Background: an optimization exercise with open tools, aiming at small area. Do not read the settings as production practice.
Only simulation tests tie the RTL to the original design; equivalence was not proved.
Not every run is shown, and edits may drop behaviour that the tests do not exercise.
The clock input has no modelled driver; a real chip could not lean on it and would need a root buffer or a full tree.

===== design/flow/config.mk =====
export PLATFORM = sky130hd
export DESIGN_NAME = filt_ppd
export DESIGN_NICKNAME = filt_ppd
export VERILOG_FILES = /design/flow/design.v
export SDC_FILE = /design/flow/constraint.sdc
export NUM_CORES = 4
export LEC_CHECK = 0
export CAP_MARGIN = 20
export CORE_MARGIN = 2
export CORE_UTILIZATION = 40
export SLEW_MARGIN = 20
export SYNTH_HIERARCHICAL = 1
export SYNTH_MINIMUM_KEEP_SIZE = 0

===== design/flow/constraint.sdc =====
create_clock -name core_clock -period 25.0 [get_ports {i_clk}]
set_input_delay 5.0000 -clock core_clock [delete_from_list [all_inputs] [get_ports {i_clk}]]
set_output_delay 5.0000 -clock core_clock [all_outputs]
set_load 0.01 [all_outputs]

===== design/flow/design.v =====
module add_fa (input wire i_a, input wire i_b, input wire i_c, output wire o_s, output wire o_c);
  assign o_s = i_a ^ i_b ^ i_c;
  assign o_c = (i_a & i_b) | (i_c & (i_a ^ i_b));
endmodule
module add_ha (input wire i_a, input wire i_b, output wire o_s, output wire o_c);
  assign o_s = i_a ^ i_b;
  assign o_c = i_a & i_b;
endmodule
module filt_ppd (
  input  wire               i_rst_an,    
  input  wire               i_ena,       
  input  wire               i_clk,       
  input  wire signed [5:0]  i_data,      
  output wire signed [27:0] o_data,      
  output wire               o_sclk       
);
  localparam [25:0] c_k30 = 26'h2ea0000;
  localparam [25:0] c_k31 = 26'h1600000;
  reg  [4:0]  r_k;
  reg         r_sclk;
  reg  [25:0] r_acc_a;
  reg  [25:0] r_acc_b;
  wire [5:0] w_x = i_data & {6{i_ena}};
  wire [6:0] w_xe = {w_x, 1'b0};
  wire [2:0] w_one, w_two, w_neg, w_nneg;
  genvar i;
  generate
    for (i = 0; i < 3; i = i + 1) begin: g_booth
      assign w_one[i]  = w_xe[2*i+1] ^ w_xe[2*i];
      assign w_two[i]  = (w_xe[2*i+2] & ~w_xe[2*i+1] & ~w_xe[2*i]) |
                         (~w_xe[2*i+2] & w_xe[2*i+1] & w_xe[2*i]);
      assign w_neg[i]  = w_xe[2*i+2];
      assign w_nneg[i] = i_ena & ~w_xe[2*i+2];
    end
  endgenerate
  reg  [4:0] w_k_nxt;
  reg        w_first, w_last, w_rst_st;
  always @(*) begin
    w_k_nxt  = 5'd0;
    w_first  = 1'b0;    
    w_last   = 1'b0;    
    w_rst_st = 1'b0;    
    case (r_k)
      5'd0: begin w_k_nxt = 5'd30; w_last = 1'b1; end
      5'd1: begin w_k_nxt = 5'd0; end
      5'd2: begin w_k_nxt = 5'd1; end
      5'd3: begin w_k_nxt = 5'd2; end
      5'd4: begin w_k_nxt = 5'd3; end
      5'd5: begin w_k_nxt = 5'd4; end
      5'd6: begin w_k_nxt = 5'd5; end
      5'd7: begin w_k_nxt = 5'd6; end
      5'd8: begin w_k_nxt = 5'd7; end
      5'd9: begin w_k_nxt = 5'd8; end
      5'd10: begin w_k_nxt = 5'd9; end
      5'd11: begin w_k_nxt = 5'd10; end
      5'd12: begin w_k_nxt = 5'd11; end
      5'd13: begin w_k_nxt = 5'd12; end
      5'd14: begin w_k_nxt = 5'd13; end
      5'd15: begin w_k_nxt = 5'd14; end
      5'd16: begin w_k_nxt = 5'd15; end
      5'd17: begin w_k_nxt = 5'd16; end
      5'd18: begin w_k_nxt = 5'd17; end
      5'd19: begin w_k_nxt = 5'd18; end
      5'd20: begin w_k_nxt = 5'd19; end
      5'd21: begin w_k_nxt = 5'd20; end
      5'd22: begin w_k_nxt = 5'd21; end
      5'd23: begin w_k_nxt = 5'd22; end
      5'd24: begin w_k_nxt = 5'd23; end
      5'd25: begin w_k_nxt = 5'd24; end
      5'd26: begin w_k_nxt = 5'd25; end
      5'd27: begin w_k_nxt = 5'd26; end
      5'd28: begin w_k_nxt = 5'd27; end
      5'd29: begin w_k_nxt = 5'd28; end
      5'd30: begin w_k_nxt = 5'd29; w_first = 1'b1; end
      5'd31: begin w_k_nxt = 5'd30; w_first = 1'b1; w_rst_st = 1'b1; end
      default: ;
    endcase
  end
  wire        w_sel    = i_ena & w_first;
  wire [25:0] w_base_a = w_sel ? r_acc_b : r_acc_a;
  wire [25:0] w_base_b = w_sel ? (w_rst_st ? c_k31 : c_k30) : r_acc_b;
  wire [25:0] w_acc_a, w_acc_b;
  reg [14:0] ma_h;
  always @(*)
    case (r_k)
      5'd0: ma_h = 15'd483;
      5'd1: ma_h = 15'd616;
      5'd2: ma_h = 15'd819;
      5'd3: ma_h = 15'd1120;
      5'd4: ma_h = 15'd1542;
      5'd5: ma_h = 15'd2109;
      5'd6: ma_h = 15'd2840;
      5'd7: ma_h = 15'd3750;
      5'd8: ma_h = 15'd4846;
      5'd9: ma_h = 15'd6133;
      5'd10: ma_h = 15'd7606;
      5'd11: ma_h = 15'd9255;
      5'd12: ma_h = 15'd11062;
      5'd13: ma_h = 15'd13002;
      5'd14: ma_h = 15'd15045;
      5'd15: ma_h = 15'd17156;
      5'd16: ma_h = 15'd19293;
      5'd17: ma_h = 15'd21414;
      5'd18: ma_h = 15'd23473;
      5'd19: ma_h = 15'd25425;
      5'd20: ma_h = 15'd27224;
      5'd21: ma_h = 15'd28827;
      5'd22: ma_h = 15'd30197;
      5'd23: ma_h = 15'd31300;
      5'd24: ma_h = 15'd32108;
      5'd25: ma_h = 15'd32601;
      5'd26: ma_h = 15'd32767;
      5'd27: ma_h = 15'd32601;
      5'd28: ma_h = 15'd32108;
      5'd29: ma_h = 15'd31300;
      5'd30: ma_h = 15'd30197;
      5'd31: ma_h = 15'd0;
      default: ma_h = 15'd0;
    endcase
  wire ma_pp0_0 = ((w_one[0] & ma_h[0])) ^ w_neg[0];
  wire ma_pp0_1 = ((w_one[0] & ma_h[1]) | (w_two[0] & ma_h[0])) ^ w_neg[0];
  wire ma_pp0_2 = ((w_one[0] & ma_h[2]) | (w_two[0] & ma_h[1])) ^ w_neg[0];
  wire ma_pp0_3 = ((w_one[0] & ma_h[3]) | (w_two[0] & ma_h[2])) ^ w_neg[0];
  wire ma_pp0_4 = ((w_one[0] & ma_h[4]) | (w_two[0] & ma_h[3])) ^ w_neg[0];
  wire ma_pp0_5 = ((w_one[0] & ma_h[5]) | (w_two[0] & ma_h[4])) ^ w_neg[0];
  wire ma_pp0_6 = ((w_one[0] & ma_h[6]) | (w_two[0] & ma_h[5])) ^ w_neg[0];
  wire ma_pp0_7 = ((w_one[0] & ma_h[7]) | (w_two[0] & ma_h[6])) ^ w_neg[0];
  wire ma_pp0_8 = ((w_one[0] & ma_h[8]) | (w_two[0] & ma_h[7])) ^ w_neg[0];
  wire ma_pp0_9 = ((w_one[0] & ma_h[9]) | (w_two[0] & ma_h[8])) ^ w_neg[0];
  wire ma_pp0_10 = ((w_one[0] & ma_h[10]) | (w_two[0] & ma_h[9])) ^ w_neg[0];
  wire ma_pp0_11 = ((w_one[0] & ma_h[11]) | (w_two[0] & ma_h[10])) ^ w_neg[0];
  wire ma_pp0_12 = ((w_one[0] & ma_h[12]) | (w_two[0] & ma_h[11])) ^ w_neg[0];
  wire ma_pp0_13 = ((w_one[0] & ma_h[13]) | (w_two[0] & ma_h[12])) ^ w_neg[0];
  wire ma_pp0_14 = ((w_one[0] & ma_h[14]) | (w_two[0] & ma_h[13])) ^ w_neg[0];
  wire ma_pp0_15 = ((w_two[0] & ma_h[14])) ^ w_neg[0];
  wire ma_pp1_0 = ((w_one[1] & ma_h[0])) ^ w_neg[1];
  wire ma_pp1_1 = ((w_one[1] & ma_h[1]) | (w_two[1] & ma_h[0])) ^ w_neg[1];
  wire ma_pp1_2 = ((w_one[1] & ma_h[2]) | (w_two[1] & ma_h[1])) ^ w_neg[1];
  wire ma_pp1_3 = ((w_one[1] & ma_h[3]) | (w_two[1] & ma_h[2])) ^ w_neg[1];
  wire ma_pp1_4 = ((w_one[1] & ma_h[4]) | (w_two[1] & ma_h[3])) ^ w_neg[1];
  wire ma_pp1_5 = ((w_one[1] & ma_h[5]) | (w_two[1] & ma_h[4])) ^ w_neg[1];
  wire ma_pp1_6 = ((w_one[1] & ma_h[6]) | (w_two[1] & ma_h[5])) ^ w_neg[1];
  wire ma_pp1_7 = ((w_one[1] & ma_h[7]) | (w_two[1] & ma_h[6])) ^ w_neg[1];
  wire ma_pp1_8 = ((w_one[1] & ma_h[8]) | (w_two[1] & ma_h[7])) ^ w_neg[1];
  wire ma_pp1_9 = ((w_one[1] & ma_h[9]) | (w_two[1] & ma_h[8])) ^ w_neg[1];
  wire ma_pp1_10 = ((w_one[1] & ma_h[10]) | (w_two[1] & ma_h[9])) ^ w_neg[1];
  wire ma_pp1_11 = ((w_one[1] & ma_h[11]) | (w_two[1] & ma_h[10])) ^ w_neg[1];
  wire ma_pp1_12 = ((w_one[1] & ma_h[12]) | (w_two[1] & ma_h[11])) ^ w_neg[1];
  wire ma_pp1_13 = ((w_one[1] & ma_h[13]) | (w_two[1] & ma_h[12])) ^ w_neg[1];
  wire ma_pp1_14 = ((w_one[1] & ma_h[14]) | (w_two[1] & ma_h[13])) ^ w_neg[1];
  wire ma_pp1_15 = ((w_two[1] & ma_h[14])) ^ w_neg[1];
  wire ma_pp2_0 = ((w_one[2] & ma_h[0])) ^ w_neg[2];
  wire ma_pp2_1 = ((w_one[2] & ma_h[1]) | (w_two[2] & ma_h[0])) ^ w_neg[2];
  wire ma_pp2_2 = ((w_one[2] & ma_h[2]) | (w_two[2] & ma_h[1])) ^ w_neg[2];
  wire ma_pp2_3 = ((w_one[2] & ma_h[3]) | (w_two[2] & ma_h[2])) ^ w_neg[2];
  wire ma_pp2_4 = ((w_one[2] & ma_h[4]) | (w_two[2] & ma_h[3])) ^ w_neg[2];
  wire ma_pp2_5 = ((w_one[2] & ma_h[5]) | (w_two[2] & ma_h[4])) ^ w_neg[2];
  wire ma_pp2_6 = ((w_one[2] & ma_h[6]) | (w_two[2] & ma_h[5])) ^ w_neg[2];
  wire ma_pp2_7 = ((w_one[2] & ma_h[7]) | (w_two[2] & ma_h[6])) ^ w_neg[2];
  wire ma_pp2_8 = ((w_one[2] & ma_h[8]) | (w_two[2] & ma_h[7])) ^ w_neg[2];
  wire ma_pp2_9 = ((w_one[2] & ma_h[9]) | (w_two[2] & ma_h[8])) ^ w_neg[2];
  wire ma_pp2_10 = ((w_one[2] & ma_h[10]) | (w_two[2] & ma_h[9])) ^ w_neg[2];
  wire ma_pp2_11 = ((w_one[2] & ma_h[11]) | (w_two[2] & ma_h[10])) ^ w_neg[2];
  wire ma_pp2_12 = ((w_one[2] & ma_h[12]) | (w_two[2] & ma_h[11])) ^ w_neg[2];
  wire ma_pp2_13 = ((w_one[2] & ma_h[13]) | (w_two[2] & ma_h[12])) ^ w_neg[2];
  wire ma_pp2_14 = ((w_one[2] & ma_h[14]) | (w_two[2] & ma_h[13])) ^ w_neg[2];
  wire ma_pp2_15 = ((w_two[2] & ma_h[14])) ^ w_neg[2];
  wire ma_w1, ma_w2;
  add_fa u_ma_w1 (.i_a(w_base_a[0]), .i_b(w_neg[0]), .i_c(ma_pp0_0), .o_s(ma_w1), .o_c(ma_w2));
  wire ma_w3, ma_w4;
  add_fa u_ma_w3 (.i_a(w_base_a[1]), .i_b(ma_pp0_1), .i_c(ma_w2), .o_s(ma_w3), .o_c(ma_w4));
  wire ma_w5, ma_w6;
  add_fa u_ma_w5 (.i_a(w_base_a[2]), .i_b(w_neg[1]), .i_c(ma_pp0_2), .o_s(ma_w5), .o_c(ma_w6));
  wire ma_w7, ma_w8;
  add_fa u_ma_w7 (.i_a(ma_pp1_0), .i_b(ma_w5), .i_c(ma_w4), .o_s(ma_w7), .o_c(ma_w8));
  wire ma_w9, ma_w10;
  add_fa u_ma_w9 (.i_a(w_base_a[3]), .i_b(ma_pp0_3), .i_c(ma_pp1_1), .o_s(ma_w9), .o_c(ma_w10));
  wire ma_w11, ma_w12;
  add_fa u_ma_w11 (.i_a(ma_w6), .i_b(ma_w9), .i_c(ma_w8), .o_s(ma_w11), .o_c(ma_w12));
  wire ma_w13, ma_w14;
  add_fa u_ma_w13 (.i_a(w_base_a[4]), .i_b(w_neg[2]), .i_c(ma_pp0_4), .o_s(ma_w13), .o_c(ma_w14));
  wire ma_w15, ma_w16;
  add_fa u_ma_w15 (.i_a(ma_pp1_2), .i_b(ma_pp2_0), .i_c(ma_w10), .o_s(ma_w15), .o_c(ma_w16));
  wire ma_w17, ma_w18;
  add_fa u_ma_w17 (.i_a(ma_w13), .i_b(ma_w15), .i_c(ma_w12), .o_s(ma_w17), .o_c(ma_w18));
  wire ma_w19, ma_w20;
  add_fa u_ma_w19 (.i_a(w_base_a[5]), .i_b(ma_pp0_5), .i_c(ma_pp1_3), .o_s(ma_w19), .o_c(ma_w20));
  wire ma_w21, ma_w22;
  add_fa u_ma_w21 (.i_a(ma_pp2_1), .i_b(ma_w14), .i_c(ma_w19), .o_s(ma_w21), .o_c(ma_w22));
  wire ma_w23, ma_w24;
  add_fa u_ma_w23 (.i_a(ma_w16), .i_b(ma_w21), .i_c(ma_w18), .o_s(ma_w23), .o_c(ma_w24));
  wire ma_w25, ma_w26;
  add_fa u_ma_w25 (.i_a(w_base_a[6]), .i_b(ma_pp0_6), .i_c(ma_pp1_4), .o_s(ma_w25), .o_c(ma_w26));
  wire ma_w27, ma_w28;
  add_fa u_ma_w27 (.i_a(ma_pp2_2), .i_b(ma_w20), .i_c(ma_w25), .o_s(ma_w27), .o_c(ma_w28));
  wire ma_w29, ma_w30;
  add_fa u_ma_w29 (.i_a(ma_w22), .i_b(ma_w27), .i_c(ma_w24), .o_s(ma_w29), .o_c(ma_w30));
  wire ma_w31, ma_w32;
  add_fa u_ma_w31 (.i_a(w_base_a[7]), .i_b(ma_pp0_7), .i_c(ma_pp1_5), .o_s(ma_w31), .o_c(ma_w32));
  wire ma_w33, ma_w34;
  add_fa u_ma_w33 (.i_a(ma_pp2_3), .i_b(ma_w26), .i_c(ma_w31), .o_s(ma_w33), .o_c(ma_w34));
  wire ma_w35, ma_w36;
  add_fa u_ma_w35 (.i_a(ma_w28), .i_b(ma_w33), .i_c(ma_w30), .o_s(ma_w35), .o_c(ma_w36));
  wire ma_w37, ma_w38;
  add_fa u_ma_w37 (.i_a(w_base_a[8]), .i_b(ma_pp0_8), .i_c(ma_pp1_6), .o_s(ma_w37), .o_c(ma_w38));
  wire ma_w39, ma_w40;
  add_fa u_ma_w39 (.i_a(ma_pp2_4), .i_b(ma_w32), .i_c(ma_w37), .o_s(ma_w39), .o_c(ma_w40));
  wire ma_w41, ma_w42;
  add_fa u_ma_w41 (.i_a(ma_w34), .i_b(ma_w39), .i_c(ma_w36), .o_s(ma_w41), .o_c(ma_w42));
  wire ma_w43, ma_w44;
  add_fa u_ma_w43 (.i_a(w_base_a[9]), .i_b(ma_pp0_9), .i_c(ma_pp1_7), .o_s(ma_w43), .o_c(ma_w44));
  wire ma_w45, ma_w46;
  add_fa u_ma_w45 (.i_a(ma_pp2_5), .i_b(ma_w38), .i_c(ma_w43), .o_s(ma_w45), .o_c(ma_w46));
  wire ma_w47, ma_w48;
  add_fa u_ma_w47 (.i_a(ma_w40), .i_b(ma_w45), .i_c(ma_w42), .o_s(ma_w47), .o_c(ma_w48));
  wire ma_w49, ma_w50;
  add_fa u_ma_w49 (.i_a(w_base_a[10]), .i_b(ma_pp0_10), .i_c(ma_pp1_8), .o_s(ma_w49), .o_c(ma_w50));
  wire ma_w51, ma_w52;
  add_fa u_ma_w51 (.i_a(ma_pp2_6), .i_b(ma_w44), .i_c(ma_w49), .o_s(ma_w51), .o_c(ma_w52));
  wire ma_w53, ma_w54;
  add_fa u_ma_w53 (.i_a(ma_w46), .i_b(ma_w51), .i_c(ma_w48), .o_s(ma_w53), .o_c(ma_w54));
  wire ma_w55, ma_w56;
  add_fa u_ma_w55 (.i_a(w_base_a[11]), .i_b(ma_pp0_11), .i_c(ma_pp1_9), .o_s(ma_w55), .o_c(ma_w56));
  wire ma_w57, ma_w58;
  add_fa u_ma_w57 (.i_a(ma_pp2_7), .i_b(ma_w50), .i_c(ma_w55), .o_s(ma_w57), .o_c(ma_w58));
  wire ma_w59, ma_w60;
  add_fa u_ma_w59 (.i_a(ma_w52), .i_b(ma_w57), .i_c(ma_w54), .o_s(ma_w59), .o_c(ma_w60));
  wire ma_w61, ma_w62;
  add_fa u_ma_w61 (.i_a(w_base_a[12]), .i_b(ma_pp0_12), .i_c(ma_pp1_10), .o_s(ma_w61), .o_c(ma_w62));
  wire ma_w63, ma_w64;
  add_fa u_ma_w63 (.i_a(ma_pp2_8), .i_b(ma_w56), .i_c(ma_w61), .o_s(ma_w63), .o_c(ma_w64));
  wire ma_w65, ma_w66;
  add_fa u_ma_w65 (.i_a(ma_w58), .i_b(ma_w63), .i_c(ma_w60), .o_s(ma_w65), .o_c(ma_w66));
  wire ma_w67, ma_w68;
  add_fa u_ma_w67 (.i_a(w_base_a[13]), .i_b(ma_pp0_13), .i_c(ma_pp1_11), .o_s(ma_w67), .o_c(ma_w68));
  wire ma_w69, ma_w70;
  add_fa u_ma_w69 (.i_a(ma_pp2_9), .i_b(ma_w62), .i_c(ma_w67), .o_s(ma_w69), .o_c(ma_w70));
  wire ma_w71, ma_w72;
  add_fa u_ma_w71 (.i_a(ma_w64), .i_b(ma_w69), .i_c(ma_w66), .o_s(ma_w71), .o_c(ma_w72));
  wire ma_w73, ma_w74;
  add_fa u_ma_w73 (.i_a(w_base_a[14]), .i_b(ma_pp0_14), .i_c(ma_pp1_12), .o_s(ma_w73), .o_c(ma_w74));
  wire ma_w75, ma_w76;
  add_fa u_ma_w75 (.i_a(ma_pp2_10), .i_b(ma_w68), .i_c(ma_w73), .o_s(ma_w75), .o_c(ma_w76));
  wire ma_w77, ma_w78;
  add_fa u_ma_w77 (.i_a(ma_w70), .i_b(ma_w75), .i_c(ma_w72), .o_s(ma_w77), .o_c(ma_w78));
  wire ma_w79, ma_w80;
  add_fa u_ma_w79 (.i_a(w_base_a[15]), .i_b(ma_pp0_15), .i_c(ma_pp1_13), .o_s(ma_w79), .o_c(ma_w80));
  wire ma_w81, ma_w82;
  add_fa u_ma_w81 (.i_a(ma_pp2_11), .i_b(ma_w74), .i_c(ma_w79), .o_s(ma_w81), .o_c(ma_w82));
  wire ma_w83, ma_w84;
  add_fa u_ma_w83 (.i_a(ma_w76), .i_b(ma_w81), .i_c(ma_w78), .o_s(ma_w83), .o_c(ma_w84));
  wire ma_w85, ma_w86;
  add_fa u_ma_w85 (.i_a(w_base_a[16]), .i_b(w_nneg[0]), .i_c(ma_pp1_14), .o_s(ma_w85), .o_c(ma_w86));
  wire ma_w87, ma_w88;
  add_fa u_ma_w87 (.i_a(ma_pp2_12), .i_b(ma_w80), .i_c(ma_w85), .o_s(ma_w87), .o_c(ma_w88));
  wire ma_w89, ma_w90;
  add_fa u_ma_w89 (.i_a(ma_w82), .i_b(ma_w87), .i_c(ma_w84), .o_s(ma_w89), .o_c(ma_w90));
  wire ma_w91, ma_w92;
  add_fa u_ma_w91 (.i_a(w_base_a[17]), .i_b(ma_pp1_15), .i_c(ma_pp2_13), .o_s(ma_w91), .o_c(ma_w92));
  wire ma_w93, ma_w94;
  add_fa u_ma_w93 (.i_a(ma_w86), .i_b(ma_w91), .i_c(ma_w88), .o_s(ma_w93), .o_c(ma_w94));
  wire ma_w95, ma_w96;
  add_ha u_ma_w95 (.i_a(ma_w93), .i_b(ma_w90), .o_s(ma_w95), .o_c(ma_w96));
  wire ma_w97, ma_w98;
  add_fa u_ma_w97 (.i_a(w_base_a[18]), .i_b(w_nneg[1]), .i_c(ma_pp2_14), .o_s(ma_w97), .o_c(ma_w98));
  wire ma_w99, ma_w100;
  add_fa u_ma_w99 (.i_a(ma_w92), .i_b(ma_w97), .i_c(ma_w94), .o_s(ma_w99), .o_c(ma_w100));
  wire ma_w101, ma_w102;
  add_ha u_ma_w101 (.i_a(ma_w99), .i_b(ma_w96), .o_s(ma_w101), .o_c(ma_w102));
  wire ma_w103, ma_w104;
  add_fa u_ma_w103 (.i_a(w_base_a[19]), .i_b(ma_pp2_15), .i_c(ma_w98), .o_s(ma_w103), .o_c(ma_w104));
  wire ma_w105, ma_w106;
  add_fa u_ma_w105 (.i_a(ma_w103), .i_b(ma_w100), .i_c(ma_w102), .o_s(ma_w105), .o_c(ma_w106));
  wire ma_w107, ma_w108;
  add_fa u_ma_w107 (.i_a(w_base_a[20]), .i_b(w_nneg[2]), .i_c(ma_w104), .o_s(ma_w107), .o_c(ma_w108));
  wire ma_w109, ma_w110;
  add_ha u_ma_w109 (.i_a(ma_w107), .i_b(ma_w106), .o_s(ma_w109), .o_c(ma_w110));
  wire ma_w111, ma_w112;
  add_fa u_ma_w111 (.i_a(w_base_a[21]), .i_b(ma_w108), .i_c(ma_w110), .o_s(ma_w111), .o_c(ma_w112));
  wire ma_w113, ma_w114;
  add_ha u_ma_w113 (.i_a(w_base_a[22]), .i_b(ma_w112), .o_s(ma_w113), .o_c(ma_w114));
  wire ma_w115, ma_w116;
  add_ha u_ma_w115 (.i_a(w_base_a[23]), .i_b(ma_w114), .o_s(ma_w115), .o_c(ma_w116));
  wire ma_w117, ma_w118;
  add_ha u_ma_w117 (.i_a(w_base_a[24]), .i_b(ma_w116), .o_s(ma_w117), .o_c(ma_w118));
  wire ma_w119 = w_base_a[25] ^ ma_w118;
  assign w_acc_a = {ma_w119, ma_w117, ma_w115, ma_w113, ma_w111, ma_w109, ma_w105, ma_w101, ma_w95, ma_w89, ma_w83, ma_w77, ma_w71, ma_w65, ma_w59, ma_w53, ma_w47, ma_w41, ma_w35, ma_w29, ma_w23, ma_w17, ma_w11, ma_w7, ma_w3, ma_w1};
  reg [14:0] mb_h;
  always @(*)
    case (r_k)
      5'd0: mb_h = 15'd28827;
      5'd1: mb_h = 15'd27224;
      5'd2: mb_h = 15'd25425;
      5'd3: mb_h = 15'd23473;
      5'd4: mb_h = 15'd21414;
      5'd5: mb_h = 15'd19293;
      5'd6: mb_h = 15'd17156;
      5'd7: mb_h = 15'd15045;
      5'd8: mb_h = 15'd13002;
      5'd9: mb_h = 15'd11062;
      5'd10: mb_h = 15'd9255;
      5'd11: mb_h = 15'd7606;
      5'd12: mb_h = 15'd6133;
      5'd13: mb_h = 15'd4846;
      5'd14: mb_h = 15'd3750;
      5'd15: mb_h = 15'd2840;
      5'd16: mb_h = 15'd2109;
      5'd17: mb_h = 15'd1542;
      5'd18: mb_h = 15'd1120;
      5'd19: mb_h = 15'd819;
      5'd20: mb_h = 15'd616;
      5'd21: mb_h = 15'd483;
      5'd22: mb_h = 15'd0;
      5'd23: mb_h = 15'd0;
      5'd24: mb_h = 15'd0;
      5'd25: mb_h = 15'd0;
      5'd26: mb_h = 15'd0;
      5'd27: mb_h = 15'd0;
      5'd28: mb_h = 15'd0;
      5'd29: mb_h = 15'd0;
      5'd30: mb_h = 15'd0;
      5'd31: mb_h = 15'd0;
      default: mb_h = 15'd0;
    endcase
  wire mb_pp0_0 = ((w_one[0] & mb_h[0])) ^ w_neg[0];
  wire mb_pp0_1 = ((w_one[0] & mb_h[1]) | (w_two[0] & mb_h[0])) ^ w_neg[0];
  wire mb_pp0_2 = ((w_one[0] & mb_h[2]) | (w_two[0] & mb_h[1])) ^ w_neg[0];
  wire mb_pp0_3 = ((w_one[0] & mb_h[3]) | (w_two[0] & mb_h[2])) ^ w_neg[0];
  wire mb_pp0_4 = ((w_one[0] & mb_h[4]) | (w_two[0] & mb_h[3])) ^ w_neg[0];
  wire mb_pp0_5 = ((w_one[0] & mb_h[5]) | (w_two[0] & mb_h[4])) ^ w_neg[0];
  wire mb_pp0_6 = ((w_one[0] & mb_h[6]) | (w_two[0] & mb_h[5])) ^ w_neg[0];
  wire mb_pp0_7 = ((w_one[0] & mb_h[7]) | (w_two[0] & mb_h[6])) ^ w_neg[0];
  wire mb_pp0_8 = ((w_one[0] & mb_h[8]) | (w_two[0] & mb_h[7])) ^ w_neg[0];
  wire mb_pp0_9 = ((w_one[0] & mb_h[9]) | (w_two[0] & mb_h[8])) ^ w_neg[0];
  wire mb_pp0_10 = ((w_one[0] & mb_h[10]) | (w_two[0] & mb_h[9])) ^ w_neg[0];
  wire mb_pp0_11 = ((w_one[0] & mb_h[11]) | (w_two[0] & mb_h[10])) ^ w_neg[0];
  wire mb_pp0_12 = ((w_one[0] & mb_h[12]) | (w_two[0] & mb_h[11])) ^ w_neg[0];
  wire mb_pp0_13 = ((w_one[0] & mb_h[13]) | (w_two[0] & mb_h[12])) ^ w_neg[0];
  wire mb_pp0_14 = ((w_one[0] & mb_h[14]) | (w_two[0] & mb_h[13])) ^ w_neg[0];
  wire mb_pp0_15 = ((w_two[0] & mb_h[14])) ^ w_neg[0];
  wire mb_pp1_0 = ((w_one[1] & mb_h[0])) ^ w_neg[1];
  wire mb_pp1_1 = ((w_one[1] & mb_h[1]) | (w_two[1] & mb_h[0])) ^ w_neg[1];
  wire mb_pp1_2 = ((w_one[1] & mb_h[2]) | (w_two[1] & mb_h[1])) ^ w_neg[1];
  wire mb_pp1_3 = ((w_one[1] & mb_h[3]) | (w_two[1] & mb_h[2])) ^ w_neg[1];
  wire mb_pp1_4 = ((w_one[1] & mb_h[4]) | (w_two[1] & mb_h[3])) ^ w_neg[1];
  wire mb_pp1_5 = ((w_one[1] & mb_h[5]) | (w_two[1] & mb_h[4])) ^ w_neg[1];
  wire mb_pp1_6 = ((w_one[1] & mb_h[6]) | (w_two[1] & mb_h[5])) ^ w_neg[1];
  wire mb_pp1_7 = ((w_one[1] & mb_h[7]) | (w_two[1] & mb_h[6])) ^ w_neg[1];
  wire mb_pp1_8 = ((w_one[1] & mb_h[8]) | (w_two[1] & mb_h[7])) ^ w_neg[1];
  wire mb_pp1_9 = ((w_one[1] & mb_h[9]) | (w_two[1] & mb_h[8])) ^ w_neg[1];
  wire mb_pp1_10 = ((w_one[1] & mb_h[10]) | (w_two[1] & mb_h[9])) ^ w_neg[1];
  wire mb_pp1_11 = ((w_one[1] & mb_h[11]) | (w_two[1] & mb_h[10])) ^ w_neg[1];
  wire mb_pp1_12 = ((w_one[1] & mb_h[12]) | (w_two[1] & mb_h[11])) ^ w_neg[1];
  wire mb_pp1_13 = ((w_one[1] & mb_h[13]) | (w_two[1] & mb_h[12])) ^ w_neg[1];
  wire mb_pp1_14 = ((w_one[1] & mb_h[14]) | (w_two[1] & mb_h[13])) ^ w_neg[1];
  wire mb_pp1_15 = ((w_two[1] & mb_h[14])) ^ w_neg[1];
  wire mb_pp2_0 = ((w_one[2] & mb_h[0])) ^ w_neg[2];
  wire mb_pp2_1 = ((w_one[2] & mb_h[1]) | (w_two[2] & mb_h[0])) ^ w_neg[2];
  wire mb_pp2_2 = ((w_one[2] & mb_h[2]) | (w_two[2] & mb_h[1])) ^ w_neg[2];
  wire mb_pp2_3 = ((w_one[2] & mb_h[3]) | (w_two[2] & mb_h[2])) ^ w_neg[2];
  wire mb_pp2_4 = ((w_one[2] & mb_h[4]) | (w_two[2] & mb_h[3])) ^ w_neg[2];
  wire mb_pp2_5 = ((w_one[2] & mb_h[5]) | (w_two[2] & mb_h[4])) ^ w_neg[2];
  wire mb_pp2_6 = ((w_one[2] & mb_h[6]) | (w_two[2] & mb_h[5])) ^ w_neg[2];
  wire mb_pp2_7 = ((w_one[2] & mb_h[7]) | (w_two[2] & mb_h[6])) ^ w_neg[2];
  wire mb_pp2_8 = ((w_one[2] & mb_h[8]) | (w_two[2] & mb_h[7])) ^ w_neg[2];
  wire mb_pp2_9 = ((w_one[2] & mb_h[9]) | (w_two[2] & mb_h[8])) ^ w_neg[2];
  wire mb_pp2_10 = ((w_one[2] & mb_h[10]) | (w_two[2] & mb_h[9])) ^ w_neg[2];
  wire mb_pp2_11 = ((w_one[2] & mb_h[11]) | (w_two[2] & mb_h[10])) ^ w_neg[2];
  wire mb_pp2_12 = ((w_one[2] & mb_h[12]) | (w_two[2] & mb_h[11])) ^ w_neg[2];
  wire mb_pp2_13 = ((w_one[2] & mb_h[13]) | (w_two[2] & mb_h[12])) ^ w_neg[2];
  wire mb_pp2_14 = ((w_one[2] & mb_h[14]) | (w_two[2] & mb_h[13])) ^ w_neg[2];
  wire mb_pp2_15 = ((w_two[2] & mb_h[14])) ^ w_neg[2];
  wire mb_w1, mb_w2;
  add_fa u_mb_w1 (.i_a(w_base_b[0]), .i_b(w_neg[0]), .i_c(mb_pp0_0), .o_s(mb_w1), .o_c(mb_w2));
  wire mb_w3, mb_w4;
  add_fa u_mb_w3 (.i_a(w_base_b[1]), .i_b(mb_pp0_1), .i_c(mb_w2), .o_s(mb_w3), .o_c(mb_w4));
  wire mb_w5, mb_w6;
  add_fa u_mb_w5 (.i_a(w_base_b[2]), .i_b(w_neg[1]), .i_c(mb_pp0_2), .o_s(mb_w5), .o_c(mb_w6));
  wire mb_w7, mb_w8;
  add_fa u_mb_w7 (.i_a(mb_pp1_0), .i_b(mb_w5), .i_c(mb_w4), .o_s(mb_w7), .o_c(mb_w8));
  wire mb_w9, mb_w10;
  add_fa u_mb_w9 (.i_a(w_base_b[3]), .i_b(mb_pp0_3), .i_c(mb_pp1_1), .o_s(mb_w9), .o_c(mb_w10));
  wire mb_w11, mb_w12;
  add_fa u_mb_w11 (.i_a(mb_w6), .i_b(mb_w9), .i_c(mb_w8), .o_s(mb_w11), .o_c(mb_w12));
  wire mb_w13, mb_w14;
  add_fa u_mb_w13 (.i_a(w_base_b[4]), .i_b(w_neg[2]), .i_c(mb_pp0_4), .o_s(mb_w13), .o_c(mb_w14));
  wire mb_w15, mb_w16;
  add_fa u_mb_w15 (.i_a(mb_pp1_2), .i_b(mb_pp2_0), .i_c(mb_w10), .o_s(mb_w15), .o_c(mb_w16));
  wire mb_w17, mb_w18;
  add_fa u_mb_w17 (.i_a(mb_w13), .i_b(mb_w15), .i_c(mb_w12), .o_s(mb_w17), .o_c(mb_w18));
  wire mb_w19, mb_w20;
  add_fa u_mb_w19 (.i_a(w_base_b[5]), .i_b(mb_pp0_5), .i_c(mb_pp1_3), .o_s(mb_w19), .o_c(mb_w20));
  wire mb_w21, mb_w22;
  add_fa u_mb_w21 (.i_a(mb_pp2_1), .i_b(mb_w14), .i_c(mb_w19), .o_s(mb_w21), .o_c(mb_w22));
  wire mb_w23, mb_w24;
  add_fa u_mb_w23 (.i_a(mb_w16), .i_b(mb_w21), .i_c(mb_w18), .o_s(mb_w23), .o_c(mb_w24));
  wire mb_w25, mb_w26;
  add_fa u_mb_w25 (.i_a(w_base_b[6]), .i_b(mb_pp0_6), .i_c(mb_pp1_4), .o_s(mb_w25), .o_c(mb_w26));
  wire mb_w27, mb_w28;
  add_fa u_mb_w27 (.i_a(mb_pp2_2), .i_b(mb_w20), .i_c(mb_w25), .o_s(mb_w27), .o_c(mb_w28));
  wire mb_w29, mb_w30;
  add_fa u_mb_w29 (.i_a(mb_w22), .i_b(mb_w27), .i_c(mb_w24), .o_s(mb_w29), .o_c(mb_w30));
  wire mb_w31, mb_w32;
  add_fa u_mb_w31 (.i_a(w_base_b[7]), .i_b(mb_pp0_7), .i_c(mb_pp1_5), .o_s(mb_w31), .o_c(mb_w32));
  wire mb_w33, mb_w34;
  add_fa u_mb_w33 (.i_a(mb_pp2_3), .i_b(mb_w26), .i_c(mb_w31), .o_s(mb_w33), .o_c(mb_w34));
  wire mb_w35, mb_w36;
  add_fa u_mb_w35 (.i_a(mb_w28), .i_b(mb_w33), .i_c(mb_w30), .o_s(mb_w35), .o_c(mb_w36));
  wire mb_w37, mb_w38;
  add_fa u_mb_w37 (.i_a(w_base_b[8]), .i_b(mb_pp0_8), .i_c(mb_pp1_6), .o_s(mb_w37), .o_c(mb_w38));
  wire mb_w39, mb_w40;
  add_fa u_mb_w39 (.i_a(mb_pp2_4), .i_b(mb_w32), .i_c(mb_w37), .o_s(mb_w39), .o_c(mb_w40));
  wire mb_w41, mb_w42;
  add_fa u_mb_w41 (.i_a(mb_w34), .i_b(mb_w39), .i_c(mb_w36), .o_s(mb_w41), .o_c(mb_w42));
  wire mb_w43, mb_w44;
  add_fa u_mb_w43 (.i_a(w_base_b[9]), .i_b(mb_pp0_9), .i_c(mb_pp1_7), .o_s(mb_w43), .o_c(mb_w44));
  wire mb_w45, mb_w46;
  add_fa u_mb_w45 (.i_a(mb_pp2_5), .i_b(mb_w38), .i_c(mb_w43), .o_s(mb_w45), .o_c(mb_w46));
  wire mb_w47, mb_w48;
  add_fa u_mb_w47 (.i_a(mb_w40), .i_b(mb_w45), .i_c(mb_w42), .o_s(mb_w47), .o_c(mb_w48));
  wire mb_w49, mb_w50;
  add_fa u_mb_w49 (.i_a(w_base_b[10]), .i_b(mb_pp0_10), .i_c(mb_pp1_8), .o_s(mb_w49), .o_c(mb_w50));
  wire mb_w51, mb_w52;
  add_fa u_mb_w51 (.i_a(mb_pp2_6), .i_b(mb_w44), .i_c(mb_w49), .o_s(mb_w51), .o_c(mb_w52));
  wire mb_w53, mb_w54;
  add_fa u_mb_w53 (.i_a(mb_w46), .i_b(mb_w51), .i_c(mb_w48), .o_s(mb_w53), .o_c(mb_w54));
  wire mb_w55, mb_w56;
  add_fa u_mb_w55 (.i_a(w_base_b[11]), .i_b(mb_pp0_11), .i_c(mb_pp1_9), .o_s(mb_w55), .o_c(mb_w56));
  wire mb_w57, mb_w58;
  add_fa u_mb_w57 (.i_a(mb_pp2_7), .i_b(mb_w50), .i_c(mb_w55), .o_s(mb_w57), .o_c(mb_w58));
  wire mb_w59, mb_w60;
  add_fa u_mb_w59 (.i_a(mb_w52), .i_b(mb_w57), .i_c(mb_w54), .o_s(mb_w59), .o_c(mb_w60));
  wire mb_w61, mb_w62;
  add_fa u_mb_w61 (.i_a(w_base_b[12]), .i_b(mb_pp0_12), .i_c(mb_pp1_10), .o_s(mb_w61), .o_c(mb_w62));
  wire mb_w63, mb_w64;
  add_fa u_mb_w63 (.i_a(mb_pp2_8), .i_b(mb_w56), .i_c(mb_w61), .o_s(mb_w63), .o_c(mb_w64));
  wire mb_w65, mb_w66;
  add_fa u_mb_w65 (.i_a(mb_w58), .i_b(mb_w63), .i_c(mb_w60), .o_s(mb_w65), .o_c(mb_w66));
  wire mb_w67, mb_w68;
  add_fa u_mb_w67 (.i_a(w_base_b[13]), .i_b(mb_pp0_13), .i_c(mb_pp1_11), .o_s(mb_w67), .o_c(mb_w68));
  wire mb_w69, mb_w70;
  add_fa u_mb_w69 (.i_a(mb_pp2_9), .i_b(mb_w62), .i_c(mb_w67), .o_s(mb_w69), .o_c(mb_w70));
  wire mb_w71, mb_w72;
  add_fa u_mb_w71 (.i_a(mb_w64), .i_b(mb_w69), .i_c(mb_w66), .o_s(mb_w71), .o_c(mb_w72));
  wire mb_w73, mb_w74;
  add_fa u_mb_w73 (.i_a(w_base_b[14]), .i_b(mb_pp0_14), .i_c(mb_pp1_12), .o_s(mb_w73), .o_c(mb_w74));
  wire mb_w75, mb_w76;
  add_fa u_mb_w75 (.i_a(mb_pp2_10), .i_b(mb_w68), .i_c(mb_w73), .o_s(mb_w75), .o_c(mb_w76));
  wire mb_w77, mb_w78;
  add_fa u_mb_w77 (.i_a(mb_w70), .i_b(mb_w75), .i_c(mb_w72), .o_s(mb_w77), .o_c(mb_w78));
  wire mb_w79, mb_w80;
  add_fa u_mb_w79 (.i_a(w_base_b[15]), .i_b(mb_pp0_15), .i_c(mb_pp1_13), .o_s(mb_w79), .o_c(mb_w80));
  wire mb_w81, mb_w82;
  add_fa u_mb_w81 (.i_a(mb_pp2_11), .i_b(mb_w74), .i_c(mb_w79), .o_s(mb_w81), .o_c(mb_w82));
  wire mb_w83, mb_w84;
  add_fa u_mb_w83 (.i_a(mb_w76), .i_b(mb_w81), .i_c(mb_w78), .o_s(mb_w83), .o_c(mb_w84));
  wire mb_w85, mb_w86;
  add_fa u_mb_w85 (.i_a(w_base_b[16]), .i_b(w_nneg[0]), .i_c(mb_pp1_14), .o_s(mb_w85), .o_c(mb_w86));
  wire mb_w87, mb_w88;
  add_fa u_mb_w87 (.i_a(mb_pp2_12), .i_b(mb_w80), .i_c(mb_w85), .o_s(mb_w87), .o_c(mb_w88));
  wire mb_w89, mb_w90;
  add_fa u_mb_w89 (.i_a(mb_w82), .i_b(mb_w87), .i_c(mb_w84), .o_s(mb_w89), .o_c(mb_w90));
  wire mb_w91, mb_w92;
  add_fa u_mb_w91 (.i_a(w_base_b[17]), .i_b(mb_pp1_15), .i_c(mb_pp2_13), .o_s(mb_w91), .o_c(mb_w92));
  wire mb_w93, mb_w94;
  add_fa u_mb_w93 (.i_a(mb_w86), .i_b(mb_w91), .i_c(mb_w88), .o_s(mb_w93), .o_c(mb_w94));
  wire mb_w95, mb_w96;
  add_ha u_mb_w95 (.i_a(mb_w93), .i_b(mb_w90), .o_s(mb_w95), .o_c(mb_w96));
  wire mb_w97, mb_w98;
  add_fa u_mb_w97 (.i_a(w_base_b[18]), .i_b(w_nneg[1]), .i_c(mb_pp2_14), .o_s(mb_w97), .o_c(mb_w98));
  wire mb_w99, mb_w100;
  add_fa u_mb_w99 (.i_a(mb_w92), .i_b(mb_w97), .i_c(mb_w94), .o_s(mb_w99), .o_c(mb_w100));
  wire mb_w101, mb_w102;
  add_ha u_mb_w101 (.i_a(mb_w99), .i_b(mb_w96), .o_s(mb_w101), .o_c(mb_w102));
  wire mb_w103, mb_w104;
  add_fa u_mb_w103 (.i_a(w_base_b[19]), .i_b(mb_pp2_15), .i_c(mb_w98), .o_s(mb_w103), .o_c(mb_w104));
  wire mb_w105, mb_w106;
  add_fa u_mb_w105 (.i_a(mb_w103), .i_b(mb_w100), .i_c(mb_w102), .o_s(mb_w105), .o_c(mb_w106));
  wire mb_w107, mb_w108;
  add_fa u_mb_w107 (.i_a(w_base_b[20]), .i_b(w_nneg[2]), .i_c(mb_w104), .o_s(mb_w107), .o_c(mb_w108));
  wire mb_w109, mb_w110;
  add_ha u_mb_w109 (.i_a(mb_w107), .i_b(mb_w106), .o_s(mb_w109), .o_c(mb_w110));
  wire mb_w111, mb_w112;
  add_fa u_mb_w111 (.i_a(w_base_b[21]), .i_b(mb_w108), .i_c(mb_w110), .o_s(mb_w111), .o_c(mb_w112));
  wire mb_w113, mb_w114;
  add_ha u_mb_w113 (.i_a(w_base_b[22]), .i_b(mb_w112), .o_s(mb_w113), .o_c(mb_w114));
  wire mb_w115, mb_w116;
  add_ha u_mb_w115 (.i_a(w_base_b[23]), .i_b(mb_w114), .o_s(mb_w115), .o_c(mb_w116));
  wire mb_w117, mb_w118;
  add_ha u_mb_w117 (.i_a(w_base_b[24]), .i_b(mb_w116), .o_s(mb_w117), .o_c(mb_w118));
  wire mb_w119 = w_base_b[25] ^ mb_w118;
  assign w_acc_b = {mb_w119, mb_w117, mb_w115, mb_w113, mb_w111, mb_w109, mb_w105, mb_w101, mb_w95, mb_w89, mb_w83, mb_w77, mb_w71, mb_w65, mb_w59, mb_w53, mb_w47, mb_w41, mb_w35, mb_w29, mb_w23, mb_w17, mb_w11, mb_w7, mb_w3, mb_w1};
  always @(posedge i_clk or negedge i_rst_an)
    if (!i_rst_an) begin
      r_k    <= 5'd31;
      r_sclk <= 1'b0;
    end else begin
      if (i_ena)
        r_k <= w_k_nxt;
      r_sclk <= i_ena & w_last;
    end
  always @(posedge i_clk) begin
    r_acc_a <= w_acc_a;
    r_acc_b <= w_acc_b;
  end
  assign o_data = {{2{r_acc_a[25]}}, r_acc_a};
  assign o_sclk = r_sclk;
endmodule

===== design/flow/flow/run.sh =====
#!/bin/bash
# Own layout flow: the standard synthesis, then an area re-mapping of the
# combinational logic between the registers and adder cells (registers, full
# and half adders are kept as they are, with their names), then the standard flow's
# standard layout with smaller port buffers and a clock tree without dummy loads.
# Each tool's full output goes to a log file of its own in this folder.
set -euo pipefail
W=$(pwd)
export PLATFORM_LIB=$FLOW_HOME/platforms/$FLOW_PLATFORM/lib/sky130_fd_sc_hd__tt_025C_1v80.lib
R=$W/orfs/results/$FLOW_PLATFORM/filt_ppd/base
L=$W/orfs/logs/$FLOW_PLATFORM/filt_ppd/base

# 1. standard synthesis
bash standard.sh synth > $W/log_1_synth.log 2>&1

# 2. re-map the combinational logic for area
cp $R/1_2_yosys.v $W/synth_standard.v
DONT_USE=$(grep -o -- '-dont_use [^ ]*' $L/1_2_yosys.log | sort -u | tr '\n' ' ')
python3 $W/flow/prep.py $W/synth_standard.v $W/synth_prep.v > $W/log_2_prep.log 2>&1
export REOPT_IN=$W/synth_prep.v
export REOPT_OUT=$W/synth_reopt.v
export REOPT_DONT_USE="$DONT_USE"
export REOPT_SCRIPT=$W/flow/abc_area.script
yosys -c $W/flow/reopt.tcl > $W/log_2_reopt.log 2>&1
cp $W/synth_reopt.v $R/1_2_yosys.v
rm -f $R/1_synth.odb $R/1_synth.sdc

# 3. layout
bash standard.sh finish \
  "BUFFER_PORTS_ARGS=-buffer_cell sky130_fd_sc_hd__buf_1" \
  "CTS_ARGS=-sink_clustering_enable -repair_clock_nets -dont_use_dummy_load -buf_list sky130_fd_sc_hd__clkbuf_8 -sink_clustering_size 30 -sink_clustering_max_diameter 150" \
  > $W/log_3_layout.log 2>&1

===== design/flow/flow/abc_area.script =====
strash
&get -n
&deepsyn -T 30
&put
dch -f
amap
topo

===== design/flow/flow/prep.py =====
#!/usr/bin/env python3
"""Turn adder cells of the standard synthesis netlist that have an unused output
into the plain gate they reduce to, so that the re-mapping can optimise them:
half adder without SUM -> and2, half adder without COUT -> xor2,
full adder without SUM -> maj3, full adder without COUT -> xor3.
Usage: prep.py IN.v OUT.v"""
import re, sys
from collections import Counter

src = open(sys.argv[1]).read()
inst_re = re.compile(r'(sky130_fd_sc_hd__(?:ha|fa)_\d)\s+(\S+)\s*\((.*?)\);', re.S)
pin_re = re.compile(r'\.(\w+)\(\s*([^()]*?)\s*\)')

# every net reference: pin connections, assigns and port declarations
refs = Counter(n for _, n in pin_re.findall(src))
for m in re.finditer(r'^\s*(?:output|assign)\b(.*?);', src, re.S | re.M):
    for tok in re.findall(r'\\\S+|[A-Za-z_][\w$]*(?:\s*\[\d+\])?', m.group(1)):
        refs[tok.strip()] += 1
outputs = set()
for m in re.finditer(r'^\s*output\b(.*?);', src, re.S | re.M):
    outputs.update(t.strip() for t in re.findall(r'\\\S+|[A-Za-z_][\w$]*', m.group(1)))

changed = Counter()
def repl(m):
    typ, name, body = m.groups()
    pins = dict(pin_re.findall(body))
    used = lambda p: p in pins and pins[p] != '' and (refs[pins[p]] > 1 or pins[p] in outputs)
    ins = [pins[p] for p in ('A', 'B', 'CIN') if p in pins]
    if 'ha_' in typ:
        if not used('SUM') and used('COUT'):
            new, out = 'sky130_fd_sc_hd__and2_1', pins['COUT']
        elif not used('COUT') and used('SUM'):
            new, out = 'sky130_fd_sc_hd__xor2_1', pins['SUM']
        else:
            return m.group(0)
        conn = [f".A({ins[0]} )", f".B({ins[1]} )", f".X({out} )"]
    else:
        if not used('SUM') and used('COUT'):
            new, out, o = 'sky130_fd_sc_hd__maj3_1', pins['COUT'], 'X'
        elif not used('COUT') and used('SUM'):
            new, out, o = 'sky130_fd_sc_hd__xor3_1', pins['SUM'], 'X'
        else:
            return m.group(0)
        conn = [f".A({ins[0]} )", f".B({ins[1]} )", f".C({ins[2]} )", f".{o}({out} )"]
    changed[new] += 1
    return f"{new} {name} (\n    " + ",\n    ".join(conn) + "\n  );"

out = inst_re.sub(repl, src)
open(sys.argv[2], 'w').write(out)
print("prep:", dict(changed))

===== design/flow/flow/reopt.tcl =====
# Re-map the combinational logic of the standard synthesis netlist for area.
# Registers, full and half adders stay as they are (blackboxes, same instance names).
yosys -import
set lib $::env(PLATFORM_LIB)
read_liberty -ignore_miss_func $lib
read_verilog $::env(REOPT_IN)
hierarchy -top $::env(FLOW_TOP)
setattr -mod -set blackbox 1 sky130_fd_sc_hd__fa_* sky130_fd_sc_hd__ha_* sky130_fd_sc_hd__df*
tee -o $::env(REOPT_OUT).before.stat stat -liberty $lib
flatten
yosys rename -hide w:*.*
hierarchy -top $::env(FLOW_TOP)
opt_clean -purge
abc -liberty $lib {*}$::env(REOPT_DONT_USE) -script $::env(REOPT_SCRIPT)
read_liberty -lib -ignore_redef $lib
setundef -zero
splitnets
opt_clean -purge
hilomap -singleton -hicell sky130_fd_sc_hd__conb_1 HI -locell sky130_fd_sc_hd__conb_1 LO
insbuf -buf sky130_fd_sc_hd__buf_1 A X
opt_clean -purge
check -assert
tee -o $::env(REOPT_OUT).after.stat stat -liberty $lib
write_verilog -noattr -nohex -nodec $::env(REOPT_OUT)

===== design/flow/standard.sh =====
#!/bin/bash
# synth_recipe.tcl (not shown) runs the flow's synth.tcl, then flattens the netlist and writes it again
# the make line also repeats each setting of config.mk as NAME=value (left out here)
make -C /OpenROAD-flow-scripts/flow DESIGN_CONFIG=/design/flow/config.mk WORK_HOME=/design/flow/orfs CLKGATE_MAP_FILE= SYNTH_SCRIPT=/design/flow/synth_recipe.tcl "${@:-finish}"

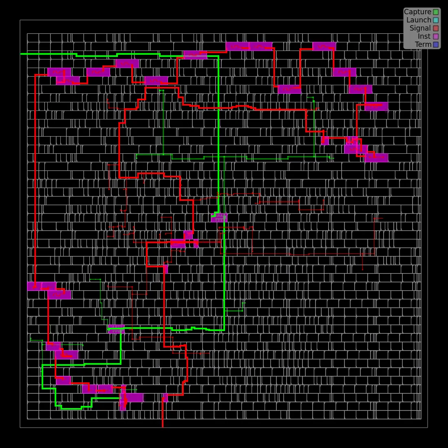
run_1/worst_path.png
final worst setup slack: 9.672 ns
Final Util: 0.4548

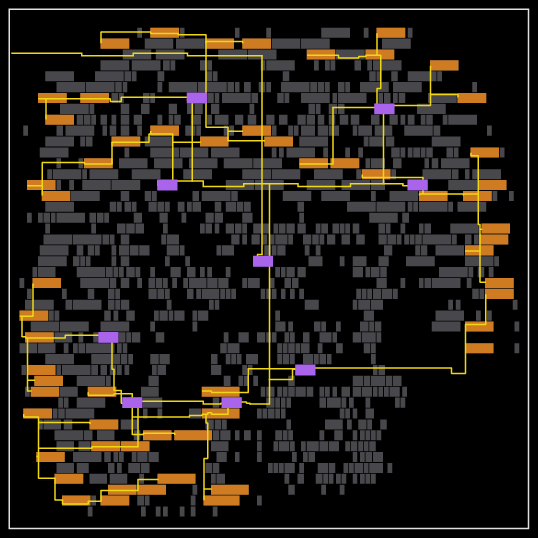
run_1/clk_routes.png
Drawn at 4 px/um.
clock wires -> yellow  # length 1,090 um
clock drivers -> purple  # count 9
flip-flops -> orange  # count 58
routed clock nets = 10
flops lie = spread over the die

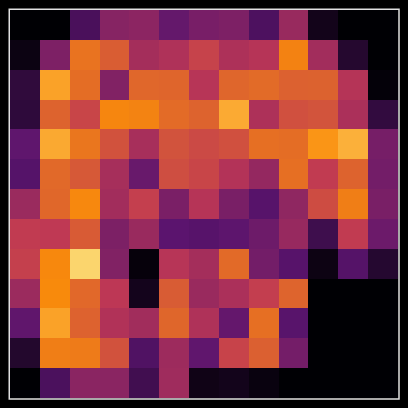
run_1/cell_density.png
Drawn at 3 px/um. 13 x 13 tiles, from black (low) to pale yellow (high), 0 to 100% covered.
fullest tile = 91%
nearly empty tiles = 12%
mean over tiles = 40%

==> impl_metrics.toml, run 1 <==
[die]
die_width_um = 129.4
row_count = 45
coreArea_mm2 = 0.01531
initial_utilization = 0.4110
fp.dieH_um = 129.4
io_pins = 38
dieArea_mm2 = 0.01676

[timing]
tns_ns = 0
final_max_slew_viol_count = 0
relSlewSlack = 0.3911
rsz0062_at_grt = "no"
period_minus_slack_ns = 15.33
fmax_mhz = 65.24
period_share = 0.6131

[finish]
drive_above_1_share = 0.04284
largest_class = "multi-input gates"
layout_common_cells = "nor2_1 (201), fa_1 (106), a21oi_1 (87), o22ai_1 (68), clkinv_1 (60)"
nNonClkInverters = 60
final_cells = 1028
final_area_mm2 = 0.006965
clock_area_frac = 0.01778
seq_share = 0.1719
seq_area_mm2 = 0.001197
multi_input_gates = 637
nets = 948
top_regs = "r_acc_a: 26 flops, r_acc_b: 26 flops, r_k: 5 flops"
clock_buffers = 9

[routing]
drc_errors = 0
vias = 5829
drt_iter0_markers = 439
wl_met1_mm = 8.056
route.met2.wl_mm = 8.638
vias_per_cell = 5.670
met3_wirelength_mm = 1.242

[grt]
grt.met1_usage = 0.3256
grt_max_degree = 68
gr-total-overflow = 0
grt_pass1_vias = 5787

[setup_path]
slowest_stage = "nor2_1"
worstPathMaxFanout = 30
startpoint = "i_ena"
reg2reg_setup_slack_ns = 13.11
arrival_ns = 15.58
cp.depth = 33
r2r-end = "r_acc_a[25]"
start_kind = "input port"
crit_end = "r_acc_a[25]"

[outcome]
status = "no timing/DRC/antenna violations"

[flow_run]
maxCapViolations = 0

[placement]
dp_hpwl_mm = 14.28
dp_slack_ns = 9.171
place_area_mm2 = 0.006842
numPortBuffers = 37

[clock_network]
clk_pin_slew_worst_paths_ns = 0.08
cts_tree = "yes"
clock_sinks = 58
clk_path_buf_depth = 2
h-tree-depth = 3
ctsResizeCount = 0

[hold_path]
min-delay-start = "r_acc_b[25]"
hold_path_class = "flip-flop to flip-flop"
holdPathEnd = "r_acc_a[25]"

[logic_synthesis]
syn-num-nets = 886
syn_inst = 757
==> run 2, diff against run 1 <==
--- a/design/flow/flow/run.sh
+++ b/design/flow/flow/run.sh
@@ -1,8 +1,10 @@
 #!/bin/bash
 # Own layout flow: the standard synthesis, then an area re-mapping of the
 # combinational logic between the registers and adder cells (registers, full
-# and half adders are kept as they are, with their names), then the standard flow's
-# standard layout with smaller port buffers and a clock tree without dummy loads.
+# and half adders are kept as they are, with their names; adder cells with an
+# unused output become the plain gate they reduce to), then the standard
+# layout with smaller port buffers, a clock tree without dummy loads, and
+# smaller leaf clock buffers where the clock slew allows.
 # Each tool's full output goes to a log file of its own in this folder.
 set -euo pipefail
 W=$(pwd)
@@ -25,8 +27,13 @@
 cp $W/synth_reopt.v $R/1_2_yosys.v
 rm -f $R/1_synth.odb $R/1_synth.sdc
 
-# 3. layout
-bash standard.sh finish \
-  "BUFFER_PORTS_ARGS=-buffer_cell sky130_fd_sc_hd__buf_1" \
-  "CTS_ARGS=-sink_clustering_enable -repair_clock_nets -dont_use_dummy_load -buf_list sky130_fd_sc_hd__clkbuf_8 -sink_clustering_size 30 -sink_clustering_max_diameter 150" \
-  > $W/log_3_layout.log 2>&1
+# 3. layout up to the clock tree
+ARGS=("BUFFER_PORTS_ARGS=-buffer_cell sky130_fd_sc_hd__buf_1"
+      "CTS_ARGS=-sink_clustering_enable -repair_clock_nets -dont_use_dummy_load -buf_list sky130_fd_sc_hd__clkbuf_8 -sink_clustering_size 30 -sink_clustering_max_diameter 150")
+bash standard.sh "${ARGS[@]}" cts > $W/log_3_layout_cts.log 2>&1
+
+# 4. smaller leaf clock buffers where the clock pins they drive keep a low slew
+RESULTS=$R CLK_SLEW_LIMIT=0.095 openroad -no_init -exit $W/flow/clk_resize.tcl > $W/log_4_clk_resize.log 2>&1
+
+# 5. rest of the layout
+bash standard.sh "${ARGS[@]}" finish > $W/log_5_layout.log 2>&1
==> design/flow/flow/clk_resize.tcl (new file) <==
# Downsize leaf clock buffers of the clock tree where the flip-flop clock pins
# they drive keep a small slew (placement parasitics), then save the database.
set r $::env(RESULTS)
read_db $r/4_cts.odb
read_liberty $::env(PLATFORM_LIB)
read_sdc $r/4_cts.sdc
source $::env(FLOW_HOME)/platforms/$::env(FLOW_PLATFORM)/setRC.tcl
set_propagated_clock [all_clocks]
set limit $::env(CLK_SLEW_LIMIT)
proc sink_slew {inst} {
  set mx 0
  set out [get_pins -of_objects [get_cells $inst] -filter "direction == output"]
  foreach p [get_pins -of_objects [get_nets -of_objects $out] -filter "direction == input"] {
    set s [get_property $p slew_max]
    if {$s > $mx} { set mx $s }
  }
  return $mx
}
estimate_parasitics -placement
foreach inst [get_cells clkbuf_*] {
  set name [get_full_name $inst]
  set old [get_property $inst ref_name]
  # leaves only: buffers that drive no other clock buffer
  set out [get_pins -of_objects $inst -filter "direction == output"]
  set drives_buf 0
  foreach p [get_pins -of_objects [get_nets -of_objects $out] -filter "direction == input"] {
    if {[string match "clkbuf_*" [get_full_name [get_cells -of_objects $p]]]} { set drives_buf 1 }
  }
  if {$drives_buf} { continue }
  foreach cand {sky130_fd_sc_hd__clkbuf_2 sky130_fd_sc_hd__clkbuf_4} {
    if {$cand == $old} { break }
    replace_cell $name $cand
    estimate_parasitics -placement
    set s [sink_slew $name]
    if {$s <= $limit} {
      puts "clk_resize: $name $old -> $cand (sink slew [format %.3f $s])"
      break
    }
    replace_cell $name $old
    estimate_parasitics -placement
  }
}
set mx 0
foreach p [get_pins -hierarchical */CLK*] { set s [get_property $p slew_max]; if {$s > $mx} {set mx $s} }
puts "clk_resize: max flip-flop clock slew [format %.3f $mx]"
write_db $r/4_cts.odb
--- a/design/flow/config.mk
+++ b/design/flow/config.mk
@@ -5,9 +5,10 @@
 export SDC_FILE = /design/flow/constraint.sdc
 export NUM_CORES = 4
 export LEC_CHECK = 0
-export CAP_MARGIN = 20
+export CAP_MARGIN = 0
 export CORE_MARGIN = 2
 export CORE_UTILIZATION = 40
-export SLEW_MARGIN = 20
+export GPL_TIMING_DRIVEN = 0
+export SLEW_MARGIN = 0
 export SYNTH_HIERARCHICAL = 1
 export SYNTH_MINIMUM_KEEP_SIZE = 0
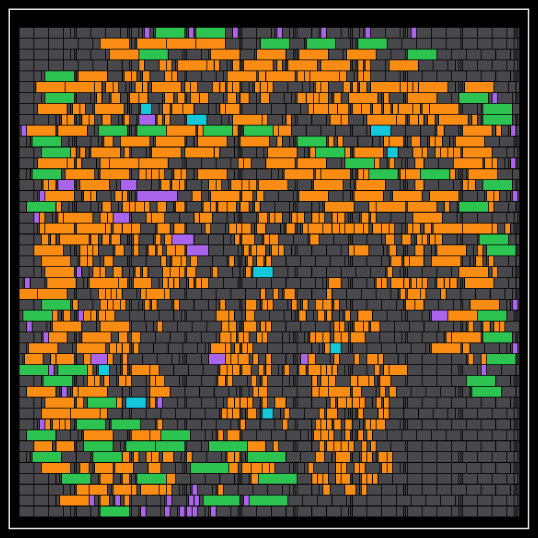
run_2/placement_by_type.png
Drawn at 4 px/um. Fill, decap, tap and diode cells in grey.
sequential cells -> green  # cells 58, share of their area 18%
clock drivers -> cyan  # cells 9, share of their area 1.4%
remaining buffers and delay cells -> purple  # cells 50, share of their area 4.3%
combinational and other logic -> orange  # cells 697, share of their area 76%

==> run 2 against run 1 <==
Against the previous run:
- still clean
- clock-buffer cell count unchanged
- final cell count down 0.29%
- setup slack worse by 0.43 ns
- highest routed layer unchanged
==> impl_metrics.toml, run 2 <==
[flow_run]
maxCapViolations = 0

[routing]
route.met2.wl_mm = 8.654
drt_iter0_markers = 483
vias_per_cell = 5.673
met3_wirelength_mm = 1.246

[finish]
final_core_util = 0.4552
largest_class = "multi-input gates"
final_area_mm2 = 0.006972
drive_above_1_share = 0.04054
nets = 945
final_cells = 1025
seq_share = 0.1718
multi_input_gates = 637

[setup_path]
arrival_ns = 15.98
reg2reg_setup_slack_ns = 12.80
worstPathMaxFanout = 18
r2r-end = "r_acc_a[25]"
cp.depth = 33
startpoint = "i_ena"
crit_end = "r_acc_b[25]"
start_kind = "input port"

[timing]
relSlewSlack = 0.1600
final_max_slew_viol_count = 0
setup_ws_ns = 9.241

[clock_network]
clk_path_buf_depth = 2
h-tree-depth = 3
clock_sinks = 58

[hold_path]
min-delay-start = "r_acc_b[24]"
hold_path_class = "flip-flop to flip-flop"

[outcome]
status = "no timing/DRC/antenna violations"

[die]
die_width_um = 129.4
fp.dieH_um = 129.4
initial_utilization = 0.4110
coreArea_mm2 = 0.01531
row_count = 45
dieArea_mm2 = 0.01676

[grt]
gr-total-overflow = 0
grt_max_degree = 59
grt_pass1_vias = 5678

[placement]
place_area_mm2 = 0.006879
numPortBuffers = 37
dp_hpwl_mm = 14.62
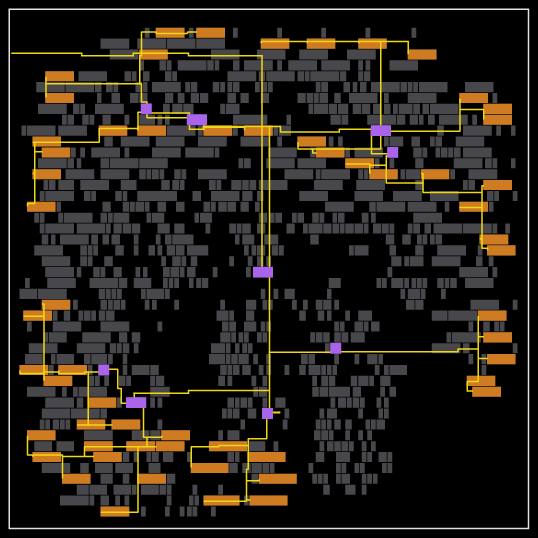
run_2/clk_routes.png
Drawn at 4 px/um.
clock drivers -> purple  # count 9
clock wires -> yellow  # length 987 um
flip-flops -> orange  # count 58
flops lie = spread over the die
routed clock nets = 10

==> run 3, diff against run 2 <==
==> design/flow/config.mk (replaced) <==
export PLATFORM = sky130hd
export DESIGN_NAME = filt_ppd
export DESIGN_NICKNAME = filt_ppd
export VERILOG_FILES = /design/flow/design.v
export SDC_FILE = /design/flow/constraint.sdc
export NUM_CORES = 4
export LEC_CHECK = 0
export CAP_MARGIN = 20
export CORE_MARGIN = 2
export CORE_UTILIZATION = 40
export SLEW_MARGIN = 20
export SYNTH_HIERARCHICAL = 1
export SYNTH_MINIMUM_KEEP_SIZE = 0
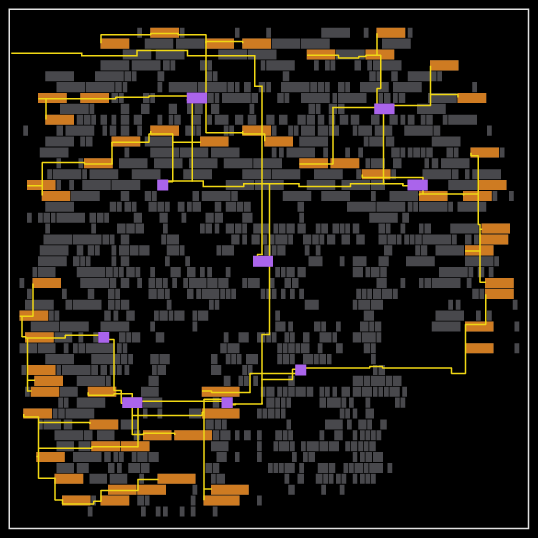
run_3/clk_routes.png
Drawn at 4 px/um.
clock drivers -> purple  # count 9
clock wires -> yellow  # length 1,090 um
flip-flops -> orange  # count 58
flops lie = spread over the die
routed clock nets = 10

==> run 3 against run 2 <==
Against the previous run:
- largest cell class unchanged
- utilization down 0.20 points
- non-clock buffer count up 3
- still clean
- critical endpoint is now r_acc_a[25]
==> impl_metrics.toml, run 3 <==
[outcome]
status = "no timing/DRC/antenna violations"

[setup_path]
startpoint = "i_ena"
start_kind = "input port"
slowest_stage = "nor2_1"
endpoint_kind = "flip-flop"
arrival_ns = 15.64
cp.depth = 33
r2r-end = "r_acc_a[25]"
crit_end = "r_acc_a[25]"
worst_ep_required_time_ns = 25.24
reg2reg_setup_slack_ns = 13.09
critPathTopFamily = "adder cells"

[placement]
dp_slack_ns = 9.171
dp_hpwl_mm = 14.28
place_area_mm2 = 0.006842
gp_congestion = 1.024
numPortBuffers = 37
place_inst = 1019

[routing]
drc_errors = 0
vias = 5812
wl_met1_mm = 7.884
met3_wirelength_mm = 1.417
route.met2.wl_mm = 8.583
vias_per_cell = 5.654

[grt]
grt_pass1_vias = 5786
grt.met1_usage = 0.3253
grt_max_degree = 68
met3_usage = 0.05202
gr-total-overflow = 0

[timing]
final_max_slew_viol_count = 0
period_share = 0.6158
fmax_mhz = 64.95
period_minus_slack_ns = 15.40
hold_ws_ns = 0.5942
setup_ws_ns = 9.604
hold_violations = 0
tns_ns = 0
rsz0062_at_grt = "no"
relSlewSlack = 0.3834

[die]
row_count = 45
dieArea_mm2 = 0.01676
coreArea_mm2 = 0.01531
initial_utilization = 0.4110
fp.dieH_um = 129.4
die_width_um = 129.4

[hold_path]
hold_path_class = "flip-flop to flip-flop"
min-delay-start = "r_acc_b[25]"

[finish]
final_core_util = 0.4532
final_area_mm2 = 0.006940
layout_common_cells = "nor2_1 (201), fa_1 (106), a21oi_1 (87), o22ai_1 (68), clkinv_1 (60)"
clock_buffers = 9
multi_input_gates = 637
nets = 948
clock_area_frac = 0.01424
largest_class = "multi-input gates"
drive_above_1_share = 0.04284
seq_area_mm2 = 0.001197
seq_share = 0.1725
nNonClkInverters = 60
top_regs = "r_acc_a: 26 flops, r_acc_b: 26 flops, r_k: 5 flops"
final_cells = 1028

[clock_network]
ctsResizeCount = 0
clock_sinks = 58
clk_path_buf_depth = 2
cts_tree = "yes"
clk_pin_slew_worst_paths_ns = 0.08
h-tree-depth = 3

[logic_synthesis]
syn_inst = 757
syn-num-nets = 886

[flow_run]
maxCapViolations = 0
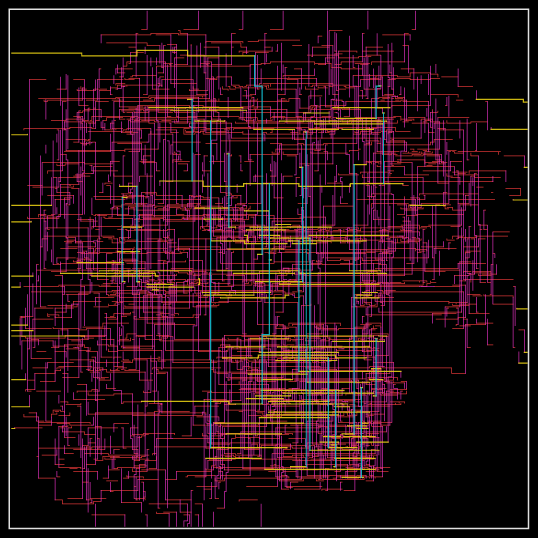
run_3/wires.png
Drawn at 4 px/um.
metal 3 -> yellow  # wire length 1,420 um
metal 4 -> cyan  # wire length 644 um
metal 1 -> red  # wire length 7,880 um
metal 2 -> magenta  # wire length 8,580 um

==> run 4, diff against run 3 <==
--- a/design/flow/flow/run.sh
+++ b/design/flow/flow/run.sh
@@ -3,8 +3,8 @@
 # combinational logic between the registers and adder cells (registers, full
 # and half adders are kept as they are, with their names; adder cells with an
 # unused output become the plain gate they reduce to), then the standard
-# layout with smaller port buffers, a clock tree without dummy loads, and
-# smaller leaf clock buffers where the clock slew allows.
+# layout with smaller port buffers and a clock tree with fewer and smaller
+# buffers where the clock slew allows.
 # Each tool's full output goes to a log file of its own in this folder.
 set -euo pipefail
 W=$(pwd)
@@ -32,7 +32,11 @@
       "CTS_ARGS=-sink_clustering_enable -repair_clock_nets -dont_use_dummy_load -buf_list sky130_fd_sc_hd__clkbuf_8 -sink_clustering_size 30 -sink_clustering_max_diameter 150")
 bash standard.sh "${ARGS[@]}" cts > $W/log_3_layout_cts.log 2>&1
 
-# 4. smaller leaf clock buffers where the clock pins they drive keep a low slew
+# 4. a clock tree with fewer buffers (the clock port drives 4 leaf buffers), if
+#    the clock slew at the flip-flops stays low; then smaller leaf buffers where
+#    the clock pins they drive keep a low slew
+RESULTS=$R CLK_SLEW_LIMIT=0.118 CLK_LEAVES=4 CLK_PORT=i_clk CLK_LEAF_CELL=sky130_fd_sc_hd__clkbuf_8 \
+  openroad -no_init -exit $W/flow/clk_tree.tcl > $W/log_4_clk_tree.log 2>&1
 RESULTS=$R CLK_SLEW_LIMIT=0.095 openroad -no_init -exit $W/flow/clk_resize.tcl > $W/log_4_clk_resize.log 2>&1
 
 # 5. rest of the layout
==> design/flow/flow/clk_tree.tcl (new file) <==
set r $::env(RESULTS)
read_db $r/4_cts.odb
read_liberty $::env(PLATFORM_LIB)
read_sdc $r/4_cts.sdc
source $::env(FLOW_HOME)/platforms/$::env(FLOW_PLATFORM)/setRC.tcl
set_propagated_clock [all_clocks]
set limit $::env(CLK_SLEW_LIMIT)
set nleaf $::env(CLK_LEAVES)
set db [ord::get_db]
set block [ord::get_db_block]

proc max_clk_slew {} {
  set mx 0
  foreach p [get_pins -hierarchical */CLK*] { set s [get_property $p slew_max]; if {$s > $mx} { set mx $s } }
  return $mx
}
proc center {inst} {
  set b [$inst getBBox]
  return [list [expr {([$b xMin] + [$b xMax]) / 2}] [expr {([$b yMin] + [$b yMax]) / 2}]]
}

estimate_parasitics -placement
puts "clk_tree: CTS tree: [llength [get_cells clkbuf_*]] buffers, max clock slew [format %.3f [max_clk_slew]]"

set clk [$block findNet $::env(CLK_PORT)]
# the root: buffers driven by the clock port; leaves: buffers driven by the root
set roots {}
foreach it [$clk getITerms] {
  if {[string match "clkbuf_*" [[$it getInst] getName]]} { lappend roots [$it getInst] }
}
if {[llength $roots] != 1} { puts "clk_tree: unexpected tree, kept"; write_db $r/4_cts.odb; exit }
set root [lindex $roots 0]
set rnet [[$root findITerm X] getNet]
set leaves {}
foreach it [$rnet getITerms] {
  if {[$it isInputSignal] || [$it getMTerm] != "" } {
    set i [$it getInst]
    if {$i != $root && [string match "clkbuf_*" [$i getName]]} { lappend leaves $i }
  }
}
puts "clk_tree: root [$root getName], [llength $leaves] leaves"
if {[llength $leaves] <= $nleaf} { puts "clk_tree: nothing to merge, kept"; write_db $r/4_cts.odb; exit }

# greedy merge of the closest pair of groups until nleaf groups remain
set groups {}
foreach l $leaves { lappend groups [list $l] }
proc gcenter {g} {
  set x 0; set y 0
  foreach i $g { lassign [center $i] a b; set x [expr {$x + $a}]; set y [expr {$y + $b}] }
  return [list [expr {$x / [llength $g]}] [expr {$y / [llength $g]}]]
}
while {[llength $groups] > $nleaf} {
  set best ""; set bd 1e18
  for {set i 0} {$i < [llength $groups]} {incr i} {
    for {set j [expr {$i + 1}]} {$j < [llength $groups]} {incr j} {
      lassign [gcenter [lindex $groups $i]] x1 y1
      lassign [gcenter [lindex $groups $j]] x2 y2
      set d [expr {abs($x1 - $x2) + abs($y1 - $y2)}]
      if {$d < $bd} { set bd $d; set best [list $i $j] }
    }
  }
  lassign $best i j
  set merged [concat [lindex $groups $i] [lindex $groups $j]]
  set groups [lreplace $groups $j $j]
  set groups [lreplace $groups $i $i $merged]
}

set master [$db findMaster $::env(CLK_LEAF_CELL)]
foreach g $groups {
  set keep [lindex $g 0]
  set knet [[$keep findITerm X] getNet]
  foreach other [lrange $g 1 end] {
    set onet [[$other findITerm X] getNet]
    foreach it [$onet getITerms] {
      if {[$it getInst] != $other} { $it disconnect; $it connect $knet }
    }
    [$other findITerm A] disconnect
    [$other findITerm X] disconnect
    odb::dbInst_destroy $other
    odb::dbNet_destroy $onet
  }
  $keep swapMaster $master
  # move the kept buffer to the middle of its flip-flops
  set x 0; set y 0; set n 0
  foreach it [$knet getITerms] {
    if {[$it getInst] != $keep} { lassign [center [$it getInst]] a b; set x [expr {$x + $a}]; set y [expr {$y + $b}]; incr n }
  }
  $keep setLocation [expr {$x / $n}] [expr {$y / $n}]
  [$keep findITerm A] disconnect
  [$keep findITerm A] connect $clk
}
[$root findITerm A] disconnect
[$root findITerm X] disconnect
odb::dbInst_destroy $root
odb::dbNet_destroy $rnet

detailed_placement
estimate_parasitics -placement
set s [max_clk_slew]
puts "clk_tree: rebuilt tree: [llength [get_cells clkbuf_*]] buffers, max clock slew [format %.3f $s]"
if {$s > $limit} { puts "clk_tree: slew over [format %.3f $limit], CTS tree kept"; exit }
check_placement
write_db $r/4_cts.odb
puts "clk_tree: written"
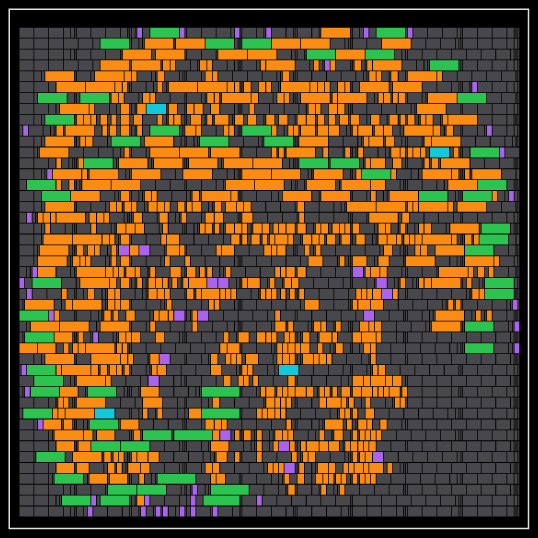
run_4/placement_by_type.png
Drawn at 4 px/um. Fill, decap, tap and diode cells in grey.
clock drivers -> cyan  # cells 4, share of their area 0.83%
combinational and other logic -> orange  # cells 697, share of their area 77%
remaining buffers and delay cells -> purple  # cells 53, share of their area 3.9%
sequential cells -> green  # cells 58, share of their area 18%

==> run 4 against run 3 <==
Against the previous run:
- still clean
- sequential share of layout area up 0.11 points
- via count about the same
- synthesized cell count unchanged
- synthesized area unchanged
- die area unchanged
- non-clock buffer count unchanged
- highest routed layer unchanged
==> impl_metrics.toml, run 4 <==
[outcome]
status = "no timing/DRC/antenna violations"

[finish]
largest_class = "multi-input gates"
seq_share = 0.1736
final_cells = 1023
layout_common_cells = "nor2_1 (201), fa_1 (106), a21oi_1 (87), o22ai_1 (68), clkinv_1 (60)"
nets = 943
seq_area_mm2 = 0.001197
clock_buffers = 4
fillers = 1542
final_core_util = 0.4503
final_area_mm2 = 0.006897
nNonClkInverters = 60
top_regs = "r_acc_a: 26 flops, r_acc_b: 26 flops, r_k: 5 flops"
multi_input_gates = 637

[timing]
hold_violations = 0
tns_ns = 0
clock_skew_ns = 0.01279
hold_ws_ns = 0.5872
relSlewSlack = 0.4005
period_share = 0.6220
final_max_slew_viol_count = 0
setup_ws_ns = 9.449
period_minus_slack_ns = 15.55

[die]
coreArea_mm2 = 0.01531
die_width_um = 129.4
io_pins = 38
dieArea_mm2 = 0.01676
initial_utilization = 0.4110
fp.dieH_um = 129.4
row_count = 45

[hold_path]
min-delay-start = "r_acc_b[25]"
hold_path_class = "flip-flop to flip-flop"
holdPathEnd = "r_acc_b[25]"

[placement]
place_inst = 1019
dp_hpwl_mm = 14.28
dp_slack_ns = 9.171
place_area_mm2 = 0.006842

[setup_path]
critPathTopFamily = "adder cells"
start_kind = "input port"
reg2reg_setup_slack_ns = 13.11
crit_end = "r_acc_a[25]"
startpoint = "i_ena"
slowest_stage = "nor2_1"
r2r-end = "r_acc_a[25]"

[clock_network]
ctsResizeCount = 0
clock_sinks = 58
hold_buffers = 0
clk_pin_slew_worst_paths_ns = 0.10

[routing]
ant_nets = 0
vias = 5811
route.met2.wl_mm = 8.668
vias_per_cell = 5.680
met3_wirelength_mm = 1.309
drt_iter0_markers = 427

[flow_run]
maxCapViolations = 0

[grt]
grt_max_degree = 68
gr-total-overflow = 0
grt_pass1_vias = 5731
grt.met1_usage = 0.3251
met3_usage = 0.04872

[logic_synthesis]
syn-num-nets = 886
syn_inst = 757
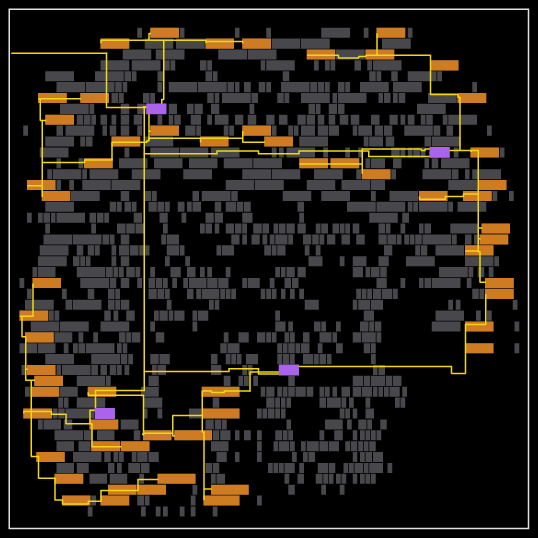
run_4/clk_routes.png
Drawn at 4 px/um.
flip-flops -> orange  # count 58
clock wires -> yellow  # length 920 um
clock drivers -> purple  # count 4
flops lie = spread over the die
routed clock nets = 5

-- separate check: timing with driven ports --
Ports are ideal in the flow. The routed layouts listed here were re-timed in OpenROAD. Step 1: set_driving_cell puts a clkbuf_16 on i_clk and a buf_2 on each other input, an assumption about the parent block. Step 2 moves the port delays by t, midway between the first and last clock arrival at a register: inputs arrive t later, outputs are due t later. That takes back most of the time a late clock gives input paths. Slacks: ideal ports / drivers / drivers and shift; pairs: ideal ports / drivers.
run	t, ns	setup WS [ns]	worst setup path after step 2	worst register clock-pin slew, ns	worst slew at a driven data input, ns
run 1	0.389	9.672 / 9.682 / 9.293	input to register	0.08 / 0.08	0.04
run 2	0.383	9.241 / 9.252 / 8.869	input to register	0.08 / 0.08	0.04
run 3	0.386	9.604 / 9.615 / 9.229	input to register	0.08 / 0.08	0.04
run 4	0.232	9.449 / 9.498 / 9.266	input to register	0.11 / 0.11	0.04
After both steps every run listed still meets setup and hold. The setup slack of run 1, which loses most, moves by +0.010 ns with the drivers and by -0.379 ns with both steps.
